Context: an optimization exercise on an open-source flow, tuned for small area. The choices shown serve that exercise and are no tape-out recipe. At most, simulation tests tie the RTL to the original design; equivalence was not proved. Some runs may be left out. An edit can pass the tests and still lose a function that they never use. No functional check of the RTL was part of run 3. Power and IR drop assume default switching activity.

### Metal 1, run 1

Bar = 100 um. Supply wires on this layer in gray.
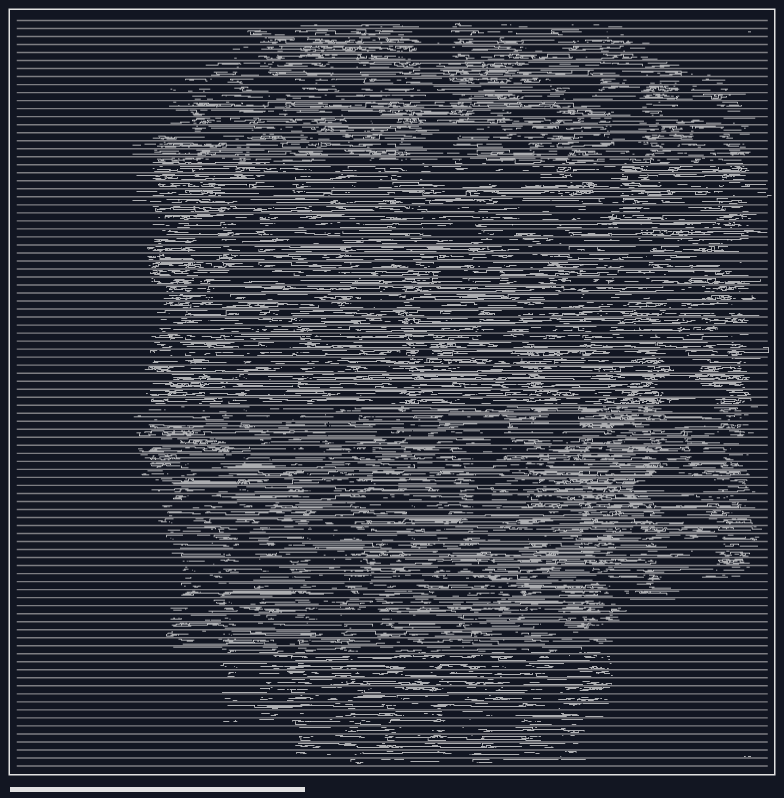
### The metal 2 layer, run 1

Bar = 100 um.
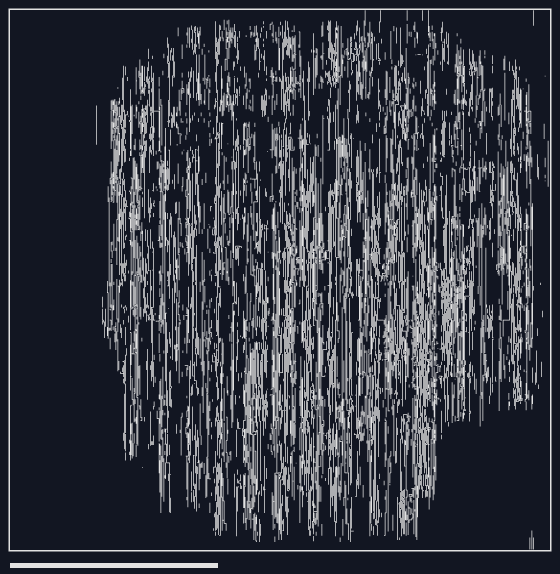
### Metal 3, run 1

Bar = 100 um.
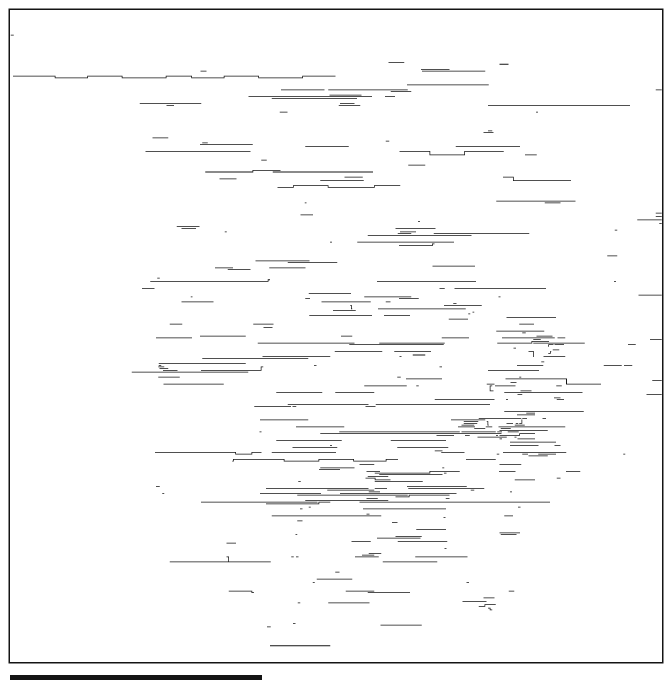
==> flow/config.mk <==
export PLATFORM = sky130hd
export DESIGN_NAME = top
export DESIGN_NICKNAME = top
export VERILOG_FILES = /design/flow/design.v
export SDC_FILE = /design/flow/constraint.sdc
export NUM_CORES = 4
export LEC_CHECK = 0
export CAP_MARGIN = 20
export CORE_MARGIN = 2
export CORE_UTILIZATION = 40
export SLEW_MARGIN = 20
==> flow/constraint.sdc <==
create_clock -name core_clock -period 10.0 [get_ports {CLK}]
set_input_delay 2.0000 -clock core_clock [delete_from_list [all_inputs] [get_ports {CLK}]]
set_output_delay 2.0000 -clock core_clock [all_outputs]
set_load 0.01 [all_outputs]
==> flow/design.v <==
module prescaler(input clk_in, input rst, output clk_out, output tick);
reg [20:0] count3;
assign clk_out = count3[4];
assign tick = (count3[4:0] == 5'b11111);
always @(posedge(clk_in)) begin
  if (rst) count3 <= 0;
  else count3 <= count3 + 1;
end
endmodule
module tasty (CLK,rst,ce,pinin,load,gsclk1,bar);
input pinin;
input CLK;
input rst, ce;
output   load,gsclk1;
reg load, gsclk1;
output [0:31] bar ;
reg [0:31] bar ;
reg [7:0] cnt1,cntin;
always @(posedge CLK) begin
if (rst) begin
            gsclk1 <=1'b1;
            cnt1<=00;
            load<=1'b0;
            cntin<=00;
            bar <= 0;
         end
else if (ce) begin
if (cnt1 ==0) begin                       
                  gsclk1 <= 1'b0;
                  cnt1 <=cnt1+1;
                end
if (cnt1 ==1) begin
                  load<=1'b1;
                  bar[cntin]<=pinin;
                  cnt1 <=cnt1+1;
              end
if (cnt1 ==2) begin
                    gsclk1 <= 1'b1;
                    cnt1 <=cnt1+1;
                    cntin<=cntin+1;
              end
if (cnt1 ==3) begin
                    if (cntin >31) begin
                                        load<=1'b0;
                                        cntin<=00;
                                        cnt1<=00;
                                    end
                    else    cnt1<=00;
                end
end
end
endmodule
module graph(CLK, rst, ce, gsdo, gsclk, gload,val1,val2,val3,val4,val5,val6,val7,val8,str1,str2,str3,str4,str5,str6,str7,str8,tasty);
input CLK;
input rst, ce;
output gsdo,gsclk,gload;
reg gsdo,gsclk,gload;
input   [0:7] val1,val2,val3,val4,val5,val6,val7,val8;
input [8*4-1:0] str1,str2,str3,str4,str5,str6,str7,str8;
input [31:0]tasty;
reg [7:0] gcount ;
reg [31:0] regbar;
reg [7:0] cntspi,cnt,cntrl,valcnt,valcnv;
reg [0:47] barsend;
reg[7:0] ind;
reg[7:0] ser,drain,kio;
wire[0:7]val[7:0];                   
reg  [0:7] bar [0:31];
reg flag;
wire [7:0] graph1,graph2,graph3,graph4;
integer i;
always @(*) begin
  case (ind[2:0])
        0 :kio =0;
        1 :kio =4;
        2 :kio =8;
        3 :kio =12;
        4 :kio =16;
        5 :kio =20;
        6 :kio =24;
        7 :kio =28;
  endcase
end
always @(posedge CLK) begin
if (rst) begin
        ind<=00;
        gcount <=00;
        valcnt<=00;
        cntspi <=00;
        cnt <=00;
        gsclk <= 1'b0;
        gload <=1'b0;
        gsdo <= 1'b0;
        regbar <= 0;
        cntrl <= 0;
        valcnv <= 0;
        barsend <= 0;
        ser <= 0;
        drain <= 0;
        flag <= 1'b0;
        for (i = 0; i < 32; i = i + 1) bar[i] <= 0;
end
else if (ce) begin
if (flag ==1'b1)begin
                  bar[(kio)]<=graph1;
                  bar[(kio+1)]<=graph2;
                  bar[(kio+2)]<=graph3;
                  bar[(kio+3)]<=graph4;
                  flag <=1'b0;
              end
if (valcnt==0)begin
                  valcnv<=val[(ind[2:0])];
                  valcnt<=valcnt+1;
              end
if (valcnt==1)begin
                  if  (cntrl<32 )begin
                                      regbar[0] <=1'b1;
                                      if (valcnv >=cntrl) regbar[cntrl]<=1'b1;
                                      else  regbar[cntrl]<=1'b0;
                                      valcnt<=valcnt+1;
                                  end
                  else begin
                            valcnt<=3;
                            cntrl <=1;
                            flag <=1'b1;
                       end
              end
if (valcnt==2)begin
                  cntrl <=cntrl+1;
                  valcnt<=1;
              end
if(valcnt==3)begin
                  if (ind >= 7) ind <= 00;
                  else ind<=ind+1;
                  valcnt<=0;
             end
if (gcount >=4)ser<=12;
 else ser<=00;
            if (gcount==18) begin
                                gcount<=00;
                                drain <= 8'b00000001;
                            end
            if (gcount <8) begin
                    barsend[40:47]<=bar[(gcount+ser)];
                    barsend[32:39]<=bar[(gcount+4+ser)];
                    barsend[24:31]<=bar[(gcount+8+ser)];  
                    barsend[16:23]<=bar[(gcount+12+ser)];  
                    barsend[8:15] <=drain;
                    barsend[0:7]  <= 8'b00001000;  
                      end
            if (gcount ==8) begin
                            barsend[40:47]<=8'b00000000;
                            barsend[32:39]<=8'b00011111;
                            barsend[24:31]  <= 8'b01010010;
                            barsend[16:23] <=8'b01010010;
                            barsend[8:15] <= 8'b00000000;
                            barsend[0:7] <= 8'b00000000;
                    end
            if (gcount ==9) begin
                            barsend[40:47]<= str1[7:0];         
                            barsend[32:39]<= str2[7:0];         
                            barsend[24:31]<= str3[7:0];  
                            barsend[16:23] <= str4[7:0];  
                            barsend[8:15] <= 8'b00000000;
                            barsend[0:7] <= 8'b00000100;
                    end                       
            if (gcount ==10) begin
                            barsend[40:47]<= str5[7:0];                    
                            barsend[32:39]<= str6[7:0];
                            barsend[24:31]<= str7[7:0];
                            barsend[16:23]<= str8[7:0];
                            barsend[8:15] <= 8'b00000000;
                            barsend[0:7] <= 8'b00000000;
                    end
            if (gcount ==11) begin
                            barsend[40:47]<= str1[15:8];                   
                            barsend[32:39]<= str2[15:8];  
                            barsend[24:31]<= str3[15:8];  
                            barsend[16:23]<= str4[15:8];
                            barsend[8:15] <= 8'b00000000;
                            barsend[0:7]  <= 8'b00000101;
                    end
            if (gcount ==12) begin
                            barsend[40:47]<= str5[15:8];                    
                            barsend[32:39]<= str6[15:8];
                            barsend[24:31]<= str7[15:8];
                            barsend[16:23]<= str8[15:8];
                            barsend[8:15] <= 8'b00000000;
                            barsend[0:7]  <= 8'b00000001;
                    end
            if (gcount ==13) begin
                                barsend[40:47]<= {7'b 0011000,tasty[25]};    
                                barsend[32:39]<= str2[23:16];   
                                barsend[24:31]<= str3[23:16];   
                                barsend[16:23]<= str4[23:16];
                                barsend[8:15] <= 8'b00000000;
                                barsend[0:7]  <= 8'b00000110;
                        end
            if (gcount ==14) begin
                                  barsend[40:47]<= str5[23:16];                       
                                  barsend[32:39]<= str6[23:16];
                                  barsend[24:31]<= str7[23:16];
                                  barsend[16:23]<= str8[23:16];
                                  barsend[8:15] <= 8'b00000000;
                                  barsend[0:7]  <= 8'b00000010;
                          end
             if (gcount ==15) begin
                                   barsend[40:47]<={7'b 0011000,tasty[24]};    
                                   barsend[32:39]<= str2[31:24];    
                                   barsend[24:31]<= str3[31:24];  
                                   barsend[16:23] <= str4[31:24];
                                   barsend[8:15] <= 8'b00000000;
                                   barsend[0:7]  <= 8'b00000111;
                            end
            if (gcount ==16) begin
                                  barsend[40:47]<= str5[31:24];             
                                  barsend[32:39]<= str6[31:24];
                                  barsend[24:31]<= str7[31:24];
                                  barsend[16:23]<= str8[31:24];
                                  barsend[8:15] <= 8'b00000000;
                                  barsend[0:7]  <= 8'b00000011;
                          end
            if (gcount ==17) begin                                   
                                  barsend[8:15] <= 8'b00000000;
                                  barsend[0:7]  <= 8'b00001000;
                          end
              if (cnt ==0) begin                       
                                gsclk <= 1'b0;
                                cnt <=cnt+1;
                              end
              if (cnt==1) begin
                               gsdo <=    {barsend[cntspi]};
                               cnt <=cnt+1;
                            end
              if (cnt ==2) begin
                                gsclk <= 1'b1;
                                cnt <=cnt+1;
                            end
                if (cnt ==3) begin
                                    cntspi <=cntspi +1;
                                    if (cntspi ==47) begin
                                                          gload <=1'b0;
                                                          cnt <=cnt+1;
                                                      end
                                    else cnt <=00;
                              end
                if (cnt ==4) begin                       
                                  gload <=1'b1;
                                  cnt <= cnt+1;
                                  gcount <=gcount+1;
                                  cntspi <=00;
                                  drain<= drain<<1;
                              end
                  if (cnt ==5) begin                       
                                    gload <=1'b1;
                                    cnt <= 00;
                                    cntspi <=00;
                                end
      end
end
      assign graph1[0] =regbar[0]; 
      assign graph2[0] =regbar[1]; 
      assign graph3[0] =regbar[2];
      assign graph4[0] =regbar[3];
      assign graph1[1] =regbar[4];
      assign graph2[1] =regbar[5];
      assign graph3[1] =regbar[6];
      assign graph4[1] =regbar[7]; 
      assign graph1[2] =regbar[8];
      assign graph2[2] =regbar[9];
      assign graph3[2] =regbar[10];
      assign graph4[2] =regbar[11];
      assign graph1[3] =regbar[12];
      assign graph2[3] =regbar[13];
      assign graph3[3] =regbar[14];
      assign graph4[3] =regbar[15];
      assign graph1[4] =regbar[16];
      assign graph2[4] =regbar[17];
      assign graph3[4] =regbar[18];
      assign graph4[4] =regbar[19];
      assign graph1[5] =regbar[20];
      assign graph2[5] =regbar[21];
      assign graph3[5] =regbar[22];
      assign graph4[5] =regbar[23];
      assign graph1[6] =regbar[24];
      assign graph2[6] =regbar[25];
      assign graph3[6] =regbar[26];
      assign graph4[6] =regbar[27];
      assign graph1[7] =regbar[28];
      assign graph2[7] =regbar[29];
      assign graph3[7] =regbar[30];
      assign graph4[7] =regbar[31];
assign val[0] =val1;
assign val[1] =val2;
assign val[2] =val3;
assign val[3] =val4;
assign val[4] =val5;
assign val[5] =val6;
assign val[6] =val7;
assign val[7] =val8;
endmodule
module quad(clk, rst, quadA, quadB, count);
input clk, rst, quadA, quadB;
output [7:0] count;
reg [2:0] quadA_delayed, quadB_delayed;
always @(posedge clk) if (rst) quadA_delayed <= 0; else quadA_delayed <= {quadA_delayed[1:0], quadA};
always @(posedge clk) if (rst) quadB_delayed <= 0; else quadB_delayed <= {quadB_delayed[1:0], quadB};
wire count_enable = quadA_delayed[1] ^ quadA_delayed[2] ^ quadB_delayed[1] ^ quadB_delayed[2];
wire count_direction = quadA_delayed[1] ^ quadB_delayed[2];
reg [9:0] count1;
reg [7:0] count;
always @(posedge clk)
begin
  if (rst) begin
    count <= 7;
    count1 <= 100;
  end
  else begin
  if(count_enable)
  begin
    if(count_direction) count1<=count1+1; else count1<=count1-1;
  end
  count[7:0]<=count1[9:2];
  end
end
endmodule
module scopp(clk, quadA, quadB, tast);
input clk;
output quadA, quadB;
input [31:0] tast;
assign quadA =tast[25];
assign quadB =tast[24];
endmodule
module SPI_slave(CLK, RST, SCK, MOSI, MISO, SSEL, LED, VAL);
input CLK;
input RST;
input  [7:0] VAL;
input SCK, SSEL, MOSI;
output MISO;
output LED;
reg [2:0] SCKr;  always @(posedge CLK) if (RST) SCKr <= 0; else SCKr <= {SCKr[1:0], SCK};
wire SCK_risingedge = (SCKr[2:1]==2'b01);   
wire SCK_fallingedge = (SCKr[2:1]==2'b10);   
reg [2:0] SSELr;  always @(posedge CLK) if (RST) SSELr <= 0; else SSELr <= {SSELr[1:0], SSEL};
wire SSEL_active = ~SSELr[1];   
wire SSEL_startmessage = (SSELr[2:1]==2'b10);   
wire SSEL_endmessage = (SSELr[2:1]==2'b01);   
reg [1:0] MOSIr;  always @(posedge CLK) if (RST) MOSIr <= 0; else MOSIr <= {MOSIr[0], MOSI};
wire MOSI_data = MOSIr[1];
reg [2:0] bitcnt0;
reg [1:0] cnt0;
reg [1:0] cnt1;
reg byte_received;   
reg [7:0] byte_data_received;
reg [7:0] reg_data_rec0, reg_data_rec1;
always @(posedge CLK)
begin
  if (RST) begin
    bitcnt0 <= 3'b000;
    cnt0 <= 2'b00;
    byte_data_received <= 8'h00;
    byte_received <= 1'b0;
    reg_data_rec0 <= 8'h00;
    reg_data_rec1 <= 8'h00;
  end
  else begin
  if(~SSEL_active)begin
    bitcnt0 <= 3'b000;
    cnt0 <= 2'b00;
      end
  else
  if(SCK_risingedge)
  begin
    bitcnt0 <= bitcnt0 + 3'b001;
    byte_data_received <= {byte_data_received[6:0], MOSI_data};
  end
 byte_received <= SSEL_active && SCK_risingedge && (bitcnt0==3'b111);
 if (byte_received) begin
                          cnt0 <= cnt0 +8'h01;
                          if (cnt0 ==8'h00)reg_data_rec0 <= byte_data_received;
                            if (cnt0 ==8'h01)reg_data_rec1 <= byte_data_received;
                      end
  end
end
reg LED;
always @(posedge CLK) if (RST) LED <= 1'b0; else if(byte_received) LED <= byte_data_received[0];
reg [7:0] byte_data_sent;
always @(posedge CLK)
begin
  if (RST) begin
    byte_data_sent <= 8'h00;
    cnt1 <= 2'b00;
  end
  else
  if(SSEL_active)
                begin
                    if(SSEL_startmessage) byte_data_sent <=8'hce;
                    if(SSEL_startmessage) cnt1<=8'h00;
                    else
                        if(SCK_fallingedge)
                                          begin
                                              if(bitcnt0==3'b000) begin
                                                                        cnt1 <= cnt1 +8'h01;
                                                                        if (cnt1 ==8'h00)   byte_data_sent <=8'haa;
                                                                        if (cnt1 ==8'h01)   byte_data_sent <=reg_data_rec0 ;
                                                                        if (cnt1 ==8'h02)   byte_data_sent <=VAL;
                                                                  end
                                              else     byte_data_sent <= {byte_data_sent[6:0], 1'b0};
                                          end
                  end
end
assign MISO = byte_data_sent[7];   
endmodule
module top(CLK, RST, SCK, MOSI, MISO, SSEL,PIN_14,PIN_15,PIN_16,PIN_17,PIN_18,LED,PIN_13,PIN_12,PIN_20,PIN_10,PIN_8,PIN_9,PIN_7);
input CLK,PIN_8;
input RST;
output LED;
output PIN_10,PIN_20,PIN_12,PIN_13,PIN_14,PIN_15,PIN_16,PIN_17,PIN_18,PIN_9,PIN_7;
input SCK, SSEL, MOSI;
output MISO;
wire clkpresc;
wire tick;
assign PIN_18 = clkpresc;
assign LED =clkpresc;
assign PIN_10 = 1'b0;
assign PIN_14 = 1'b0;
assign PIN_15 = 1'b0;
assign PIN_16 = 1'b0;
assign PIN_17 = 1'b0;
wire   [0:31] intasty;
wire [7:0]bar2;
wire [7:0]bar3;
wire [7:0]bar4;
wire [7:0]bar5;
wire [7:0]bar6;
wire [7:0]bar7;
wire [0:8*4-1] st1;
wire [0:8*4-1] st2;
wire [0:8*4-1] st3;
wire [0:8*4-1] st4;
wire [0:8*4-1] st5;
wire [0:8*4-1] st6;
wire [0:8*4-1] st7;
wire [0:8*4-1] st8;
wire quadA,quadB;
wire [7:0] conn;
assign  bar2 =31;
assign  bar3 =2;
assign  bar4 =0;
assign  bar5 =0;
assign  bar6 =1;
assign  bar7 =22;
assign st1 ={"A","B",7'b 0011000,quadA,7'b 0011000,quadB};
assign st2 ={"A","B",7'b 0011000,quadA,7'b 0011000,quadB};
assign st3 ="ff#4";
assign st4 ="%$#4";
assign st5 ="Sen5";
assign st6 ="c@A6";
assign st7 ="^*{7";
assign st8 ="Pip8";
tasty miatastiera(.CLK(CLK), .rst(RST), .ce(tick), .pinin(PIN_8),.load(PIN_9),.gsclk1(PIN_7),.bar(intasty));
prescaler mioclk(.clk_in(CLK),.rst(RST),.clk_out(clkpresc),.tick(tick));
  graph miograph (.CLK(CLK), .rst(RST), .ce(tick), .gsdo(PIN_20), .gsclk(PIN_12), .gload(PIN_13),.val1(conn),.val2(conn),.val3(bar2),.val4(bar3),.val5(bar4),.val6(bar5),
  .val7(bar6),.val8(bar7),.str1(st1),.str2(st2),.str3(st3),.str4(st4),.str5(st5),.str6(st6),.str7(st7),.str8(st8) ,.tasty(intasty));
quad mio_quad(.clk(CLK), .rst(RST), .quadA(quadB), .quadB(quadA), .count(conn));
scopp mioscopp(.clk(CLK), .quadA(quadA), .quadB(quadB), .tast(intasty));
SPI_slave mio_spi(.CLK(CLK), .RST(RST), .SCK(SCK), .MOSI(MOSI), .MISO(MISO), .SSEL(SSEL), .LED(), .VAL(conn));
endmodule
==> flow/run.sh <==
#!/bin/bash
# synth_recipe.tcl (not shown) runs the flow's synth.tcl, then flattens the netlist and writes it again
# the make line also repeats each setting of config.mk as NAME=value (left out here)
make -C /OpenROAD-flow-scripts/flow DESIGN_CONFIG=/design/flow/config.mk WORK_HOME=/design/flow/orfs CLKGATE_MAP_FILE= SYNTH_SCRIPT=/design/flow/synth_recipe.tcl finish
==> run notes, run 1 <==
outcome timing/DRC/antenna clean; P_comb 0.138 mW; count of cells along the worst hold path 1; Max Clk Rate roughly 230 MHz; post-CTS setup-driven buffer insertion count 0; switch share 0.2160; most common library cells after synthesis 271 x sky130_fd_sc_hd__and2_1, 256 x sky130_fd_sc_hd__edfxtp_1, 237 x sky130_fd_sc_hd__dfxtp_1; CP startpoint mioclk.count3[0]; total congestion overflow after global routing 0; biggest fanout along the worst timing path 33; number of inverters outside the clock class in the layout 58; most common cell in the synthesized netlist sky130_fd_sc_hd__and2_1; total power 4.241 mW; arrival time at the worst endpoint 4510 ps; topmost layer with routed signal wires met4; capture point of the critical path miograph.bar[7][7]; top cell class by occupied area multi-input gates; fraction of post-synthesis cell area in the top cell type by area 0.2950; Hold Crit Class flip-flop to flip-flop; Worst Skew 30.88 ps; die height 259.2 um; number of nets in the final layout 2298; async set-or-reset flop fraction in the synthesized netlist 0; largest family of logic cells by synthesized area simple AND/OR/NAND/NOR gates; worst reg2reg path depth 9; sequential share of power 0.519; clock edge transition at the registers on the reported setup and hold paths 60 ps; worst-case clock buffer depth 3; final critical delay including setup and external delays 4291 ps; number of buffers inserted during clock tree synthesis 51; number of vias per cell after detailed routing between 5 and 6; fin. max-slew vios 0; Synth Area in Compound Gates 0.09843; number of maximum-capacitance violations 0; fraction of standard cell area in multi-input logic 0.4474; worst reg-to-reg setup slack 5710 ps; share of power burned in the clock network 0.448; max FFs per register 256; wl on met1 ~28000 um; layout buffering overhead excluding clock cells 0.01490; final period utilization 0.4291; area occupied by registers 12440 um^2; maximum vdd drop 0.0001267 V; port bufs 13; Static Leakage 9.616 nW; data required time at the worst endpoint just over 10000 ps; Fin. Hold Viols 0; total negative setup slack 0 ps; final estimated routing congestion in global placement about 0.96; CTS Sinks 493; source of the worst register-to-register timing path mioclk.count3[0]; heaviest power group sequential cells; met3 wire length 4079 um; DRC violation count after routing 0; Int Pwr 3.325 mW; Initial Util 0.4042; global-route wire length before repair around 100000 um; clock network area share 0.05833; # H-tree levels 2; total of flip-flops plus latches after synthesis 493; synthesized-area fraction occupied by and/or/nand/nor cells 0.1706; endpoint type of the worst setup path flip-flop; depth of the critical timing path with buffers and inverters included 9; area enclosed by the die boundary 67200 um^2; I/O Pins 19; slowest stage cell on the critical path sky130_fd_sc_hd__ha_1; hold worst-path end mio_spi.SSELr[1]; pin count of the biggest net entering global routing 76; global-route usage over all layers 0.2001; share of total power in combinational logic 0.033; synth top area cells sky130_fd_sc_hd__edfxtp_1 30%, sky130_fd_sc_hd__dfxtp_1 18%, sky130_fd_sc_hd__mux4_2 14%; gate count after technology mapping 2270; n_taps 855; worst path bufs/invs 2; dpl ws 5517 ps; delay of the slowest cell on the worst path 770 ps; capturing point of the worst reg2reg path miograph.bar[7][7]; P per Cell Area approximately 150 nW/um^2; final non-filler cell area 28640 um^2; Worst path top cell family by delay simple AND/OR/NAND/NOR gates; Hold Slack roughly 440 ps; Finished Core Util 0.4442; library cell used as clock root buffer sky130_fd_sc_hd__clkbuf_16; post-cts resize count 0; DP HPWL between 40000 and 50000 um; synthesis-to-layout area growth 9.901%; number of non-clock buffers in the layout 47; antenna violations before repair 1; library cell with the largest summed area after synthesis sky130_fd_sc_hd__edfxtp_1; Routed met2 length 32880 um; synthesized area per cell 11.48 um^2; number of placement rows 93; number of placed cells counting well taps 3019; registers with the most flip-flops miograph.bar (256), miograph.barsend (44), mio_quad.count1 (10); area of the multi-input gates between 10000 and 15000 um^2; post-route insts no fill between 3000 and 4000; top_reg_cell synth sky130_fd_sc_hd__edfxtp_1; number of warnings printed during yosys synthesis 5; share of layout cells above drive strength 1 0.1541; most flop-heavy register miograph.bar; most heavily used metal layer in global routing met2; share of synthesized cell area in full adder, half adder and majority cells 0.03659; antenna-violating nets left 0; sequential cell area share 0.4343; number of enable-type register cells in the synthesized netlist 256; transition at the pin with the smallest max-transition slack roughly 1100 ps; parity-gate share of the synthesized area counting xor and xnor cells 0.01906; launch point of the worst hold path mio_spi.SSELr[0]; clock network power 1.90 mW; sequential area share after synthesis 0.4771; clock latency at the later pin of the worst-skew pair 610 ps; number of iterations in the first detailed-routing pass 5; Cell Area, Synth between 20000 and 30000 um^2; power dissipated by switching net loads ~0.9 mW; share of cell area taken by muxes after synthesis 0.1615; count of routing violations after the opening detailed-route iteration 1551; crit path cell chain ha_1 > and3_1 > ha_1 > inv_1 > nor2_1 > nand3_1 > nor3_2 > buf_4 > or2_2; Multi-input comb cells 1566; number of global-route vias before repair 17830; Final Worst Setup Slack around 5700 ps; number of distinct library cells after synthesis 92; average routed wire per standard cell 21.52 um; Seq Cell Count 493; RSZ-0062 raised after global routing false; tightest slew margin relative to the limit 0.2922; CTS tree built; x dimension of the die 259.2 um; CLK BUF 70; startpoint type of the worst setup path flip-flop; quantity of hold-fixing buffers added after cts 0; Crit Path Category flip-flop to flip-flop; count of fill cells added during filler insertion 5829; Core Area 64460 um^2; power in sequential cells between 2 and 2.5 mW; total placed instance area 26950 um^2; Top cell by count, worst path sky130_fd_sc_hd__ha_1; n_diodes 1; final setup violation count 0
About 'Metal 1':
The layer holds 42% of the routed length. The longest straight run is 68.1 um. The wires run mostly horizontal. 2201 nets have wire on it. The layer carries 28.0 mm of wire.
met1 GRT Util: 0.2572
Routed Wire Length: 67030 um

About 'The metal 2 layer':
The wires run mostly vertical. 1911 nets have wire on it. The longest straight run is 85.0 um. The layer holds 49% of the routed length. The layer carries 32.9 mm of wire.
met2 track utilization from global routing: 0.3407
count of vias placed by the detailed router: 17980

About 'Metal 3':
The layer carries 4080 um of wire. The longest straight run is 75.4 um. The wires run mostly horizontal. 188 nets have wire on it.
global routing met3 resource utilization: 0.03593

run 1: cell usage in the layout (no fill, tap or decap), types with 13 or more instances in the layout:
cell,instances
sky130_fd_sc_hd__nor2_1,158
sky130_fd_sc_hd__nor3_1,51
sky130_fd_sc_hd__nand2_1,123
sky130_fd_sc_hd__nor2b_1,48
sky130_fd_sc_hd__and3_1,16
sky130_fd_sc_hd__clkbuf_16,52
sky130_fd_sc_hd__o211ai_1,16
sky130_fd_sc_hd__ha_1,72
sky130_fd_sc_hd__dfxtp_1,234
sky130_fd_sc_hd__mux2_2,14
sky130_fd_sc_hd__a211oi_1,21
sky130_fd_sc_hd__mux4_2,159
sky130_fd_sc_hd__o21ai_0,56
sky130_fd_sc_hd__a311oi_1,27
sky130_fd_sc_hd__mux2i_1,47
sky130_fd_sc_hd__nand2b_1,13
sky130_fd_sc_hd__xor2_1,15
sky130_fd_sc_hd__inv_1,57
sky130_fd_sc_hd__buf_4,32
sky130_fd_sc_hd__and2_1,271
sky130_fd_sc_hd__xnor2_1,33
sky130_fd_sc_hd__nand3_1,67
sky130_fd_sc_hd__a21oi_1,133
sky130_fd_sc_hd__edfxtp_1,256
### Routing congestion map, run 1

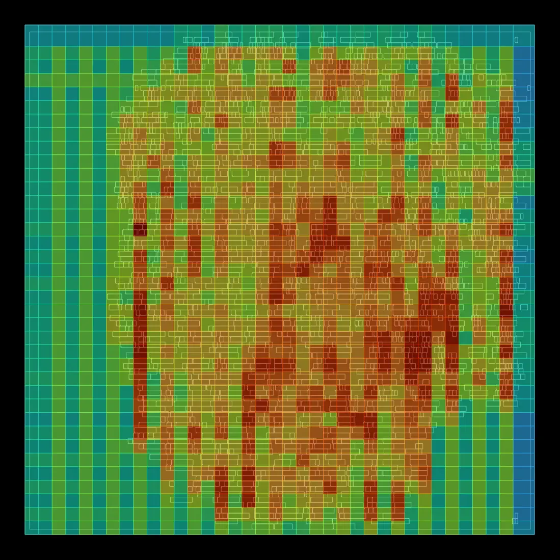

## Run 2: files that changed since run 1, shown whole
==> flow/design.v <==
module top(CLK, RST, SCK, MOSI, MISO, SSEL,PIN_14,PIN_15,PIN_16,PIN_17,PIN_18,LED,PIN_13,PIN_12,PIN_20,PIN_10,PIN_8,PIN_9,PIN_7);
input CLK,PIN_8;
input RST;
output LED;
output PIN_10,PIN_20,PIN_12,PIN_13,PIN_14,PIN_15,PIN_16,PIN_17,PIN_18,PIN_9,PIN_7;
input SCK, SSEL, MOSI;
output MISO;
assign PIN_10 = 1'b0;
assign PIN_14 = 1'b0;
assign PIN_15 = 1'b0;
assign PIN_16 = 1'b0;
assign PIN_17 = 1'b0;
reg [11:0] tc;
always @(posedge CLK) if (RST) tc <= 0; else tc <= tc + 1'b1;
wire tick = &tc[4:0];
assign LED = tc[4];
assign PIN_18 = tc[4];
assign PIN_7 = ~(tc[5] ^ tc[6]);
assign PIN_9 = |tc[11:6];
reg k6, k7, kold;
wire kwr = tick & (tc[6:5] == 2'b01);
always @(posedge CLK) begin
  if (RST) begin
    k6 <= 1'b0;
    k7 <= 1'b0;
  end else if (kwr) begin
    if (tc[11:7] == 5'd6) k6 <= PIN_8;
    if (tc[11:7] == 5'd7) k7 <= PIN_8;
  end
end
always @(posedge CLK) if (kwr) kold <= tc[7] ? k7 : k6;
reg [9:0] count1;
wire qapply = (tc[4:0] == 5'd1) & (tc[6:5] == 2'b10) & (tc[11:8] == 4'd3);
wire q_en  = tc[7] ? (k7 ^ kold) : (k6 ^ kold);
wire q_dir = tc[7] ? (k7 ^ k6) : (k7 ^ kold);
always @(posedge CLK) begin
  if (RST) count1 <= 10'd100;
  else if (qapply & q_en) count1 <= q_dir ? count1 + 1'b1 : count1 - 1'b1;
end
wire [7:0] conn = count1[9:2];
reg [6:0] s;
reg [2:0] ind;
reg R;
reg [4:0] V, B0, B1;
wire [4:0] connsat = (conn[7:5] != 0) ? 5'd31 : conn[4:0];
always @(posedge CLK) begin
  if (RST) begin
    s <= 7'd126;
    ind <= 3'd0;
    R <= 1'b0;
  end else if (tick) begin
    if (s == 7'd64) begin
      s <= 7'd0;
      ind <= ind + 1'b1;
      if (ind == 3'd7) R <= 1'b1;
    end else s <= s + 1'b1;
  end
end
always @(posedge CLK) begin
  if (tick & (s == 7'd0)) V <= connsat;
  if (tick & (s == 7'd64) & (ind == 3'd0)) B0 <= V;
  if (tick & (s == 7'd64) & (ind == 3'd1)) B1 <= V;
end
function [31:0] thermo(input [4:0] v);
  integer n;
  begin
    thermo[0] = 1'b1;
    for (n = 1; n < 32; n = n + 1) thermo[n] = (v >= n);
  end
endfunction
wire [31:0] rb0 = (R | (ind > 3'd0)) ? thermo(B0) : 32'd0;
wire [31:0] rb1 = (R | (ind > 3'd1)) ? thermo(B1) : 32'd0;
wire [31:0] rb2 = (R | (ind > 3'd2)) ? thermo(5'd31) : 32'd0;
wire [31:0] rb3 = (R | (ind > 3'd3)) ? thermo(5'd2) : 32'd0;
wire [31:0] rb4 = (R | (ind > 3'd4)) ? thermo(5'd0) : 32'd0;
wire [31:0] rb5 = (R | (ind > 3'd5)) ? thermo(5'd0) : 32'd0;
wire [31:0] rb6 = (R | (ind > 3'd6)) ? thermo(5'd1) : 32'd0;
wire [31:0] rb7 = R ? thermo(5'd22) : 32'd0;
function [0:7] barbyte(input [31:0] rb, input [1:0] j);
  begin
    barbyte = {rb[28+j], rb[24+j], rb[20+j], rb[16+j], rb[12+j], rb[8+j], rb[4+j], rb[j]};
  end
endfunction
reg [7:0] pos;
reg [4:0] gcount;
reg F;
reg nextbit;
reg gsdo;
always @(posedge CLK) begin
  if (RST) begin
    pos <= 8'd0;
    gcount <= 5'd0;
    F <= 1'b0;
    gsdo <= 1'b0;
  end else if (tick) begin
    if (pos == 8'd193) pos <= 8'd0;
    else pos <= pos + 1'b1;
    if (pos == 8'd192) begin
      if (gcount == 5'd17) begin
        gcount <= 5'd0;
        F <= 1'b1;
      end else gcount <= gcount + 1'b1;
    end
    if ((pos[1:0] == 2'd1) & ~(pos[7] & pos[6])) gsdo <= nextbit;
  end
end
wire first_word = (gcount == 5'd0) & ~F;
assign PIN_12 = ((pos[1] ~^ pos[0]) | (pos[7] & pos[6])) & ~(first_word & (pos == 8'd0));
assign PIN_13 = (pos != 8'd192) & ~first_word;
assign PIN_20 = gsdo;
reg [0:47] word;
wire [1:0] row = gcount[1:0];
wire [7:0] drain = (F & ~gcount[3]) ? (8'd1 << gcount[2:0]) : 8'd0;
wire [7:0] chA = {7'b0011000, k6};
wire [7:0] chB = {7'b0011000, k7};
always @(*) begin
  word = 48'd0;
  if (gcount < 5'd8) begin
    if (gcount[2]) begin
      word[40:47] = barbyte(rb4, row);
      word[32:39] = barbyte(rb5, row);
      word[24:31] = barbyte(rb6, row);
      word[16:23] = barbyte(rb7, row);
    end else begin
      word[40:47] = barbyte(rb0, row);
      word[32:39] = barbyte(rb1, row);
      word[24:31] = barbyte(rb2, row);
      word[16:23] = barbyte(rb3, row);
    end
    word[8:15] = drain;
    word[0:7]  = 8'b00001000;
  end else begin
    case (gcount)
      5'd8:  word = {8'b00000000, 8'b00000000, 8'b01010010, 8'b01010010, 8'b00011111, 8'b00000000};
      5'd9:  word = {8'b00000100, 8'b00000000, "4", "4", chB, chB};
      5'd10: word = {8'b00000000, 8'b00000000, "8", "7", "6", "5"};
      5'd11: word = {8'b00000101, 8'b00000000, "#", "#", chA, chA};
      5'd12: word = {8'b00000001, 8'b00000000, "p", "{", "A", "n"};
      5'd13: word = {8'b00000110, 8'b00000000, "$", "f", "B", chA};
      5'd14: word = {8'b00000010, 8'b00000000, "i", "*", "@", "e"};
      5'd15: word = {8'b00000111, 8'b00000000, "%", "f", "A", chB};
      5'd16: word = {8'b00000011, 8'b00000000, "P", "^", "c", "S"};
      default: word = {8'b00001000, 8'b00000000, "P", "^", "c", "S"};
    endcase
  end
end
always @(posedge CLK)
  if (tick & (pos[1:0] == 2'd0) & ~(pos[7] & pos[6])) nextbit <= word[pos[7:2]];
reg sck_q, ssel_q;
always @(posedge CLK) begin
  if (RST) begin
    sck_q <= 1'b0;
    ssel_q <= 1'b0;
  end else begin
    sck_q <= SCK;
    ssel_q <= SSEL;
  end
end
wire SCK_risingedge  = ~sck_q & SCK;
wire SCK_fallingedge = sck_q & ~SCK;
wire SSEL_active = ~SSEL;
wire SSEL_startmessage = ssel_q & ~SSEL;
wire MOSI_data = MOSI;
reg [2:0] bitcnt0;
reg [1:0] cnt0;
reg [1:0] cnt1;
reg byte_received;
reg [7:0] byte_data_received;
reg [7:0] reg_data_rec0;
reg [7:0] byte_data_sent;
reg miso1, miso2;
always @(posedge CLK) begin
  if (RST) begin
    bitcnt0 <= 3'b000;
    cnt0 <= 2'b00;
    byte_data_received <= 8'h00;
    byte_received <= 1'b0;
    reg_data_rec0 <= 8'h00;
  end else begin
    if (~SSEL_active) begin
      bitcnt0 <= 3'b000;
      cnt0 <= 2'b00;
    end else if (SCK_risingedge) begin
      bitcnt0 <= bitcnt0 + 3'b001;
      byte_data_received <= {byte_data_received[6:0], MOSI_data};
    end
    byte_received <= SSEL_active && SCK_risingedge && (bitcnt0 == 3'b111);
    if (byte_received) begin
      cnt0 <= cnt0 + 2'b01;
      if (cnt0 == 2'b00) reg_data_rec0 <= byte_data_received;
    end
  end
end
always @(posedge CLK) begin
  if (RST) begin
    byte_data_sent <= 8'h00;
    cnt1 <= 2'b00;
  end else if (SSEL_active) begin
    if (SSEL_startmessage) begin
      byte_data_sent <= 8'hce;
      cnt1 <= 2'b00;
    end else if (SCK_fallingedge) begin
      if (bitcnt0 == 3'b000) begin
        cnt1 <= cnt1 + 2'b01;
        if (cnt1 == 2'b00) byte_data_sent <= 8'haa;
        if (cnt1 == 2'b01) byte_data_sent <= reg_data_rec0;
        if (cnt1 == 2'b10) byte_data_sent <= conn;
      end else byte_data_sent <= {byte_data_sent[6:0], 1'b0};
    end
  end
end
always @(posedge CLK) begin
  if (RST) begin
    miso1 <= 1'b0;
    miso2 <= 1'b0;
  end else begin
    miso1 <= byte_data_sent[7];
    miso2 <= miso1;
  end
end
assign MISO = miso2;
endmodule
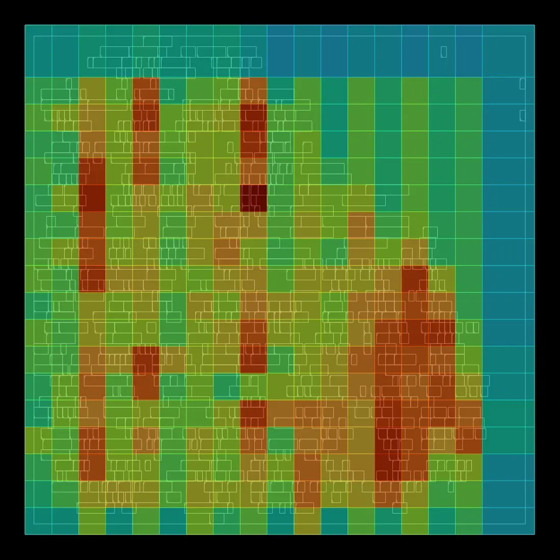
*Routing congestion map, run 2*
met2 track utilization from global routing: 0.3033
global-route usage over all layers: 0.1840

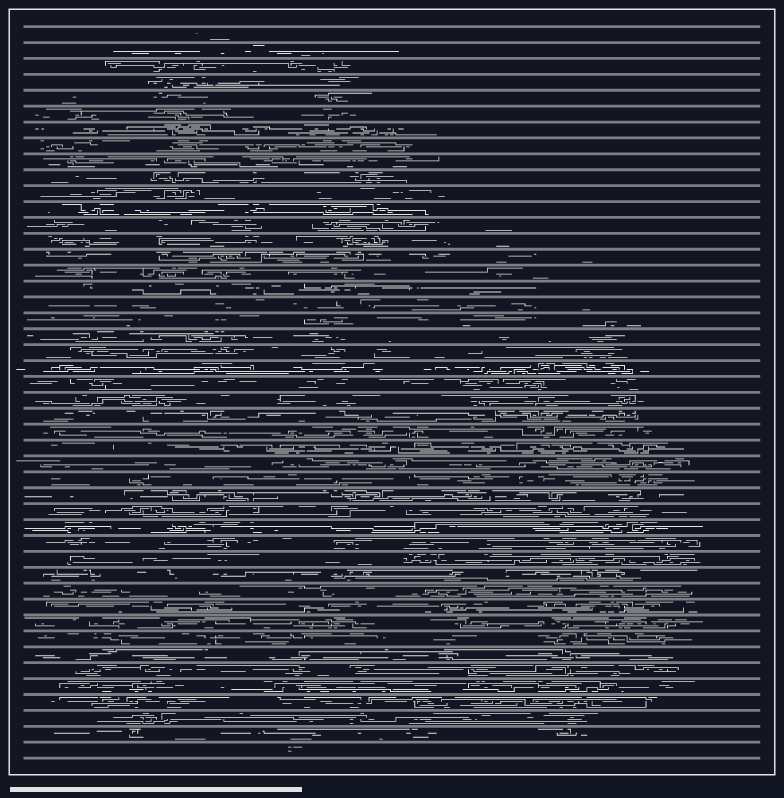
*Metal 1, run 2*
Bar = 50 um. Supply wires on this layer in gray.
The longest straight run is 31.3 um. 746 nets have wire on it. The layer carries 7280 um of wire. The layer holds 47% of the routed length.
count of vias placed by the detailed router: 5447
Routed Wire Length: 15400 um
met1 GRT Util: 0.2494

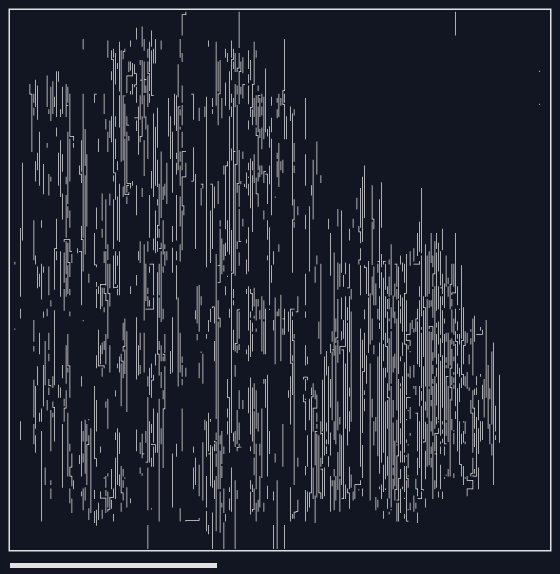
*The metal 2 layer, run 2*
Bar = 50 um.
The longest straight run is 45.9 um. The layer holds 47% of the routed length. 645 nets have wire on it.

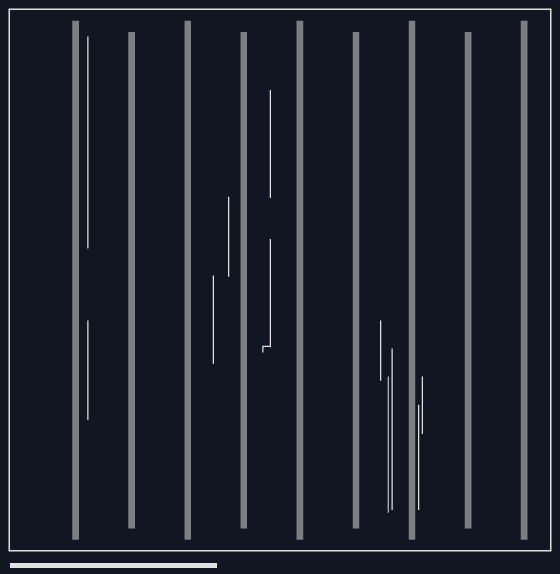
*The metal 4 layer, run 2*
Bar = 50 um. Supply wires on this layer in gray.
The longest straight run is 51.0 um. The layer carries 294 um of wire. The layer holds 1.9% of the routed length. The wires run mostly vertical. 8 nets have wire on it.

==> run 2 against run 1 <==
Net effect: still clean on timing, DRC and antenna; non-clock buffer count is 30 lower; routed wire length down 77%; flip-flop and latch count decreased by 390; worst setup slack lost 400 ps; via count decreased by 70%; critical endpoint is now PIN_12.
==> run notes, run 2 <==
synth top area cells sky130_fd_sc_hd__dfxtp_1 27%, sky130_fd_sc_hd__ha_1 8.0%, sky130_fd_sc_hd__edfxtp_1 8.0%; parity-gate share of the synthesized area counting xor and xnor cells 0.03547 (+0.01641); pin count of the biggest net entering global routing 70 (-7.9%); number of non-clock buffers in the layout 17 (-64%); average routed wire per standard cell 15.74 um (-27%); number of buffers inserted during clock tree synthesis 9 (-82%); data required time at the worst endpoint 8000 ps (-2220 ps); arrival time at the worst endpoint 2690 ps (-1820 ps); most flop-heavy register tc; final estimated routing congestion in global placement 0.9357 (-2.2%); quantity of hold-fixing buffers added after cts 0 (unchanged); top_reg_cell synth sky130_fd_sc_hd__dfxtp_1; number of placement rows 46 (-51%); post-cts resize count 0 (unchanged); CLK BUF 12 (-83%); async set-or-reset flop fraction in the synthesized netlist 0 (unchanged); delay of the slowest cell on the worst path 570 ps (-200 ps); post-CTS setup-driven buffer insertion count 0 (unchanged); final critical delay including setup and external delays 4694 ps (+403.6 ps); library cell with the largest summed area after synthesis sky130_fd_sc_hd__dfxtp_1; most common cell in the synthesized netlist sky130_fd_sc_hd__nor2_1; capturing point of the worst reg2reg path nextbit; x dimension of the die 130.7 um (-50%); number of distinct library cells after synthesis 87 (-5.4%); endpoint type of the worst setup path output pin; n_taps 216 (-75%); worst path bufs/invs 2 (unchanged); Static Leakage 2.512 nW (-74%); port bufs 13 (unchanged); worst reg2reg path depth 10 (+1); DRC violation count after routing 0 (unchanged); final period utilization 0.4694 (+0.04036); transition at the pin with the smallest max-transition slack 1076 ps (+18.17 ps); share of cell area taken by muxes after synthesis 0.03469 (-0.1268); count of cells along the worst hold path 0 (-1); startpoint type of the worst setup path flip-flop; total power 0.8388 mW (-80%); # H-tree levels 3 (+1); highest-count cells in the layout ignoring fill and taps 94 x sky130_fd_sc_hd__nor2_1, 86 x sky130_fd_sc_hd__dfxtp_1, 64 x sky130_fd_sc_hd__nand2_1; most common library cells after synthesis 94 x sky130_fd_sc_hd__nor2_1, 86 x sky130_fd_sc_hd__dfxtp_1, 64 x sky130_fd_sc_hd__nand2_1; outcome timing/DRC/antenna clean; total negative setup slack 0 ps (unchanged); worst-case clock buffer depth 2 (-1); Hold Crit Class flip-flop to flip-flop; largest family of logic cells by synthesized area simple AND/OR/NAND/NOR gates; total placed instance area 6596 um^2 (-76%); Crit Path Category flip-flop to output pin; synthesized area per cell 8.273 um^2 (-28%); top cell class by occupied area multi-input gates; Seq Cell Count 103 (-79%); clock edge transition at the registers on the reported setup and hold paths 70 ps (about the same); most frequent standard cell in the layout excluding fill and tap cells sky130_fd_sc_hd__nor2_1; maximum vdd drop 0.0001179 V (-6.9%); Synth Area in Compound Gates 0.2029 (+0.1044); share of layout cells above drive strength 1 0.05118 (-0.1029); total congestion overflow after global routing 0 (unchanged); depth of the critical timing path with buffers and inverters included 6 (-3); area occupied by registers 2232 um^2 (-82%); hold worst-path end B0[1]; launch point of the worst hold path V[1]; clock latency at the later pin of the worst-skew pair 350 ps (-260 ps); Initial Util 0.4071 (+0.002877); count of fill cells added during filler insertion 1562 (-73%); Finished Core Util 0.4388 (-0.005408); number of warnings printed during yosys synthesis 1 (-4); number of global-route vias before repair 5073 (-72%); number of enable-type register cells in the synthesized netlist 17 (-93%); fraction of standard cell area in multi-input logic 0.5453 (+0.09789); gate count after technology mapping 776 (-66%); die height 130.7 um (-50%); registers with the most flip-flops tc (12), count1 (10); I/O Pins 19 (unchanged); clock network area share 0.04683 (-0.01150); Worst path top cell family by delay buffers and inverters; global-route wire length before repair 25130 um (-76%); synthesized-area fraction occupied by and/or/nand/nor cells 0.2272 (+0.05664); Worst Skew 8.420 ps (-22.46 ps); synthesis-to-layout area growth 7.796%; tightest slew margin relative to the limit 0.2800 (-0.01216); sequential area share after synthesis 0.3477 (-0.1294); count of routing violations after the opening detailed-route iteration 401 (-74%); source of the worst register-to-register timing path gcount[1]; number of nets in the final layout 805 (-65%); library cell used as clock root buffer sky130_fd_sc_hd__clkbuf_16; Multi-input comb cells 582 (-63%); share of synthesized cell area in full adder, half adder and majority cells 0.08458 (+0.04800); biggest fanout along the worst timing path 15 (-55%); antenna violations before repair 0 (-1); max FFs per register 12 (-95%); CTS tree built; fin. max-slew vios 0 (unchanged); Core Area 15770 um^2 (-76%); number of inverters outside the clock class in the layout 44 (-24%); slowest stage cell on the critical path sky130_fd_sc_hd__ha_1; P per Cell Area 121.2 nW/um^2 (-18%); total of flip-flops plus latches after synthesis 103 (-79%); number of iterations in the first detailed-routing pass 5 (unchanged); RSZ-0062 raised after global routing false; final setup violation count 0 (unchanged); number of vias per cell after detailed routing 5.570 (-3.5%); DP HPWL 10980 um (-76%); layout buffering overhead excluding clock cells 0.02242 (+0.007521); n_diodes 0 (-1); antenna-violating nets left 0 (unchanged); capture point of the critical path PIN_12; sequential cell area share 0.3225 (-0.1118); Hold Slack 448.1 ps (+7.710 ps); crit path cell chain inv_1 > ha_1 > nand2b_1 > nor3_1 > a41oi_1 > clkdlybuf4s50_1; final non-filler cell area 6920 um^2 (-76%); Cell Area, Synth 6420 um^2 (-75%); Fin. Hold Viols 0 (unchanged); CP startpoint gcount[1]; fraction of post-synthesis cell area in the top cell type by area 0.2682 (-0.02684); area enclosed by the die boundary 17080 um^2 (-75%); Max Clk Rate 213.0 MHz (-8.6%); number of maximum-capacitance violations 0 (unchanged); area of the multi-input gates 3774 um^2 (-71%); worst reg-to-reg setup slack 6500 ps (+790 ps); CTS Sinks 103 (-79%)
-- run 2: cell types whose count changed after synthesis, moves of 36 or more --
cell,change
sky130_fd_sc_hd__nand2_1,-59
sky130_fd_sc_hd__a21oi_1,-73
sky130_fd_sc_hd__o21ai_0,-36
sky130_fd_sc_hd__nor2_1,-70
sky130_fd_sc_hd__dfxtp_1,-151
sky130_fd_sc_hd__nand3_1,-41
sky130_fd_sc_hd__and2_1,-269
sky130_fd_sc_hd__mux4_2,-159
sky130_fd_sc_hd__edfxtp_1,-239
sky130_fd_sc_hd__clkbuf_1,-86
-- run 2: per-stage QoR --
stage                     cells  setup WS, ps
after floorplan             780          6647
after global placement      962          5704
after detailed placement    962          5570
after CTS                   978          5263
after global routing        978          5133
final                       978          5306
-- run 2: routing by layer --
metal,global-route usage,share of wire,vias up
li1,-,-,2724
met1,0.2494,0.47,2563
met2,0.3033,0.47,135
met3,0.02565,0.043,25
met4,0.06133,0.019,0
met5,0,0,-
-- run 2: report_power, final --
part	switching [mW]	leakage (nW)	internal, mW	total (mW)
clock	0.153	0.158	0.228	0.381
combinational	0.0198	1.48	0.0110	0.0309
sequential	0.00312	0.873	0.424	0.427
### Worst path highlighted, run 2

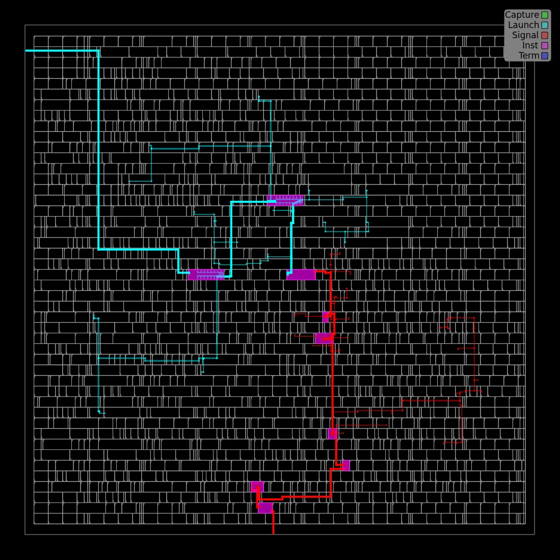

--- run 3 (changed files replaced; the others as in run 2) ---
removed: flow/run.sh
==> flow/design.v <==
module top(CLK, RST, SCK, MOSI, MISO, SSEL,PIN_14,PIN_15,PIN_16,PIN_17,PIN_18,LED,PIN_13,PIN_12,PIN_20,PIN_10,PIN_8,PIN_9,PIN_7);
input CLK,PIN_8;
input RST;
output LED;
output PIN_10,PIN_20,PIN_12,PIN_13,PIN_14,PIN_15,PIN_16,PIN_17,PIN_18,PIN_9,PIN_7;
input SCK, SSEL, MOSI;
output MISO;
assign PIN_10 = 1'b0;
assign PIN_14 = 1'b0;
assign PIN_15 = 1'b0;
assign PIN_16 = 1'b0;
assign PIN_17 = 1'b0;
reg [11:0] tc;
always @(posedge CLK) if (RST) tc <= 0; else tc <= tc + 1'b1;
wire tick = &tc[4:0];
assign LED = tc[4];
assign PIN_18 = tc[4];
assign PIN_7 = ~(tc[5] ^ tc[6]);
assign PIN_9 = |tc[11:6];
reg k6, k7, kold;
wire kwr = tick & (tc[6:5] == 2'b01);
always @(posedge CLK) begin
  if (RST) begin
    k6 <= 1'b0;
    k7 <= 1'b0;
  end else if (kwr) begin
    if (tc[11:7] == 5'd6) k6 <= PIN_8;
    if (tc[11:7] == 5'd7) k7 <= PIN_8;
  end
end
always @(posedge CLK) if (kwr) kold <= tc[7] ? k7 : k6;
reg [9:0] count1;
wire qapply = (tc[4:0] == 5'd1) & (tc[6:5] == 2'b10) & (tc[11:8] == 4'd3);
wire q_en  = tc[7] ? (k7 ^ kold) : (k6 ^ kold);
wire q_dir = tc[7] ? (k7 ^ k6) : (k7 ^ kold);
always @(posedge CLK) begin
  if (RST) count1 <= 10'd100;
  else if (qapply & q_en) count1 <= q_dir ? count1 + 1'b1 : count1 - 1'b1;
end
wire [7:0] conn = count1[9:2];
reg [6:0] s;
reg [2:0] ind;
reg R;
reg [4:0] V, B0, B1;
wire [4:0] connsat = (conn[7:5] != 0) ? 5'd31 : conn[4:0];
always @(posedge CLK) begin
  if (RST) begin
    s <= 7'd126;
    ind <= 3'd0;
    R <= 1'b0;
  end else if (tick) begin
    if (s == 7'd64) begin
      s <= 7'd0;
      ind <= ind + 1'b1;
      if (ind == 3'd7) R <= 1'b1;
    end else s <= s + 1'b1;
  end
end
always @(posedge CLK) begin
  if (tick & (s == 7'd0)) V <= connsat;
  if (tick & (s == 7'd64) & (ind == 3'd0)) B0 <= V;
  if (tick & (s == 7'd64) & (ind == 3'd1)) B1 <= V;
end
reg [7:0] pos;
reg [4:0] gcount;
reg F;
reg nextbit;
reg gsdo;
always @(posedge CLK) begin
  if (RST) begin
    pos <= 8'd0;
    gcount <= 5'd0;
    F <= 1'b0;
    gsdo <= 1'b0;
  end else if (tick) begin
    if (pos == 8'd193) pos <= 8'd0;
    else pos <= pos + 1'b1;
    if (pos == 8'd192) begin
      if (gcount == 5'd17) begin
        gcount <= 5'd0;
        F <= 1'b1;
      end else gcount <= gcount + 1'b1;
    end
    if ((pos[1:0] == 2'd1) & ~(pos[7] & pos[6])) gsdo <= nextbit;
  end
end
wire first_word = (gcount == 5'd0) & ~F;
assign PIN_12 = ((pos[1] ~^ pos[0]) | (pos[7] & pos[6])) & ~(first_word & (pos == 8'd0));
assign PIN_13 = (pos != 8'd192) & ~first_word;
assign PIN_20 = gsdo;
wire [2:0] bi = pos[4:2];
wire [2:0] by = pos[7:5];
wire [2:0] grp = {gcount[2], by[1:0] ^ 2'b01};
wire [4:0] nidx = {~bi, gcount[1:0]};
reg [4:0] gv;
always @(*) begin
  case (grp)
    3'd0: gv = B0;
    3'd1: gv = B1;
    3'd2: gv = 5'd31;
    3'd3: gv = 5'd2;
    3'd4: gv = 5'd0;
    3'd5: gv = 5'd0;
    3'd6: gv = 5'd1;
    default: gv = 5'd22;
  endcase
end
wire gvalid = R | (ind > grp);
wire barbit = gvalid & (nidx <= gv);
reg [0:7] ctl;
reg [0:31] chars;
always @(*) begin
  ctl = 8'b00001000;
  chars = 32'd0;
  case (gcount)
    5'd8:  begin ctl = 8'b00000000; chars = {8'b01010010, 8'b01010010, 8'b00011111, 8'b00000000}; end
    5'd9:  begin ctl = 8'b00000100; chars = {"4", "4", 7'b0011000, k7, 7'b0011000, k7}; end
    5'd10: begin ctl = 8'b00000000; chars = {"8", "7", "6", "5"}; end
    5'd11: begin ctl = 8'b00000101; chars = {"#", "#", 7'b0011000, k6, 7'b0011000, k6}; end
    5'd12: begin ctl = 8'b00000001; chars = {"p", "{", "A", "n"}; end
    5'd13: begin ctl = 8'b00000110; chars = {"$", "f", "B", 7'b0011000, k6}; end
    5'd14: begin ctl = 8'b00000010; chars = {"i", "*", "@", "e"}; end
    5'd15: begin ctl = 8'b00000111; chars = {"%", "f", "A", 7'b0011000, k7}; end
    5'd16: begin ctl = 8'b00000011; chars = {"P", "^", "c", "S"}; end
    5'd17: begin ctl = 8'b00001000; chars = {"P", "^", "c", "S"}; end
    default: ;
  endcase
end
reg wbit;
always @(*) begin
  if (by == 3'd0) wbit = ctl[bi];
  else if (by == 3'd1) wbit = F & ~gcount[4] & ~gcount[3] & (bi == ~gcount[2:0]);
  else if (gcount[4] | gcount[3]) wbit = chars[{by[1:0] ^ 2'b10, bi}];
  else wbit = barbit;
end
always @(posedge CLK)
  if (tick & (pos[1:0] == 2'd0) & ~(pos[7] & pos[6])) nextbit <= wbit;
reg sck_q, ssel_q;
always @(posedge CLK) begin
  if (RST) begin
    sck_q <= 1'b0;
    ssel_q <= 1'b0;
  end else begin
    sck_q <= SCK;
    ssel_q <= SSEL;
  end
end
wire SCK_risingedge  = ~sck_q & SCK;
wire SCK_fallingedge = sck_q & ~SCK;
wire SSEL_active = ~SSEL;
wire SSEL_startmessage = ssel_q & ~SSEL;
wire MOSI_data = MOSI;
reg [2:0] bitcnt0;
reg [1:0] cnt0;
reg [1:0] cnt1;
reg byte_received;
reg [7:0] byte_data_received;
reg [7:0] reg_data_rec0;
reg [7:0] byte_data_sent;
reg miso1, miso2;
always @(posedge CLK) begin
  if (RST) begin
    bitcnt0 <= 3'b000;
    cnt0 <= 2'b00;
    byte_data_received <= 8'h00;
    byte_received <= 1'b0;
    reg_data_rec0 <= 8'h00;
  end else begin
    if (~SSEL_active) begin
      bitcnt0 <= 3'b000;
      cnt0 <= 2'b00;
    end else if (SCK_risingedge) begin
      bitcnt0 <= bitcnt0 + 3'b001;
      byte_data_received <= {byte_data_received[6:0], MOSI_data};
    end
    byte_received <= SSEL_active && SCK_risingedge && (bitcnt0 == 3'b111);
    if (byte_received) begin
      cnt0 <= cnt0 + 2'b01;
      if (cnt0 == 2'b00) reg_data_rec0 <= byte_data_received;
    end
  end
end
always @(posedge CLK) begin
  if (RST) begin
    byte_data_sent <= 8'h00;
    cnt1 <= 2'b00;
  end else if (SSEL_active) begin
    if (SSEL_startmessage) begin
      byte_data_sent <= 8'hce;
      cnt1 <= 2'b00;
    end else if (SCK_fallingedge) begin
      if (bitcnt0 == 3'b000) begin
        cnt1 <= cnt1 + 2'b01;
        if (cnt1 == 2'b00) byte_data_sent <= 8'haa;
        if (cnt1 == 2'b01) byte_data_sent <= reg_data_rec0;
        if (cnt1 == 2'b10) byte_data_sent <= conn;
      end else byte_data_sent <= {byte_data_sent[6:0], 1'b0};
    end
  end
end
always @(posedge CLK) begin
  if (RST) begin
    miso1 <= 1'b0;
    miso2 <= 1'b0;
  end else begin
    miso1 <= byte_data_sent[7];
    miso2 <= miso1;
  end
end
assign MISO = miso2;
endmodule
==> flow/flow/run.sh <==
#!/bin/bash
# Layout flow: the standard synthesis, then an area-oriented re-mapping of the
# combinational logic only (every register instance is kept as synthesis made it),
# then the standard layout steps on the re-mapped netlist.
set -euo pipefail
WORK=$(pwd)
R=$WORK/orfs/results/${FLOW_PLATFORM}/top/base
LIB=$FLOW_HOME/platforms/${FLOW_PLATFORM}/lib/sky130_fd_sc_hd__tt_025C_1v80.lib
YOSYS=$FLOW_HOME/../tools/install/yosys/bin/yosys
[[ -x $YOSYS ]] || YOSYS=yosys

# 1. standard synthesis
bash standard.sh synth > $WORK/flow_1_synth.log 2>&1

# 2. re-map the combinational logic for area
cp $R/1_2_yosys.v $WORK/1_2_yosys.std.v
LIB=$LIB IN=$WORK/1_2_yosys.std.v OUT=$WORK/1_2_yosys.remap.v \
  ABCSCRIPT=$WORK/flow/area.abc \
  $YOSYS -c $WORK/flow/remap.tcl > $WORK/flow_2_remap.log 2>&1
LIB=$LIB OUT=$WORK/1_2_yosys.remap.v $YOSYS -c $WORK/flow/check.tcl > $WORK/flow_2_check.log 2>&1
cp $WORK/1_2_yosys.remap.v $R/1_2_yosys.v
rm -f $R/1_synth.odb $R/1_synth.sdc

# 3. standard layout from the re-mapped netlist
bash standard.sh finish > $WORK/flow_3_layout.log 2>&1
==> flow/flow/area.abc <==
strash
&get -n
&deepsyn -T 60
&put
dch -f
amap
topo
==> flow/flow/check.tcl <==
# Sanity check of the re-mapped netlist, read back with the cells as black boxes.
yosys read_liberty -lib $::env(LIB)
yosys read_verilog $::env(OUT)
yosys hierarchy -check -top top
yosys check -assert -mapped
==> flow/flow/remap.tcl <==
# Re-map the combinational logic of a mapped netlist; registers stay as they are.
yosys read_liberty -ignore_miss_func $::env(LIB)
yosys read_verilog $::env(IN)
yosys hierarchy -top top
# sequential cells stay black boxes, so their instances and names are untouched
yosys blackbox sky130_fd_sc_hd__df* sky130_fd_sc_hd__edf* sky130_fd_sc_hd__sdf* sky130_fd_sc_hd__sedf* sky130_fd_sc_hd__dlx* sky130_fd_sc_hd__dlr* sky130_fd_sc_hd__dlclkp* sky130_fd_sc_hd__sdlclkp* sky130_fd_sc_hd__lpflow_inputisolatch*
yosys flatten
yosys opt_clean
yosys tee -o $::env(OUT).before.stat stat -liberty $::env(LIB)
yosys abc -liberty $::env(LIB) -dont_use sky130_fd_sc_hd__lpflow_* -dont_use sky130_fd_sc_hd__probe* -script $::env(ABCSCRIPT)
yosys opt_clean -purge
yosys hilomap -singleton -hicell sky130_fd_sc_hd__conb_1 HI -locell sky130_fd_sc_hd__conb_1 LO
yosys splitnets
yosys opt_clean -purge
yosys insbuf -buf sky130_fd_sc_hd__buf_4 A X
yosys tee -o $::env(OUT).stat stat -liberty $::env(LIB)
yosys write_verilog -noattr -nohex -nodec $::env(OUT)
==> flow/standard.sh <==
#!/bin/bash
# synth_recipe.tcl (not shown) runs the flow's synth.tcl, then flattens the netlist and writes it again
# the make line also repeats each setting of config.mk as NAME=value (left out here)
make -C /OpenROAD-flow-scripts/flow DESIGN_CONFIG=/design/flow/config.mk WORK_HOME=/design/flow/orfs CLKGATE_MAP_FILE= SYNTH_SCRIPT=/design/flow/synth_recipe.tcl "${@:-finish}"
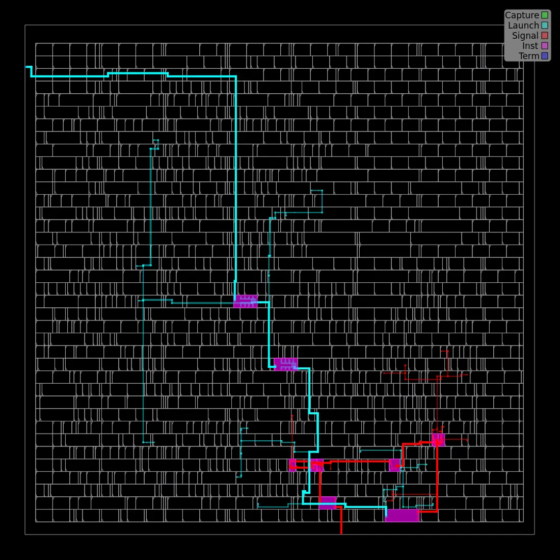
*Worst path highlighted, run 3*
Final Worst Setup Slack: 5623 ps
post-route insts no fill: 719

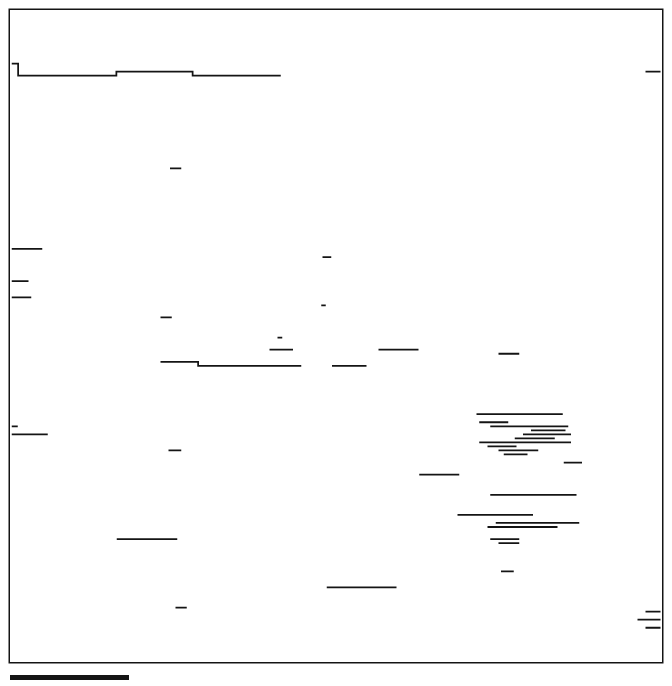
*Metal 3, run 3*
Bar = 20 um.
Routed Wire Length: 9598 um
count of vias placed by the detailed router: 3889
global routing met3 resource utilization: 0.02822

==> run 3 against run 2 <==
Net effect: clock-buffer cell count fell by 2; critical endpoint is now PIN_13; critical path type unchanged; worst setup slack improved by 320 ps; die area fell by 29%; still clean on timing, DRC and antenna; hold slack got worse by 23 ps.
==> run notes, run 3 <==
total congestion overflow after global routing 0 (unchanged); transition at the pin with the smallest max-transition slack 928.9 ps (-147.1 ps); quantity of hold-fixing buffers added after cts 0 (unchanged); synthesized area per cell 8.176 um^2 (-1.2%); fin. max-slew vios 0 (unchanged); worst path bufs/invs 2 (unchanged); switch share 0.2193 (+0.009745); number of maximum-capacitance violations 0 (unchanged); Cell Area, Synth 4497 um^2 (-30%); registers with the most flip-flops tc (12), count1 (10); final critical delay including setup and external delays 4377 ps (-316.6 ps); layout buffering overhead excluding clock cells 0.02748 (+0.005060); Multi-input comb cells 364 (-37%); synthesis-to-layout area growth 11.38%; maximum vdd drop 0.00007924 V (-33%); capture point of the critical path PIN_13; count of routing violations after the opening detailed-route iteration 253 (-37%); Core Area 10890 um^2 (-31%); share of power burned in the clock network 0.380 (-0.074); clock network area share 0.04297 (-0.003859); antenna-violating nets left 0 (unchanged); average routed wire per standard cell 13.35 um (-15%); top cell class by occupied area flip-flops and latches; post-cts resize count 0 (unchanged); Int Pwr 0.5619 mW (-15%); post-CTS setup-driven buffer insertion count 0 (unchanged); met2 track utilization from global routing 0.2673 (-0.03600); met3 wire length 300 um (-55%); source of the worst register-to-register timing path tc[0]; die height 110.0 um (-16%); worst reg2reg path depth 10 (unchanged); total power 0.7198 mW (-14%); number of nets in the final layout 580 (-28%); topmost layer with routed signal wires met4; Hold Crit Class flip-flop to flip-flop; CLK BUF 10 (-2); wl on met1 4844 um (-33%); number of warnings printed during yosys synthesis 1 (unchanged); area of the multi-input gates 1941 um^2 (-49%); endpoint type of the worst setup path output pin; crit path cell chain nor2_1 > clkinv_1 > nor4_1 > nand2_1 > nor2_1 > nor2_1 > clkdlybuf4s50_1; CP startpoint pos[2]; number of non-clock buffers in the layout 14 (-3); area enclosed by the die boundary 12110 um^2 (-29%); highest-count cells in the layout ignoring fill and taps 112 x sky130_fd_sc_hd__nor2_1, 86 x sky130_fd_sc_hd__dfxtp_1, 84 x sky130_fd_sc_hd__clkinv_1; capturing point of the worst reg2reg path B1[0]; clock latency at the later pin of the worst-skew pair 350 ps (about the same); x dimension of the die 110.0 um (-16%); RSZ-0062 raised after global routing false; Max Clk Rate 228.4 MHz (+7.2%); most flop-heavy register tc; CTS Sinks 103 (unchanged); library cell used as clock root buffer sky130_fd_sc_hd__clkbuf_8; fraction of standard cell area in multi-input logic 0.3875 (-0.1578); number of buffers inserted during clock tree synthesis 9 (unchanged); # H-tree levels 3 (unchanged); n_diodes 0 (unchanged); outcome timing/DRC/antenna clean; data required time at the worst endpoint 8000 ps (about the same); share of total power in combinational logic 0.029 (-0.008); antenna violations before repair 0 (unchanged); worst-case clock buffer depth 2 (unchanged); number of global-route vias before repair 3506 (-31%); final setup violation count 0 (unchanged); gate count after technology mapping 550 (-29%); Worst path top cell family by delay simple AND/OR/NAND/NOR gates; Crit Path Category flip-flop to output pin; I/O Pins 19 (unchanged); CTS tree built; delay of the slowest cell on the worst path 480 ps (-90 ps); Seq Cell Count 103 (unchanged); pin count of the biggest net entering global routing 37 (-47%); number of vias per cell after detailed routing 5.409 (-2.9%); biggest fanout along the worst timing path 9 (-6); final period utilization 0.4377 (-0.03166); Fin. Hold Viols 0 (unchanged); Static Leakage 1.662 nW (-34%); DRC violation count after routing 0 (unchanged); tightest slew margin relative to the limit 0.3647 (+0.08468); number of iterations in the first detailed-routing pass 5 (unchanged); worst reg-to-reg setup slack 6590 ps (+90 ps)
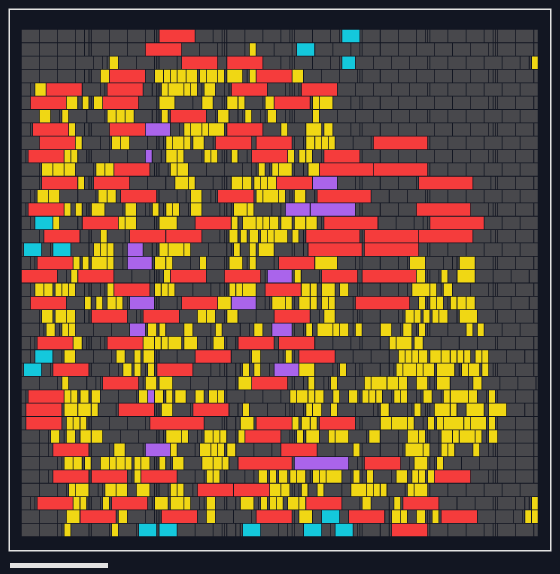
*Placed cells, one color a class, run 3*
Bar = 20 um. Fill, decap, tap and diode cells in gray.
Red stands for registers, cells 103. Yellow stands for remaining logic cells, cells 446. Purple stands for clock drivers and dummy loads, cells 16. Cyan stands for remaining buffers and delay cells, cells 14.
sequential cell area share: 0.4457
number of placement rows: 38
final non-filler cell area: 5009 um^2
Finished Core Util: 0.4600

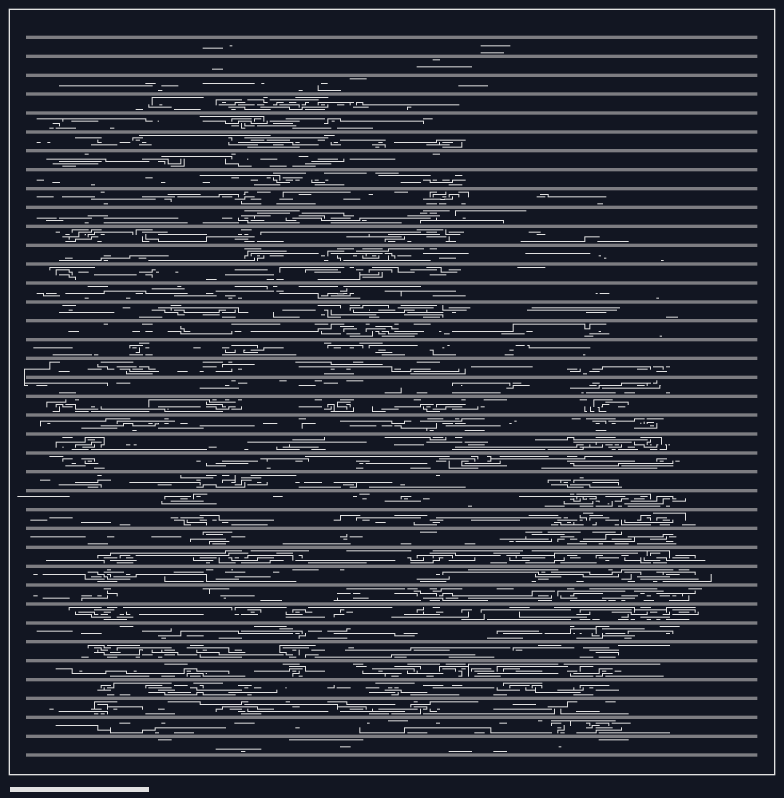
*Metal 1, run 3*
Bar = 20 um. Supply wires on this layer in gray.
met1 GRT Util: 0.2424

[run 3: power by group through the flow]
stage	logic, mW	registers [mW]	clock network, mW
after floorplan	0.0134	0.434	0
after global placement	0.0204	0.435	0
after detailed placement	0.0210	0.435	0
after CTS	0.0210	0.425	0.283
after global routing	0.0235	0.426	0.301
final	0.0208	0.425	0.274
[run 3: through the flow]
step                      setup slack [ps]  utilization  instances  instance area, um^2  hold slack [ps]
after floorplan                       6764            -        554                 4512            397.8
after global placement                5440       0.4397        703                 4787            409.5
after detailed placement              5374       0.4397        703                 4787            411.3
after CTS                             5629       0.4594        719                 5002            429.6
after global routing                  5346       0.4600        719                 5009            453.3
final                                 5623       0.4600        719                 5009            425.2
[run 3: worst min path at each step]
stage / from / end / slack, ps / depth (start not counted)
6_report: byte_data_sent[7] / miso1 / 430 / 2
5_1_grt: byte_data_sent[7] / miso1 / 450 / 2
4_1_cts: byte_data_sent[7] / miso1 / 430 / 2
3_5_place_dp: byte_data_sent[7] / miso1 / 410 / 2
3_3_place_gp: byte_data_sent[7] / miso1 / 410 / 2
2_1_floorplan: byte_data_sent[7] / miso1 / 400 / 2
### Routing congestion map, run 3

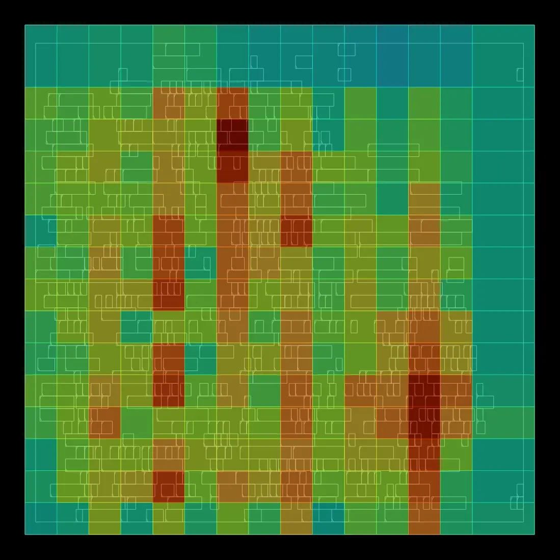

==> run 4, diff against run 3 <==
--- a/flow/design.v
+++ b/flow/design.v
@@ -19,4 +19,5 @@
 assign PIN_9 = |tc[11:6];
-reg k6, k7, kold;
+reg k6, k7, kpend;
 wire kwr = tick & (tc[6:5] == 2'b01);
+wire kupd = tick & (tc[6:5] == 2'b10) & (tc[11:8] == 4'd3);
 always @(posedge CLK) begin
@@ -25,12 +26,12 @@
     k7 <= 1'b0;
-  end else if (kwr) begin
-    if (tc[11:7] == 5'd6) k6 <= PIN_8;
-    if (tc[11:7] == 5'd7) k7 <= PIN_8;
-  end
-end
-always @(posedge CLK) if (kwr) kold <= tc[7] ? k7 : k6;
+  end else if (kupd) begin
+    if (tc[7]) k7 <= kpend;
+    else k6 <= kpend;
+  end
+end
+always @(posedge CLK) if (kwr) kpend <= PIN_8;
 reg [9:0] count1;
 wire qapply = (tc[4:0] == 5'd1) & (tc[6:5] == 2'b10) & (tc[11:8] == 4'd3);
-wire q_en  = tc[7] ? (k7 ^ kold) : (k6 ^ kold);
-wire q_dir = tc[7] ? (k7 ^ k6) : (k7 ^ kold);
+wire q_en  = tc[7] ? (k7 ^ kpend) : (k6 ^ kpend);
+wire q_dir = tc[7] ? (kpend ^ k6) : (k7 ^ k6);
 always @(posedge CLK) begin
@@ -47,3 +48,3 @@
   if (RST) begin
-    s <= 7'd126;
+    s <= 7'd125;
     ind <= 3'd0;
@@ -59,3 +60,4 @@
 always @(posedge CLK) begin
-  if (tick & (s == 7'd0)) V <= connsat;
+  if (RST) V <= 5'd25;
+  else if (tick & (s == 7'd64)) V <= connsat;
   if (tick & (s == 7'd64) & (ind == 3'd0)) B0 <= V;
@@ -66,3 +68,2 @@
 reg F;
-reg nextbit;
 reg gsdo;
@@ -73,3 +74,2 @@
     F <= 1'b0;
-    gsdo <= 1'b0;
   end else if (tick) begin
@@ -83,3 +83,2 @@
     end
-    if ((pos[1:0] == 2'd1) & ~(pos[7] & pos[6])) gsdo <= nextbit;
   end
@@ -135,4 +134,6 @@
 end
-always @(posedge CLK)
-  if (tick & (pos[1:0] == 2'd0) & ~(pos[7] & pos[6])) nextbit <= wbit;
+always @(posedge CLK) begin
+  if (RST) gsdo <= 1'b0;
+  else if (tick & (pos[1:0] == 2'd1) & ~(pos[7] & pos[6])) gsdo <= wbit;
+end
 reg sck_q, ssel_q;
--- a/flow/flow/run.sh
+++ b/flow/flow/run.sh
@@ -24,2 +24,3 @@
 # 3. standard layout from the re-mapped netlist
-bash standard.sh finish > $WORK/flow_3_layout.log 2>&1
+CTS="-sink_clustering_enable -repair_clock_nets -dont_use_dummy_load -buf_list sky130_fd_sc_hd__clkbuf_8"
+bash standard.sh finish "CTS_ARGS=$CTS" > $WORK/flow_3_layout.log 2>&1
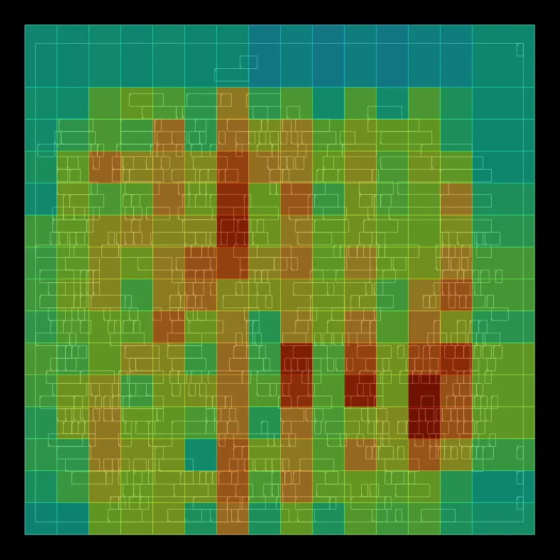
*Routing congestion map, run 4*
average routed wire per standard cell: 13.57 um
global-route usage over all layers: 0.1801

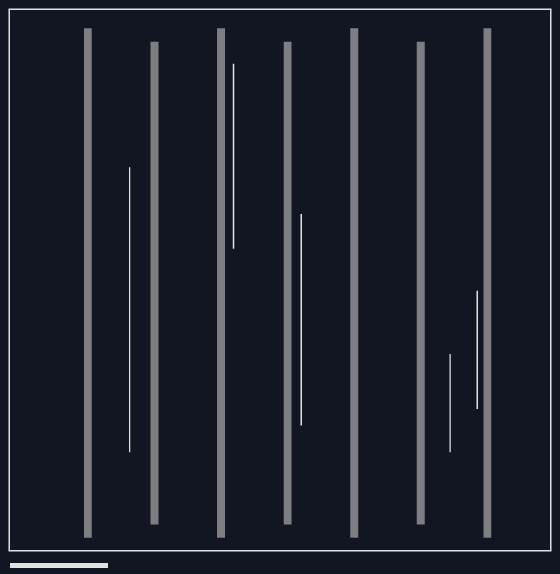
*The metal 4 layer, run 4*
Bar = 20 um. Supply wires on this layer in gray.
The longest straight run is 57.8 um. The wires run mostly vertical. 4 nets have wire on it.
Routed Wire Length: 9889 um
count of vias placed by the detailed router: 3983

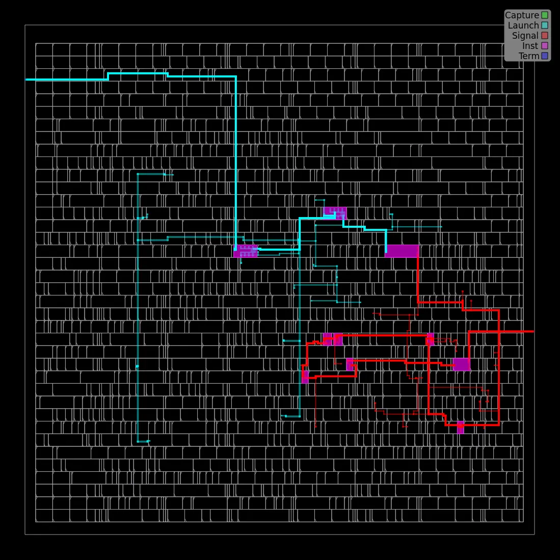
*Worst path highlighted, run 4*
post-route insts no fill: 729
final critical delay including setup and external delays: 4531 ps

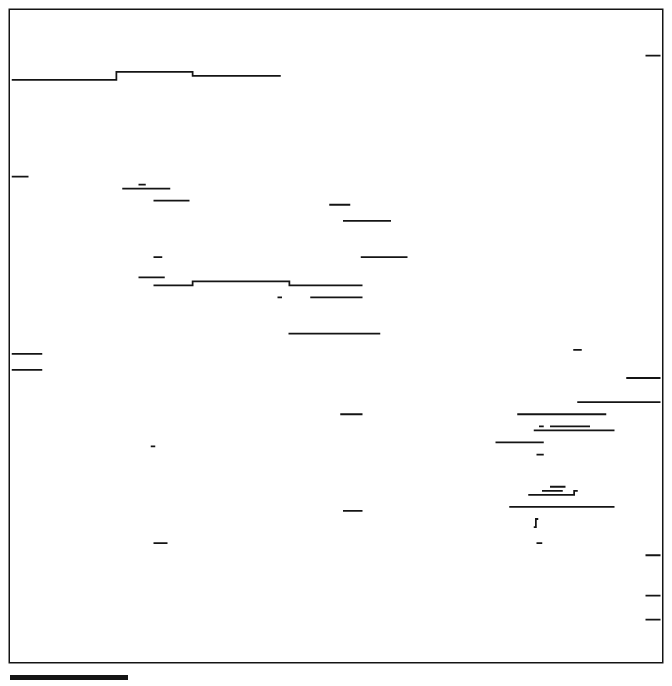
*Metal 3, run 4*
Bar = 20 um.
global routing met3 resource utilization: 0.02704

==> run 4 against run 3 <==
Net effect: still clean; global-route usage increased by 0.77 points; register-to-register slack improved by 160 ps; non-clock buffer count unchanged; clock power decreased by 27%.
==> run notes, run 4 <==
P per Cell Area ~130 nW/um^2; power in sequential cells 0.418 mW (-2%); number of warnings printed during yosys synthesis 1 (unchanged); Initial Util 0.4132; clock latency at the later pin of the worst-skew pair 380 ps (+30 ps); Core Area 10890 um^2 (unchanged); number of buffers inserted during clock tree synthesis 9 (unchanged); number of placement rows 38 (unchanged); CTS Sinks 102 (-0.97%); number of vias per cell after detailed routing 5.464 (+1.0%); Fin. Hold Viols 0 (unchanged); Crit Path Category flip-flop to output pin; worst path bufs/invs 2 (unchanged); n_diodes 0 (unchanged); Worst path top cell family by delay buffers and inverters; CTS tree built; final setup violation count 0 (unchanged); power dissipated by switching net loads 0.1352 mW; I/O Pins 19 (unchanged); max FFs per register 12; pin count of the biggest net entering global routing 48 (+30%); delay of the slowest cell on the worst path 620 ps (+140 ps); P_comb 0.0189 mW (-9%); heaviest power group sequential cells; highest-count cells in the layout ignoring fill and taps 121 x sky130_fd_sc_hd__nor2_1, 91 x sky130_fd_sc_hd__dfxtp_1, 80 x sky130_fd_sc_hd__clkinv_1; arrival time at the worst endpoint 2530 ps; clock network power 0.201 mW (-27%); quantity of hold-fixing buffers added after cts 0 (unchanged); clock edge transition at the registers on the reported setup and hold paths 90 ps; antenna violations before repair 0 (unchanged); number of global-route vias before repair 3779 (+7.8%); antenna-violating nets left 0 (unchanged); final non-filler cell area 4908 um^2 (-2.0%); transition at the pin with the smallest max-transition slack 935.7 ps (+6.753 ps); most frequent standard cell in the layout excluding fill and tap cells sky130_fd_sc_hd__nor2_1; share of layout cells above drive strength 1 0.01868; total placed instance area 4785 um^2 (about the same); data required time at the worst endpoint 8000 ps (about the same); tightest slew margin relative to the limit 0.3705 (+0.005759); fin. max-slew vios 0 (unchanged); Static Leakage 1.542 nW (-7.2%); area of the multi-input gates 2024 um^2 (+4.3%); worst-case clock buffer depth 2 (unchanged); x dimension of the die 110.1 um (about the same); library cell used as clock root buffer sky130_fd_sc_hd__clkbuf_8; biggest fanout along the worst timing path 13 (+4); outcome timing/DRC/antenna clean; Max Clk Rate 220.7 MHz (-3.4%); count of routing violations after the opening detailed-route iteration 293 (+16%); switch share 0.2118 (-0.007448); launch point of the worst hold path miso1; number of nets in the final layout 597 (+2.9%); die height 110.1 um (about the same); endpoint type of the worst setup path output pin; synthesis-to-layout area growth 9.093%; # H-tree levels 3 (unchanged); share of total power in combinational logic 0.030 (about the same); Int Pwr 0.5029 mW (-11%); crit path cell chain clkinv_1 > nand2_1 > nor3_1 > nand3_1 > nor2_1 > nor2_1 > clkdlybuf4s50_1; DRC violation count after routing 0 (unchanged); Top cell by count, worst path sky130_fd_sc_hd__nor2_1; post-cts resize count 0 (unchanged); registers with the most flip-flops tc (12), count1 (10); Worst Skew 41.59 ps; source of the worst register-to-register timing path gcount[2]; slowest stage cell on the critical path sky130_fd_sc_hd__dfxtp_1; area occupied by registers 2152 um^2; number of maximum-capacitance violations 0 (unchanged); share of power burned in the clock network 0.315 (-0.065); Cell Area, Synth 4499 um^2 (about the same); CP startpoint pos[3]; RSZ-0062 raised after global routing false; number of iterations in the first detailed-routing pass 4 (-1); port bufs 13; Hold Crit Class flip-flop to flip-flop; gate count after technology mapping 567 (+3.1%); final estimated routing congestion in global placement between 0.8 and 0.9; final period utilization 0.4531 (+0.01539); synthesized area per cell 7.935 um^2 (-2.9%); area enclosed by the die boundary 12110 um^2 (about the same); maximum vdd drop 0.00007821 V (-1.3%); total congestion overflow after global routing 0 (unchanged); post-CTS setup-driven buffer insertion count 0 (unchanged); most flop-heavy register tc
run 4: worst paths after layout:
kind	to	slack, ps	cells after the start
setup / recovery	PIN_13	5470	7
hold / removal	miso2	450	1
setup reg to reg	gsdo	6750	16
hold reg to reg	miso2	450	1
run 4: cell type report:
class,count,area share
flip-flops and latches,102,0.4384
multi-input cells,384,0.4124
inverters,80,0.06118
well taps,140,0.03569
repair buffers,14,0.02702
clock buffers,9,0.02524
run 4: stage by stage:
stage          utilization  setup WS (ps)  cells  hold WS (ps)  power [mW]
3_3_place_gp        0.4394           5397    720         442.0      0.4464
6_report            0.4508           5469    729         448.1      0.6381
2_1_floorplan            -           6687    571         413.8      0.4396
3_5_place_dp        0.4394           5307    720         435.4      0.4468
4_1_cts             0.4508           5485    729         455.1      0.6461
5_1_grt             0.4508           5266    729         466.3      0.6655
run 4: per-layer routing:
| metal | track usage | part of all wire | vias to the layer above |
|---|---|---|---|
| met5 | 0 | 0 | - |
| met4 | 0.07414 | 0.018 | 0 |
| met3 | 0.02704 | 0.028 | 16 |
| met2 | 0.2914 | 0.46 | 57 |
| met1 | 0.2403 | 0.49 | 1841 |
| li1 | - | - | 2069 |
### The metal 2 layer, run 4

Bar = 20 um.
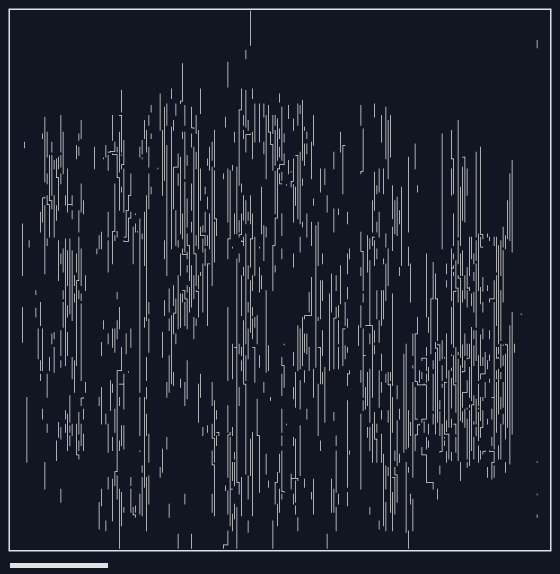

==> run 5, diff against run 4 <==
==> flow/flow/run.sh (replaced) <==
#!/bin/bash
# Layout flow: the standard synthesis, then an area-oriented re-mapping of the
# combinational logic only (every register instance is kept as synthesis made it),
# then the standard layout steps on the re-mapped netlist.
set -euo pipefail
WORK=$(pwd)
R=$WORK/orfs/results/${FLOW_PLATFORM}/top/base
LIB=$FLOW_HOME/platforms/${FLOW_PLATFORM}/lib/sky130_fd_sc_hd__tt_025C_1v80.lib
YOSYS=$FLOW_HOME/../tools/install/yosys/bin/yosys
[[ -x $YOSYS ]] || YOSYS=yosys

# 1. standard synthesis
bash standard.sh synth > $WORK/flow_1_synth.log 2>&1

# 2. re-map the combinational logic for area: a few ABC runs with different
#    seeds, keeping the smallest result
cp $R/1_2_yosys.v $WORK/1_2_yosys.std.v
SEEDS="1 2 3 4"
for s in $SEEDS; do
  sed "s/@SEED@/$s/" $WORK/flow/area.abc > $WORK/area_$s.abc
  LIB=$LIB IN=$WORK/1_2_yosys.std.v OUT=$WORK/remap_$s.v ABCSCRIPT=$WORK/area_$s.abc \
    $YOSYS -c $WORK/flow/remap.tcl > $WORK/flow_2_remap_$s.log 2>&1 &
done
wait
best=""
bestarea=""
for s in $SEEDS; do
  if LIB=$LIB OUT=$WORK/remap_$s.v $YOSYS -c $WORK/flow/check.tcl > $WORK/flow_2_check_$s.log 2>&1; then
    a=$(awk '/Chip area/ {print $NF}' $WORK/remap_$s.v.stat)
    echo "seed $s area $a" >> $WORK/flow_2_remap_pick.log
    if [[ -z $best ]] || awk -v a=$a -v b=$bestarea 'BEGIN{exit !(a<b)}'; then best=$s; bestarea=$a; fi
  fi
done
echo "picked seed $best area $bestarea" >> $WORK/flow_2_remap_pick.log
[[ -n $best ]]
cp $WORK/remap_$best.v $R/1_2_yosys.v
rm -f $R/1_synth.odb $R/1_synth.sdc

# 3. standard layout from the re-mapped netlist, with a lighter clock tree and
#    small port buffers
CTS="-sink_clustering_enable -repair_clock_nets -dont_use_dummy_load -buf_list sky130_fd_sc_hd__clkbuf_8"
bash standard.sh finish "CTS_ARGS=$CTS" "BUFFER_PORTS_ARGS=-buffer_cell sky130_fd_sc_hd__buf_1" > $WORK/flow_3_layout.log 2>&1
==> flow/flow/area.abc (replaced) <==
strash
&get -n
&deepsyn -T 60 -S @SEED@
&put
dch -f
amap
topo
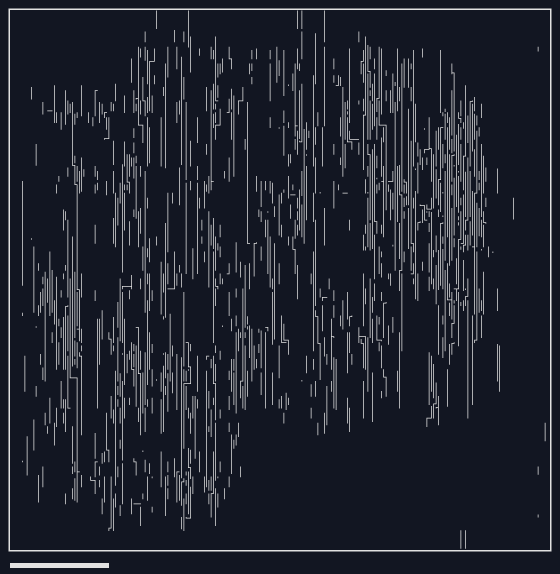
*The metal 2 layer, run 5*
Bar = 20 um.
met2 track utilization from global routing: 0.2817
Routed Wire Length: 10110 um

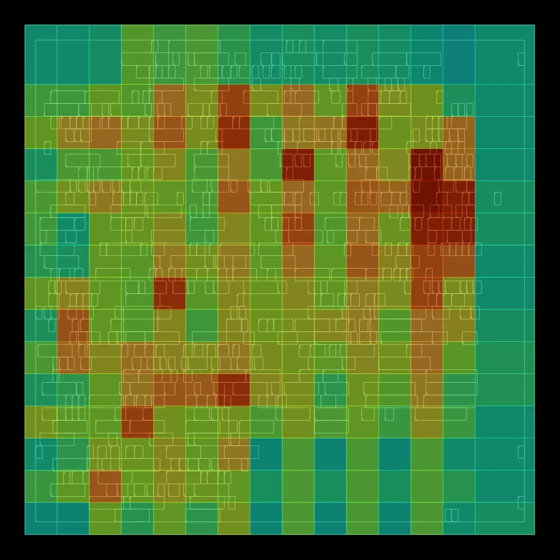
*Routing congestion map, run 5*
most heavily used metal layer in global routing: met2
global routing met3 resource utilization: 0.03853
Finished Core Util: 0.4409
average routed wire per standard cell: 14.18 um

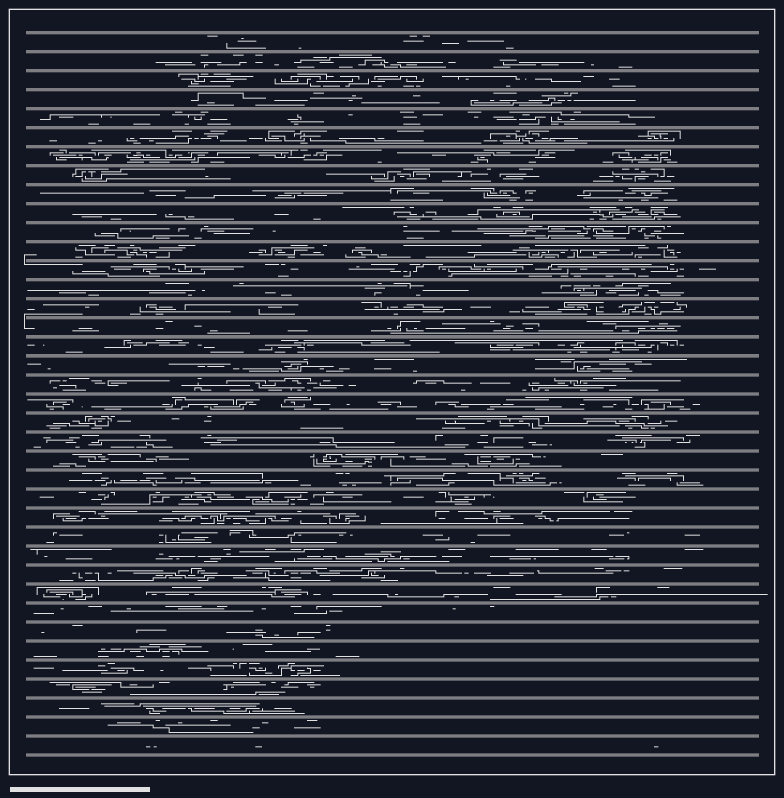
*Metal 1, run 5*
Bar = 20 um. Supply wires on this layer in gray.
The longest straight run is 35.4 um. 553 nets have wire on it. The layer carries 4840 um of wire. The layer holds 48% of the routed length. The wires run mostly horizontal.
count of vias placed by the detailed router: 3967
met1 GRT Util: 0.2444

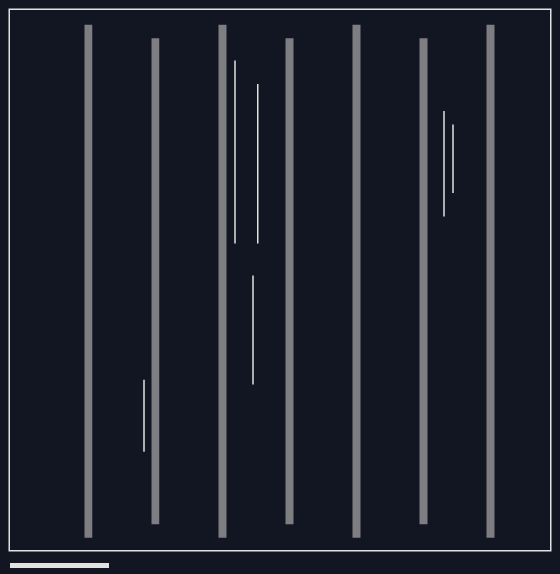
*The metal 4 layer, run 5*
Bar = 20 um. Supply wires on this layer in gray.
The layer carries 139 um of wire. The layer holds 1.4% of the routed length. 4 nets have wire on it.

==> run 5 against run 4 <==
Net effect: final area is 2.6% lower; area after synthesis is 1.4% lower; largest power group unchanged; critical path type unchanged; non-clock buffer count is 1 higher; still clean on timing, DRC and antenna.
==> run notes, run 5 <==
count of cells along the worst hold path 1 (unchanged); area enclosed by the die boundary 11950 um^2 (-1.3%); post-CTS setup-driven buffer insertion count 0 (unchanged); max FFs per register 12 (unchanged); synthesis-to-layout area growth 7.697%; gate count after technology mapping 550 (-3.0%); slowest stage cell on the critical path sky130_fd_sc_hd__dfxtp_1; maximum vdd drop 0.00008950 V (+14%); worst path bufs/invs 2 (unchanged); pin count of the biggest net entering global routing 42 (-13%); dpl ws 6146 ps (+839.0 ps); final setup violation count 0 (unchanged); Crit Path Category flip-flop to output pin; antenna violations before repair 0 (unchanged); n_diodes 0 (unchanged); post-route insts no fill 713 (-2.2%); crit path cell chain clkinv_1 > nor2_1 > a221oi_1 > a31oi_1 > buf_1; number of warnings printed during yosys synthesis 1 (unchanged); Max Clk Rate 242.8 MHz (+10%); tightest slew margin relative to the limit 0.3307 (-0.03980); Hold Crit Class flip-flop to flip-flop; CP startpoint pos[6]; library cell used as clock root buffer sky130_fd_sc_hd__clkbuf_8; transition at the pin with the smallest max-transition slack 994.8 ps (+59.15 ps); number of nets in the final layout 581 (-2.7%); Worst path top cell family by delay flip-flops; final estimated routing congestion in global placement 0.8961 (-0.20%); Final Worst Setup Slack 5882 ps (+413.5 ps); most flop-heavy register tc; source of the worst register-to-register timing path tc[7]; Hold Slack 456.4 ps (+8.301 ps); number of maximum-capacitance violations 0 (unchanged); endpoint type of the worst setup path output pin; data required time at the worst endpoint 8000 ps (about the same); delay of the slowest cell on the worst path 610 ps (about the same); final critical delay including setup and external delays 4118 ps (-413.5 ps); P per Cell Area 133.0 nW/um^2 (+2.3%); number of buffers inserted during clock tree synthesis 9 (unchanged); clock latency at the later pin of the worst-skew pair 350 ps (-30 ps); final period utilization 0.4118 (-0.04135); arrival time at the worst endpoint 2120 ps (-410 ps); Core Area 10840 um^2 (-0.44%); most frequent standard cell in the layout excluding fill and tap cells sky130_fd_sc_hd__nor2_1; global-route usage over all layers 0.1786 (-0.001414); I/O Pins 19 (unchanged); share of layout cells above drive strength 1 0.02094 (+0.002267); worst-case clock buffer depth 2 (unchanged); number of vias per cell after detailed routing 5.564 (+1.8%); synthesized area per cell 8.069 um^2 (+1.7%); worst reg2reg path depth 14 (-2); outcome timing/DRC/antenna clean; launch point of the worst hold path miso1; number of iterations in the first detailed-routing pass 5 (+1); Worst Skew 21.40 ps (-20.19 ps); total power 0.6359 mW (-0.35%); Cell Area, Synth 4438 um^2 (-1.4%); highest-count cells in the layout ignoring fill and taps 111 x sky130_fd_sc_hd__nor2_1, 91 x sky130_fd_sc_hd__dfxtp_1, 75 x sky130_fd_sc_hd__clkinv_1; x dimension of the die 109.3 um (-0.66%); Fin. Hold Viols 0 (unchanged); quantity of hold-fixing buffers added after cts 0 (unchanged); number of placed cells counting well taps 704 (-2.2%); die height 109.3 um (-0.66%); CTS tree built; worst reg-to-reg setup slack 6920 ps (+170 ps); RSZ-0062 raised after global routing false; registers with the most flip-flops tc (12), count1 (10); count of routing violations after the opening detailed-route iteration 245 (-16%); number of placement rows 38 (unchanged); port bufs 13 (unchanged); hold worst-path end miso2; Static Leakage 1.498 nW (-2.8%); total congestion overflow after global routing 0 (unchanged)
## run 5: final cells by class
class	instances	area (um^2)	share of cell area
clock buffer	9	123.9	0.02592
inverter	75	281.5	0.05890
multi-input combinational	372	1982	0.4147
sequential	102	2152	0.4503
tap	140	175.2	0.03665
timing repair buffer	15	65.06	0.01361
## run 5: how the worst max path moves through the flow
stage	to	slack (ps)	cells past startpoint
4_1_cts	PIN_12	5900	5
2_1_floorplan	byte_data_sent[4]	6610	7
6_report	PIN_12	5880	5
3_5_place_dp	byte_data_received[1]	6150	7
3_3_place_gp	byte_data_received[1]	6210	7
5_1_grt	PIN_12	5710	5
## run 5: power breakdown
part | switching (mW) | internal, mW | leakage [nW]
Sequential | 0.00249 | 0.416 | 0.825
Clock | 0.118 | 0.0810 | 0.0647
Combinational | 0.0132 | 0.00564 | 0.609
## run 5: layer usage
layer / vias up / global-route usage / part of all wire
li1: 2009 / - / -
met1: 1856 / 0.2444 / 0.48
met2: 87 / 0.2817 / 0.46
met3: 15 / 0.03853 / 0.049
met4: 0 / 0.05696 / 0.014
met5: - / 0 / 0
### Worst path highlighted, run 5

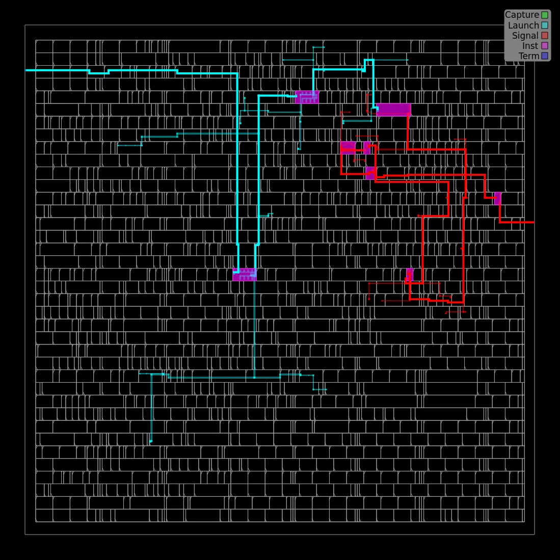

==> run 6, diff against run 5 <==
--- a/flow/design.v
+++ b/flow/design.v
@@ -48,3 +48,3 @@
   if (RST) begin
-    s <= 7'd125;
+    s <= 7'd80;
     ind <= 3'd0;
@@ -52,7 +52,7 @@
   end else if (tick) begin
-    if (s == 7'd64) begin
-      s <= 7'd0;
+    if (s == 7'd127) begin
+      s <= 7'd7;
       ind <= ind + 1'b1;
       if (ind == 3'd7) R <= 1'b1;
-    end else s <= s + 1'b1;
+    end else s <= {s[5:0], s[6] ^ s[5]};
   end
@@ -61,5 +61,5 @@
   if (RST) V <= 5'd25;
-  else if (tick & (s == 7'd64)) V <= connsat;
-  if (tick & (s == 7'd64) & (ind == 3'd0)) B0 <= V;
-  if (tick & (s == 7'd64) & (ind == 3'd1)) B1 <= V;
+  else if (tick & (s == 7'd127)) V <= connsat;
+  if (tick & (s == 7'd127) & (ind == 3'd0)) B0 <= V;
+  if (tick & (s == 7'd127) & (ind == 3'd1)) B1 <= V;
 end
--- a/flow/flow/run.sh
+++ b/flow/flow/run.sh
@@ -14,10 +14,17 @@
 
-# 2. re-map the combinational logic for area: a few ABC runs with different
-#    seeds, keeping the smallest result
+# 2. re-map the combinational logic for area: ABC runs with different seeds,
+#    each fed back into the next round, keeping the smallest result
 cp $R/1_2_yosys.v $WORK/1_2_yosys.std.v
 SEEDS="1 2 3 4"
+ROUNDS="1 2 3"
 for s in $SEEDS; do
-  sed "s/@SEED@/$s/" $WORK/flow/area.abc > $WORK/area_$s.abc
-  LIB=$LIB IN=$WORK/1_2_yosys.std.v OUT=$WORK/remap_$s.v ABCSCRIPT=$WORK/area_$s.abc \
-    $YOSYS -c $WORK/flow/remap.tcl > $WORK/flow_2_remap_$s.log 2>&1 &
+  (
+    in=$WORK/1_2_yosys.std.v
+    for r in $ROUNDS; do
+      sed "s/@SEED@/$((s * 10 + r))/" $WORK/flow/area.abc > $WORK/area_${s}_$r.abc
+      LIB=$LIB IN=$in OUT=$WORK/remap_${s}_$r.v ABCSCRIPT=$WORK/area_${s}_$r.abc \
+        $YOSYS -c $WORK/flow/remap.tcl > $WORK/flow_2_remap_${s}_$r.log 2>&1 || break
+      in=$WORK/remap_${s}_$r.v
+    done
+  ) &
 done
@@ -27,9 +34,12 @@
 for s in $SEEDS; do
-  if LIB=$LIB OUT=$WORK/remap_$s.v $YOSYS -c $WORK/flow/check.tcl > $WORK/flow_2_check_$s.log 2>&1; then
-    a=$(awk '/Chip area/ {print $NF}' $WORK/remap_$s.v.stat)
-    echo "seed $s area $a" >> $WORK/flow_2_remap_pick.log
-    if [[ -z $best ]] || awk -v a=$a -v b=$bestarea 'BEGIN{exit !(a<b)}'; then best=$s; bestarea=$a; fi
-  fi
+  for r in $ROUNDS; do
+    [[ -f $WORK/remap_${s}_$r.v.stat ]] || continue
+    if LIB=$LIB OUT=$WORK/remap_${s}_$r.v $YOSYS -c $WORK/flow/check.tcl > $WORK/flow_2_check_${s}_$r.log 2>&1; then
+      a=$(awk '/Chip area/ {print $NF}' $WORK/remap_${s}_$r.v.stat)
+      echo "seed $s round $r area $a" >> $WORK/flow_2_remap_pick.log
+      if [[ -z $best ]] || awk -v a=$a -v b=$bestarea 'BEGIN{exit !(a<b)}'; then best=${s}_$r; bestarea=$a; fi
+    fi
+  done
 done
-echo "picked seed $best area $bestarea" >> $WORK/flow_2_remap_pick.log
+echo "picked $best area $bestarea" >> $WORK/flow_2_remap_pick.log
 [[ -n $best ]]
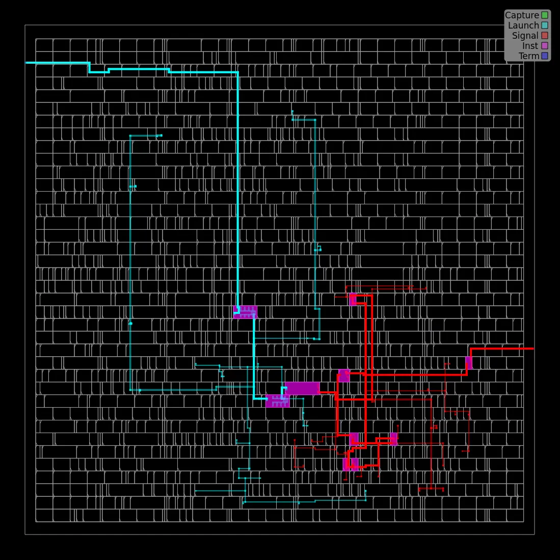
*Worst path highlighted, run 6*
Final Worst Setup Slack: 5774 ps
total negative setup slack: 0 ps
Finished Core Util: 0.4399

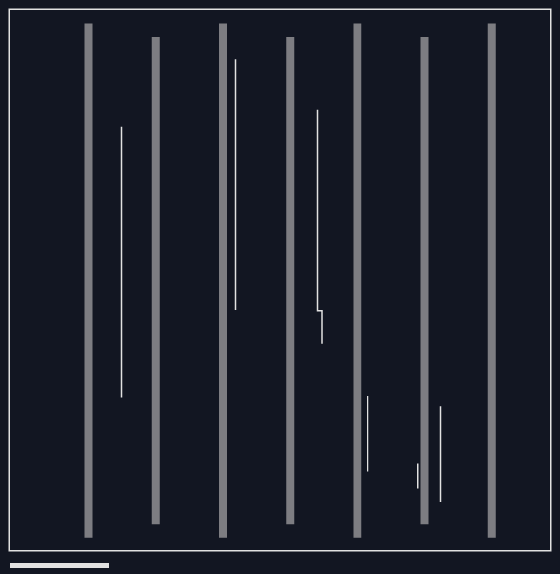
*The metal 4 layer, run 6*
Bar = 20 um. Supply wires on this layer in gray.
The layer carries 191 um of wire. The wires run mostly vertical. The layer holds 1.9% of the routed length. The longest straight run is 54.4 um. 5 nets have wire on it.
Routed Wire Length: 9842 um
count of vias placed by the detailed router: 3878

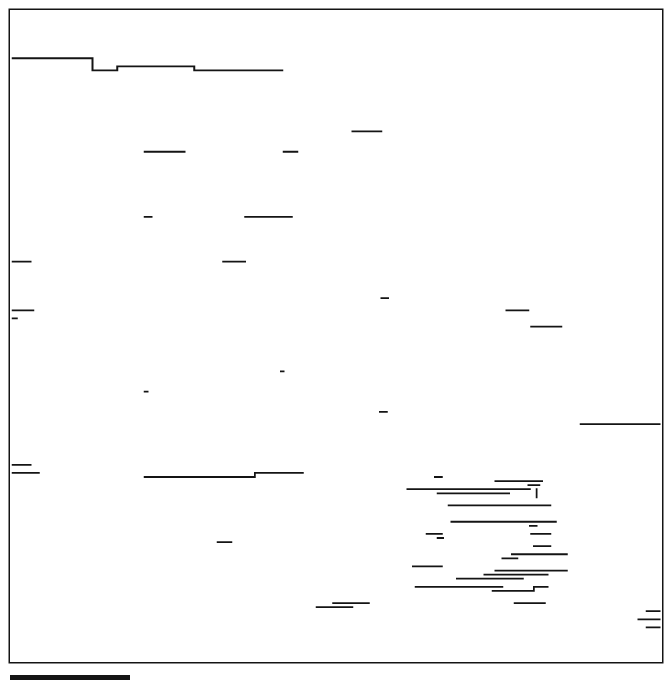
*Metal 3, run 6*
Bar = 20 um.
The wires run mostly horizontal. 36 nets have wire on it. The longest straight run is 20.5 um. The layer carries 333 um of wire.
global routing met3 resource utilization: 0.02869

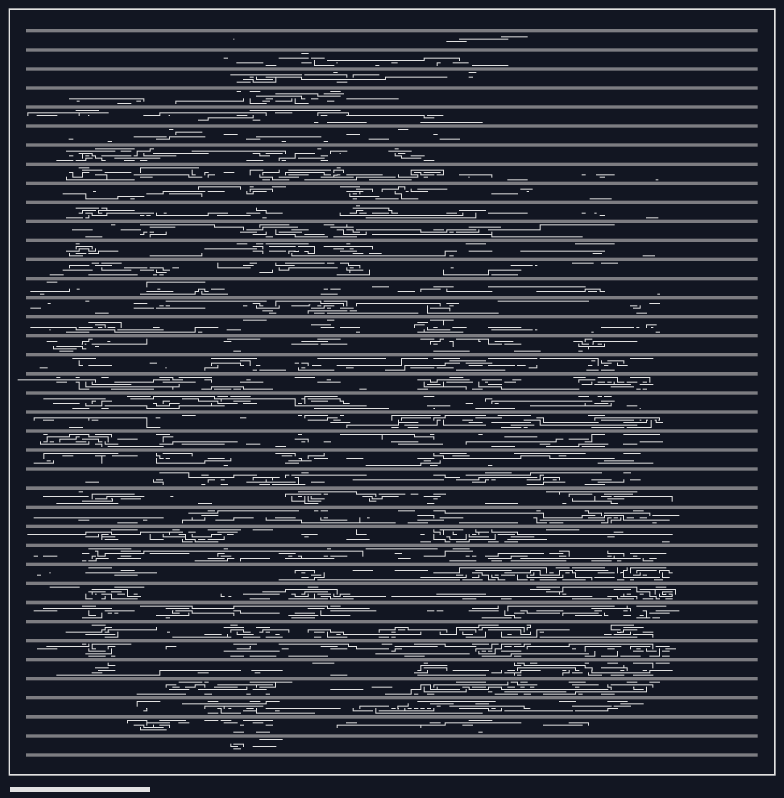
*Metal 1, run 6*
Bar = 20 um. Supply wires on this layer in gray.
The layer holds 48% of the routed length. The layer carries 4740 um of wire. The wires run mostly horizontal.
met1 GRT Util: 0.2340

==> run 6 against run 5 <==
Net effect: global-route usage is 0.066 points higher; final area is 0.65% lower; combinational power is 3% lower; critical path depth up 2; synthesized cell count down 0.73%; utilization shrank 0.096 points; sequential share of layout area increased by 0.30 points; critical endpoint unchanged; largest cell class unchanged.
==> run notes, run 6 <==
endpoint type of the worst setup path output pin; P per Cell Area 134.1 nW/um^2 (+0.80%); synthesis-to-layout area growth 7.568%; outcome timing/DRC/antenna clean; worst-case clock buffer depth 2 (unchanged); slowest stage cell on the critical path sky130_fd_sc_hd__dfxtp_1; Fin. Hold Viols 0 (unchanged); post-CTS setup-driven buffer insertion count 0 (unchanged); tightest slew margin relative to the limit 0.3085 (-0.02216); registers with the most flip-flops tc (12), count1 (10); DP HPWL 7198 um; x dimension of the die 109.1 um (-0.26%); fin. max-slew vios 0; final period utilization 0.4226 (+0.01078); clock edge transition at the registers on the reported setup and hold paths 100 ps; Crit Path Category flip-flop to output pin; number of placed cells counting well taps 699 (-0.71%); n_diodes 0 (unchanged); dpl ws 5489 ps (-657.3 ps); average routed wire per standard cell 13.90 um (-1.9%); most frequent standard cell in the layout excluding fill and tap cells sky130_fd_sc_hd__nor2_1; post-cts resize count 0; Cell Area, Synth 4414 um^2 (-0.54%); Hold Crit Class flip-flop to flip-flop; number of nets in the final layout 576 (-0.86%); highest-count cells in the layout ignoring fill and taps 106 x sky130_fd_sc_hd__nor2_1, 91 x sky130_fd_sc_hd__dfxtp_1, 77 x sky130_fd_sc_hd__clkinv_1; number of iterations in the first detailed-routing pass 4 (-1); Static Leakage 1.497 nW (-0.12%); maximum vdd drop 0.00007085 V (-21%); number of placement rows 38 (unchanged); CTS Sinks 102; final critical delay including setup and external delays 4226 ps (+107.8 ps); number of buffers inserted during clock tree synthesis 9 (unchanged); number of maximum-capacitance violations 0 (unchanged); post-route insts no fill 708 (-0.70%); count of routing violations after the opening detailed-route iteration 179 (-27%); number of warnings printed during yosys synthesis 1 (unchanged); share of layout cells above drive strength 1 0.01937 (-0.001576); Worst path top cell family by delay simple AND/OR/NAND/NOR gates; # H-tree levels 3; synthesized area per cell 8.085 um^2 (+0.19%); global-route usage over all layers 0.1793 (+0.0006578); antenna violations before repair 0 (unchanged); startpoint type of the worst setup path flip-flop; data required time at the worst endpoint 8000 ps (about the same); library cell used as clock root buffer sky130_fd_sc_hd__clkbuf_8; RSZ-0062 raised after global routing false; count of fill cells added during filler insertion about 1100; antenna-violating nets left 0; total congestion overflow after global routing 0 (unchanged); final estimated routing congestion in global placement 0.9280 (+3.6%); biggest fanout along the worst timing path 11; transition at the pin with the smallest max-transition slack 1028 ps (+32.93 ps); final setup violation count 0 (unchanged); Hold Slack 443.8 ps (-12.62 ps); Worst Skew 27.77 ps (+6.366 ps); crit path cell chain clkinv_1 > nand2_1 > nor2_1 > clkinv_1 > nor3_1 > a31oi_1 > buf_1; worst path bufs/invs 3 (+1); quantity of hold-fixing buffers added after cts 0 (unchanged); area enclosed by the die boundary 11890 um^2 (-0.51%); global-route wire length before repair ~17000 um; clock latency at the later pin of the worst-skew pair 370 ps (+20 ps); Initial Util 0.4090; CTS tree built; I/O Pins 19 (unchanged); port bufs 13 (unchanged); number of vias per cell after detailed routing 5.477 (-1.6%); Max Clk Rate 236.7 MHz (-2.6%); gate count after technology mapping 546 (-0.73%); most flop-heavy register tc; arrival time at the worst endpoint 2230 ps (+110 ps); Top cell by count, worst path sky130_fd_sc_hd__clkinv_1; DRC violation count after routing 0; number of global-route vias before repair 3569; die height 109.1 um (-0.26%); total placed instance area 4624 um^2; max FFs per register 12 (unchanged); pin count of the biggest net entering global routing 47 (+12%); total power 0.6368 mW (+0.14%); delay of the slowest cell on the worst path 440 ps (-170 ps); Core Area 10790 um^2 (-0.44%); final non-filler cell area 4748 um^2
run 6: per-layer routing:
layer / up-vias / track usage / share of wire
li1: 2014 / - / -
met1: 1771 / 0.2340 / 0.48
met2: 76 / 0.2933 / 0.47
met3: 17 / 0.02869 / 0.034
met4: 0 / 0.07692 / 0.019
met5: - / 0 / 0
run 6: power breakdown:
group / switching (mW) / total [mW] / leakage [nW] / internal [mW]
clock network: 0.120 / 0.201 / 0.0647 / 0.0810
logic: 0.0133 / 0.0183 / 0.608 / 0.00496
registers: 0.00210 / 0.418 / 0.824 / 0.416
run 6: area by class of cell:
| type | count | area, um^2 | share of cell area |
|---|---|---|---|
| inverter | 77 | 289.0 | 0.06087 |
| sequential | 102 | 2152 | 0.4532 |
| multi-input combinational | 366 | 1951 | 0.4108 |
| clock buffer | 9 | 123.9 | 0.02609 |
| timing repair buffer | 14 | 57.56 | 0.01212 |
| tap | 140 | 175.2 | 0.03689 |
run 6: final timing paths:
path	from	endpoint	slack (ps)	depth (start not counted)
setup / recovery	gcount[2]	PIN_12	5770	7
setup reg to reg	tc[6]	count1[9]	6890	12
hold reg to reg	miso1	miso2	440	1
hold / removal	miso1	miso2	440	1
### Routing congestion map, run 6

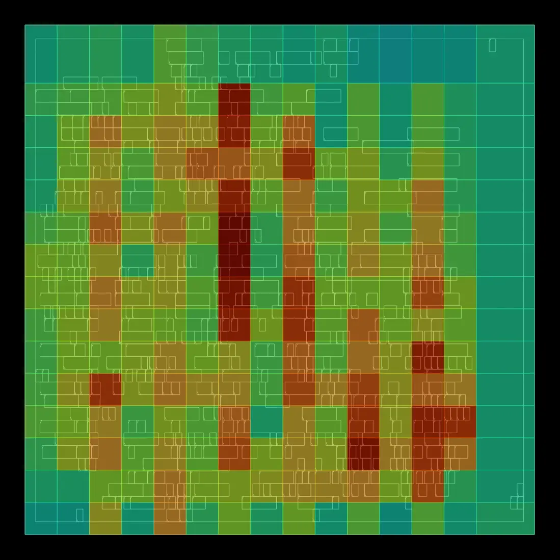

==> run 7, diff against run 6 <==
--- a/flow/design.v
+++ b/flow/design.v
@@ -41,6 +41,8 @@
 wire [7:0] conn = count1[9:2];
-reg [6:0] s;
-reg [2:0] ind;
+reg [5:0] e;
+reg cp;
 reg R;
 reg [4:0] V, B0, B1;
+wire [2:0] ind = e[2:0] - 3'd3;
+wire cend = tick & (tc[10:5] == e) & ~cp & (tc[11] | R | (e != 6'd3));
 wire [4:0] connsat = (conn[7:5] != 0) ? 5'd31 : conn[4:0];
@@ -48,11 +50,11 @@
   if (RST) begin
-    s <= 7'd80;
-    ind <= 3'd0;
+    e <= 6'd3;
+    cp <= 1'b0;
     R <= 1'b0;
-  end else if (tick) begin
-    if (s == 7'd127) begin
-      s <= 7'd7;
-      ind <= ind + 1'b1;
+  end else begin
+    if (tick) cp <= cend;
+    if (cend) begin
+      e <= e + 1'b1;
       if (ind == 3'd7) R <= 1'b1;
-    end else s <= {s[5:0], s[6] ^ s[5]};
+    end
   end
@@ -61,7 +63,7 @@
   if (RST) V <= 5'd25;
-  else if (tick & (s == 7'd127)) V <= connsat;
-  if (tick & (s == 7'd127) & (ind == 3'd0)) B0 <= V;
-  if (tick & (s == 7'd127) & (ind == 3'd1)) B1 <= V;
-end
-reg [7:0] pos;
+  else if (cend) V <= connsat;
+  if (cend & (ind == 3'd0)) B0 <= V;
+  if (cend & (ind == 3'd1)) B1 <= V;
+end
+reg [5:0] q;
 reg [4:0] gcount;
@@ -69,5 +71,8 @@
 reg gsdo;
-always @(posedge CLK) begin
-  if (RST) begin
-    pos <= 8'd0;
+wire [1:0] ph = {tc[6] ^ gcount[0], tc[5]};
+wire qlast = q[5] & q[4];
+wire latch1 = qlast & (ph == 2'd0);
+always @(posedge CLK) begin
+  if (RST) begin
+    q <= 6'd0;
     gcount <= 5'd0;
@@ -75,5 +80,4 @@
   end else if (tick) begin
-    if (pos == 8'd193) pos <= 8'd0;
-    else pos <= pos + 1'b1;
-    if (pos == 8'd192) begin
+    if (ph == 2'd3) q <= qlast ? 6'd0 : q + 1'b1;
+    if (latch1) begin
       if (gcount == 5'd17) begin
@@ -86,7 +90,7 @@
 wire first_word = (gcount == 5'd0) & ~F;
-assign PIN_12 = ((pos[1] ~^ pos[0]) | (pos[7] & pos[6])) & ~(first_word & (pos == 8'd0));
-assign PIN_13 = (pos != 8'd192) & ~first_word;
+assign PIN_12 = (ph[1] ~^ ph[0]) & ~(first_word & (q == 6'd0) & (ph == 2'd0));
+assign PIN_13 = ~latch1 & ~first_word;
 assign PIN_20 = gsdo;
-wire [2:0] bi = pos[4:2];
-wire [2:0] by = pos[7:5];
+wire [2:0] bi = q[2:0];
+wire [2:0] by = q[5:3];
 wire [2:0] grp = {gcount[2], by[1:0] ^ 2'b01};
@@ -136,3 +140,3 @@
   if (RST) gsdo <= 1'b0;
-  else if (tick & (pos[1:0] == 2'd1) & ~(pos[7] & pos[6])) gsdo <= wbit;
+  else if (tick & (ph == 2'd1) & ~qlast) gsdo <= wbit;
 end
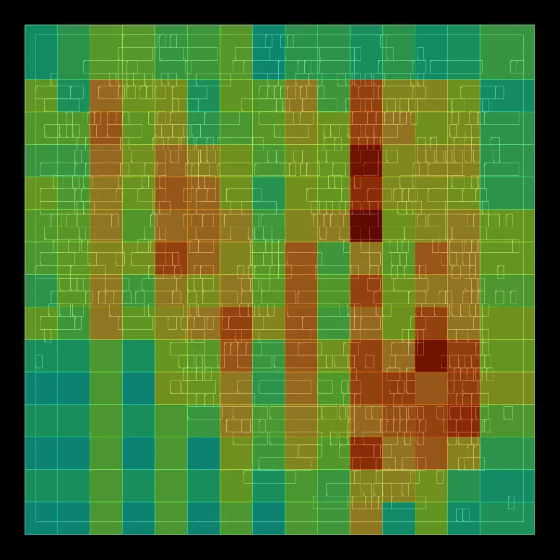
*Routing congestion map, run 7*
Finished Core Util: 0.4361
global-route usage over all layers: 0.1913
global routing met3 resource utilization: 0.03376

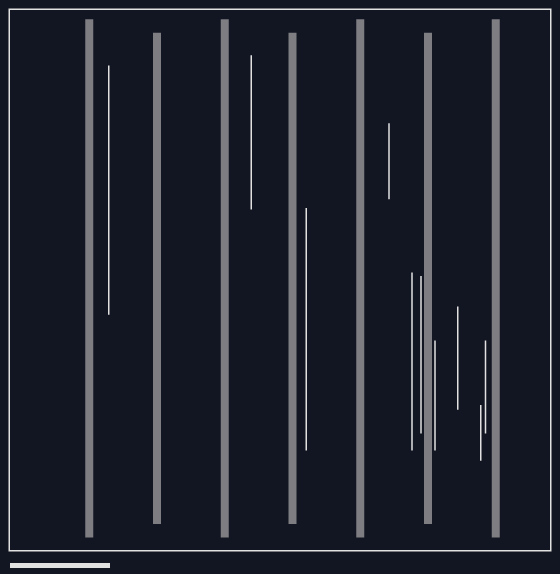
*The metal 4 layer, run 7*
Bar = 20 um. Supply wires on this layer in gray.
Routed Wire Length: 10620 um
count of vias placed by the detailed router: 3940

==> run 7 against run 6 <==
Net effect: still clean on timing, DRC and antenna; global-route usage grew 1.2 points; utilization fell by 0.38 points; maximum frequency down 15%; critical endpoint unchanged.
==> run notes, run 7 <==
Static Leakage 1.546 nW (+3.3%); worst reg2reg path depth 13 (+1); Hold Crit Class flip-flop to flip-flop; met1 GRT Util 0.2406 (+0.006627); CTS tree built; CTS Sinks 97 (-4.9%); Fin. Hold Viols 0 (unchanged); average routed wire per standard cell 14.94 um (+7.4%); antenna violations before repair 0 (unchanged); worst-case clock buffer depth 2 (unchanged); share of power burned in the clock network 0.323 (+0.008); Worst Skew 39.67 ps (+11.90 ps); quantity of hold-fixing buffers added after cts 0 (unchanged); total negative setup slack 0 ps (unchanged); DP HPWL 7814 um (+8.6%); power dissipated by switching net loads 0.1349 mW (-0.12%); Crit Path Category flip-flop to output pin; fin. max-slew vios 0 (unchanged); source of the worst register-to-register timing path gcount[2]; outcome timing/DRC/antenna clean; number of global-route vias before repair 3728 (+4.5%); met2 track utilization from global routing 0.3226 (+0.02930); number of maximum-capacitance violations 0 (unchanged); P per Cell Area 132.4 nW/um^2 (-1.3%); number of vias per cell after detailed routing 5.541 (+1.2%); final estimated routing congestion in global placement 0.9050 (-2.5%); endpoint type of the worst setup path output pin; clock network power 0.200 mW (about the same); Core Area 10700 um^2 (-0.88%); synthesized area per cell 7.889 um^2 (-2.4%); arrival time at the worst endpoint 2980 ps (+750 ps); number of iterations in the first detailed-routing pass 5 (+1); share of layout cells above drive strength 1 0.01751 (-0.001853); number of nets in the final layout 579 (+0.52%); area of the multi-input gates 1998 um^2 (+2.4%); Int Pwr 0.4829 mW (-3.8%); total power 0.6178 mW (-3.0%); I/O Pins 19 (unchanged); final period utilization 0.4984 (+0.07582); # H-tree levels 3 (unchanged); biggest fanout along the worst timing path 11 (unchanged); total placed instance area 4542 um^2 (-1.8%); gate count after technology mapping 550 (+0.73%); capturing point of the worst reg2reg path gsdo; number of buffers inserted during clock tree synthesis 9 (unchanged); startpoint type of the worst setup path flip-flop; CP startpoint q[0]; power in sequential cells 0.399 mW (-5%); Hold Slack 447.0 ps (+3.171 ps); most heavily used metal layer in global routing met2; global-route wire length before repair 17730 um (+5.4%); die height 108.2 um (-0.82%); most flop-heavy register tc; worst reg-to-reg setup slack 6960 ps (+70 ps); heaviest power group sequential cells; port bufs 13 (unchanged); RSZ-0062 raised after global routing false; final non-filler cell area 4666 um^2 (-1.7%); capture point of the critical path PIN_12; registers with the most flip-flops tc (12), count1 (10); switch share 0.2183 (+0.006252); area occupied by registers 2052 um^2 (-4.7%); count of routing violations after the opening detailed-route iteration 369 (+110%); number of placement rows 38 (unchanged)
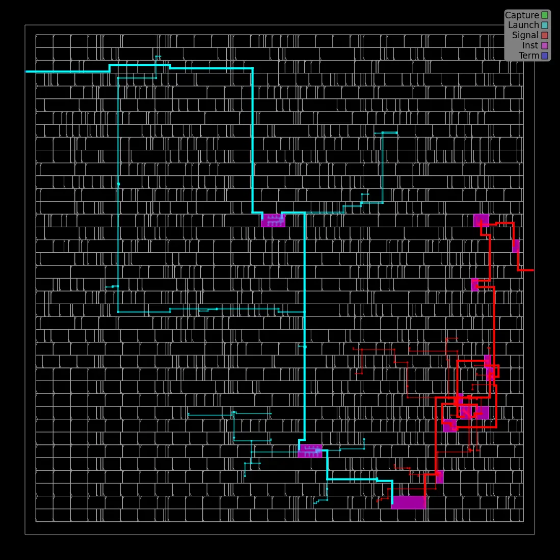
*Worst path highlighted, run 7*
Final Worst Setup Slack: 5016 ps
post-route insts no fill: 711
final critical delay including setup and external delays: 4984 ps

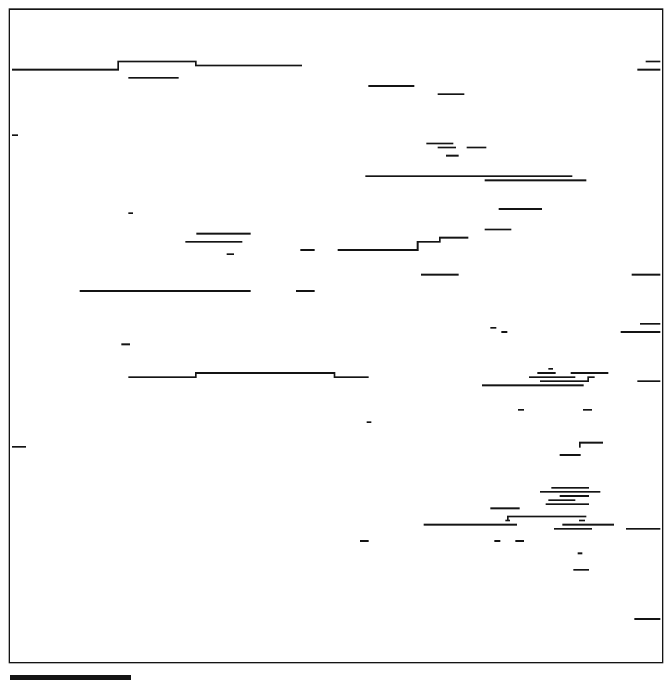
*Metal 3, run 7*
Bar = 20 um.
The wires run mostly horizontal. The layer holds 4.2% of the routed length.

## run 7: area by class of cell
type	instances	area share
clock buffers	9	0.02655
inverters	71	0.05712
multi-input cells	381	0.4283
flip-flops and latches	97	0.4398
well taps	140	0.03754
repair buffers	13	0.01073
## run 7: worst max-delay path, stage by stage, from the launching register on
cell                       delay [ps]
sky130_fd_sc_hd__dfxtp_1          470
sky130_fd_sc_hd__clkinv_1         360
sky130_fd_sc_hd__nor2_1           300
sky130_fd_sc_hd__clkinv_1         180
sky130_fd_sc_hd__nand4_1          150
sky130_fd_sc_hd__o21a_1           140
sky130_fd_sc_hd__nor2_1            50
sky130_fd_sc_hd__o31ai_1          410
sky130_fd_sc_hd__nor2_1           120
sky130_fd_sc_hd__o32ai_1          260
sky130_fd_sc_hd__buf_1            180
## run 7: worst min path at each step
stage                from    end  slack (ps)  cells after the start
CTS                 miso1  miso2         450                      1
floorplan           tc[0]  tc[0]         410                      1
global placement    tc[0]  tc[0]         430                      1
finish              miso1  miso2         450                      1
detailed placement  miso1  miso2         430                      1
global route        miso1  miso2         470                      1
## run 7: layer usage
metal	wire, um	vias up
met5	0	-
met1	4835	1821
met3	440	24
li1	-	1999
met2	5062	96
met4	281	0

re-timing with driven ports:
The flow's constraints put no driver on any port. The routed layouts listed below were extracted and timed again, unchanged, in two steps.
Step 1 assumes that a clkbuf_16 drives the clock port and a buf_2 every other input.
Step 2, shift: input delay + t, output delay - t, t = (earliest + latest rising clock arrival at the registers) / 2. This alone moves slack from input paths to output paths.
a / b / c = ideal ports / drivers / drivers and shift; a / b = the first two.
| run | t (ns) | slack for setup (ns) | hold slack, ns |
|---|---|---|---|
| run 1 | 0.663 | 5.709 / 5.709 / 5.472 | 0.440 / 0.440 / 0.440 |
| run 2 | 0.380 | 5.306 / 5.268 / 5.549 | 0.448 / 0.448 / 0.448 |
| run 3 | 0.383 | 5.623 / 5.588 / 5.394 | 0.425 / 0.425 / 0.425 |
| run 4 | 0.386 | 5.469 / 5.438 / 5.344 | 0.448 / 0.448 / 0.448 |
| run 5 | 0.375 | 5.882 / 5.850 / 6.103 | 0.456 / 0.456 / 0.456 |
| run 6 | 0.390 | 5.774 / 5.739 / 5.514 | 0.444 / 0.444 / 0.444 |
| run 7 | 0.389 | 5.016 / 4.986 / 5.010 | 0.447 / 0.447 / 0.447 |
After both steps every run listed still meets setup and hold. For run 6, which loses most, drivers alone change the setup slack by -0.035 ns; drivers and shift together by -0.260 ns.
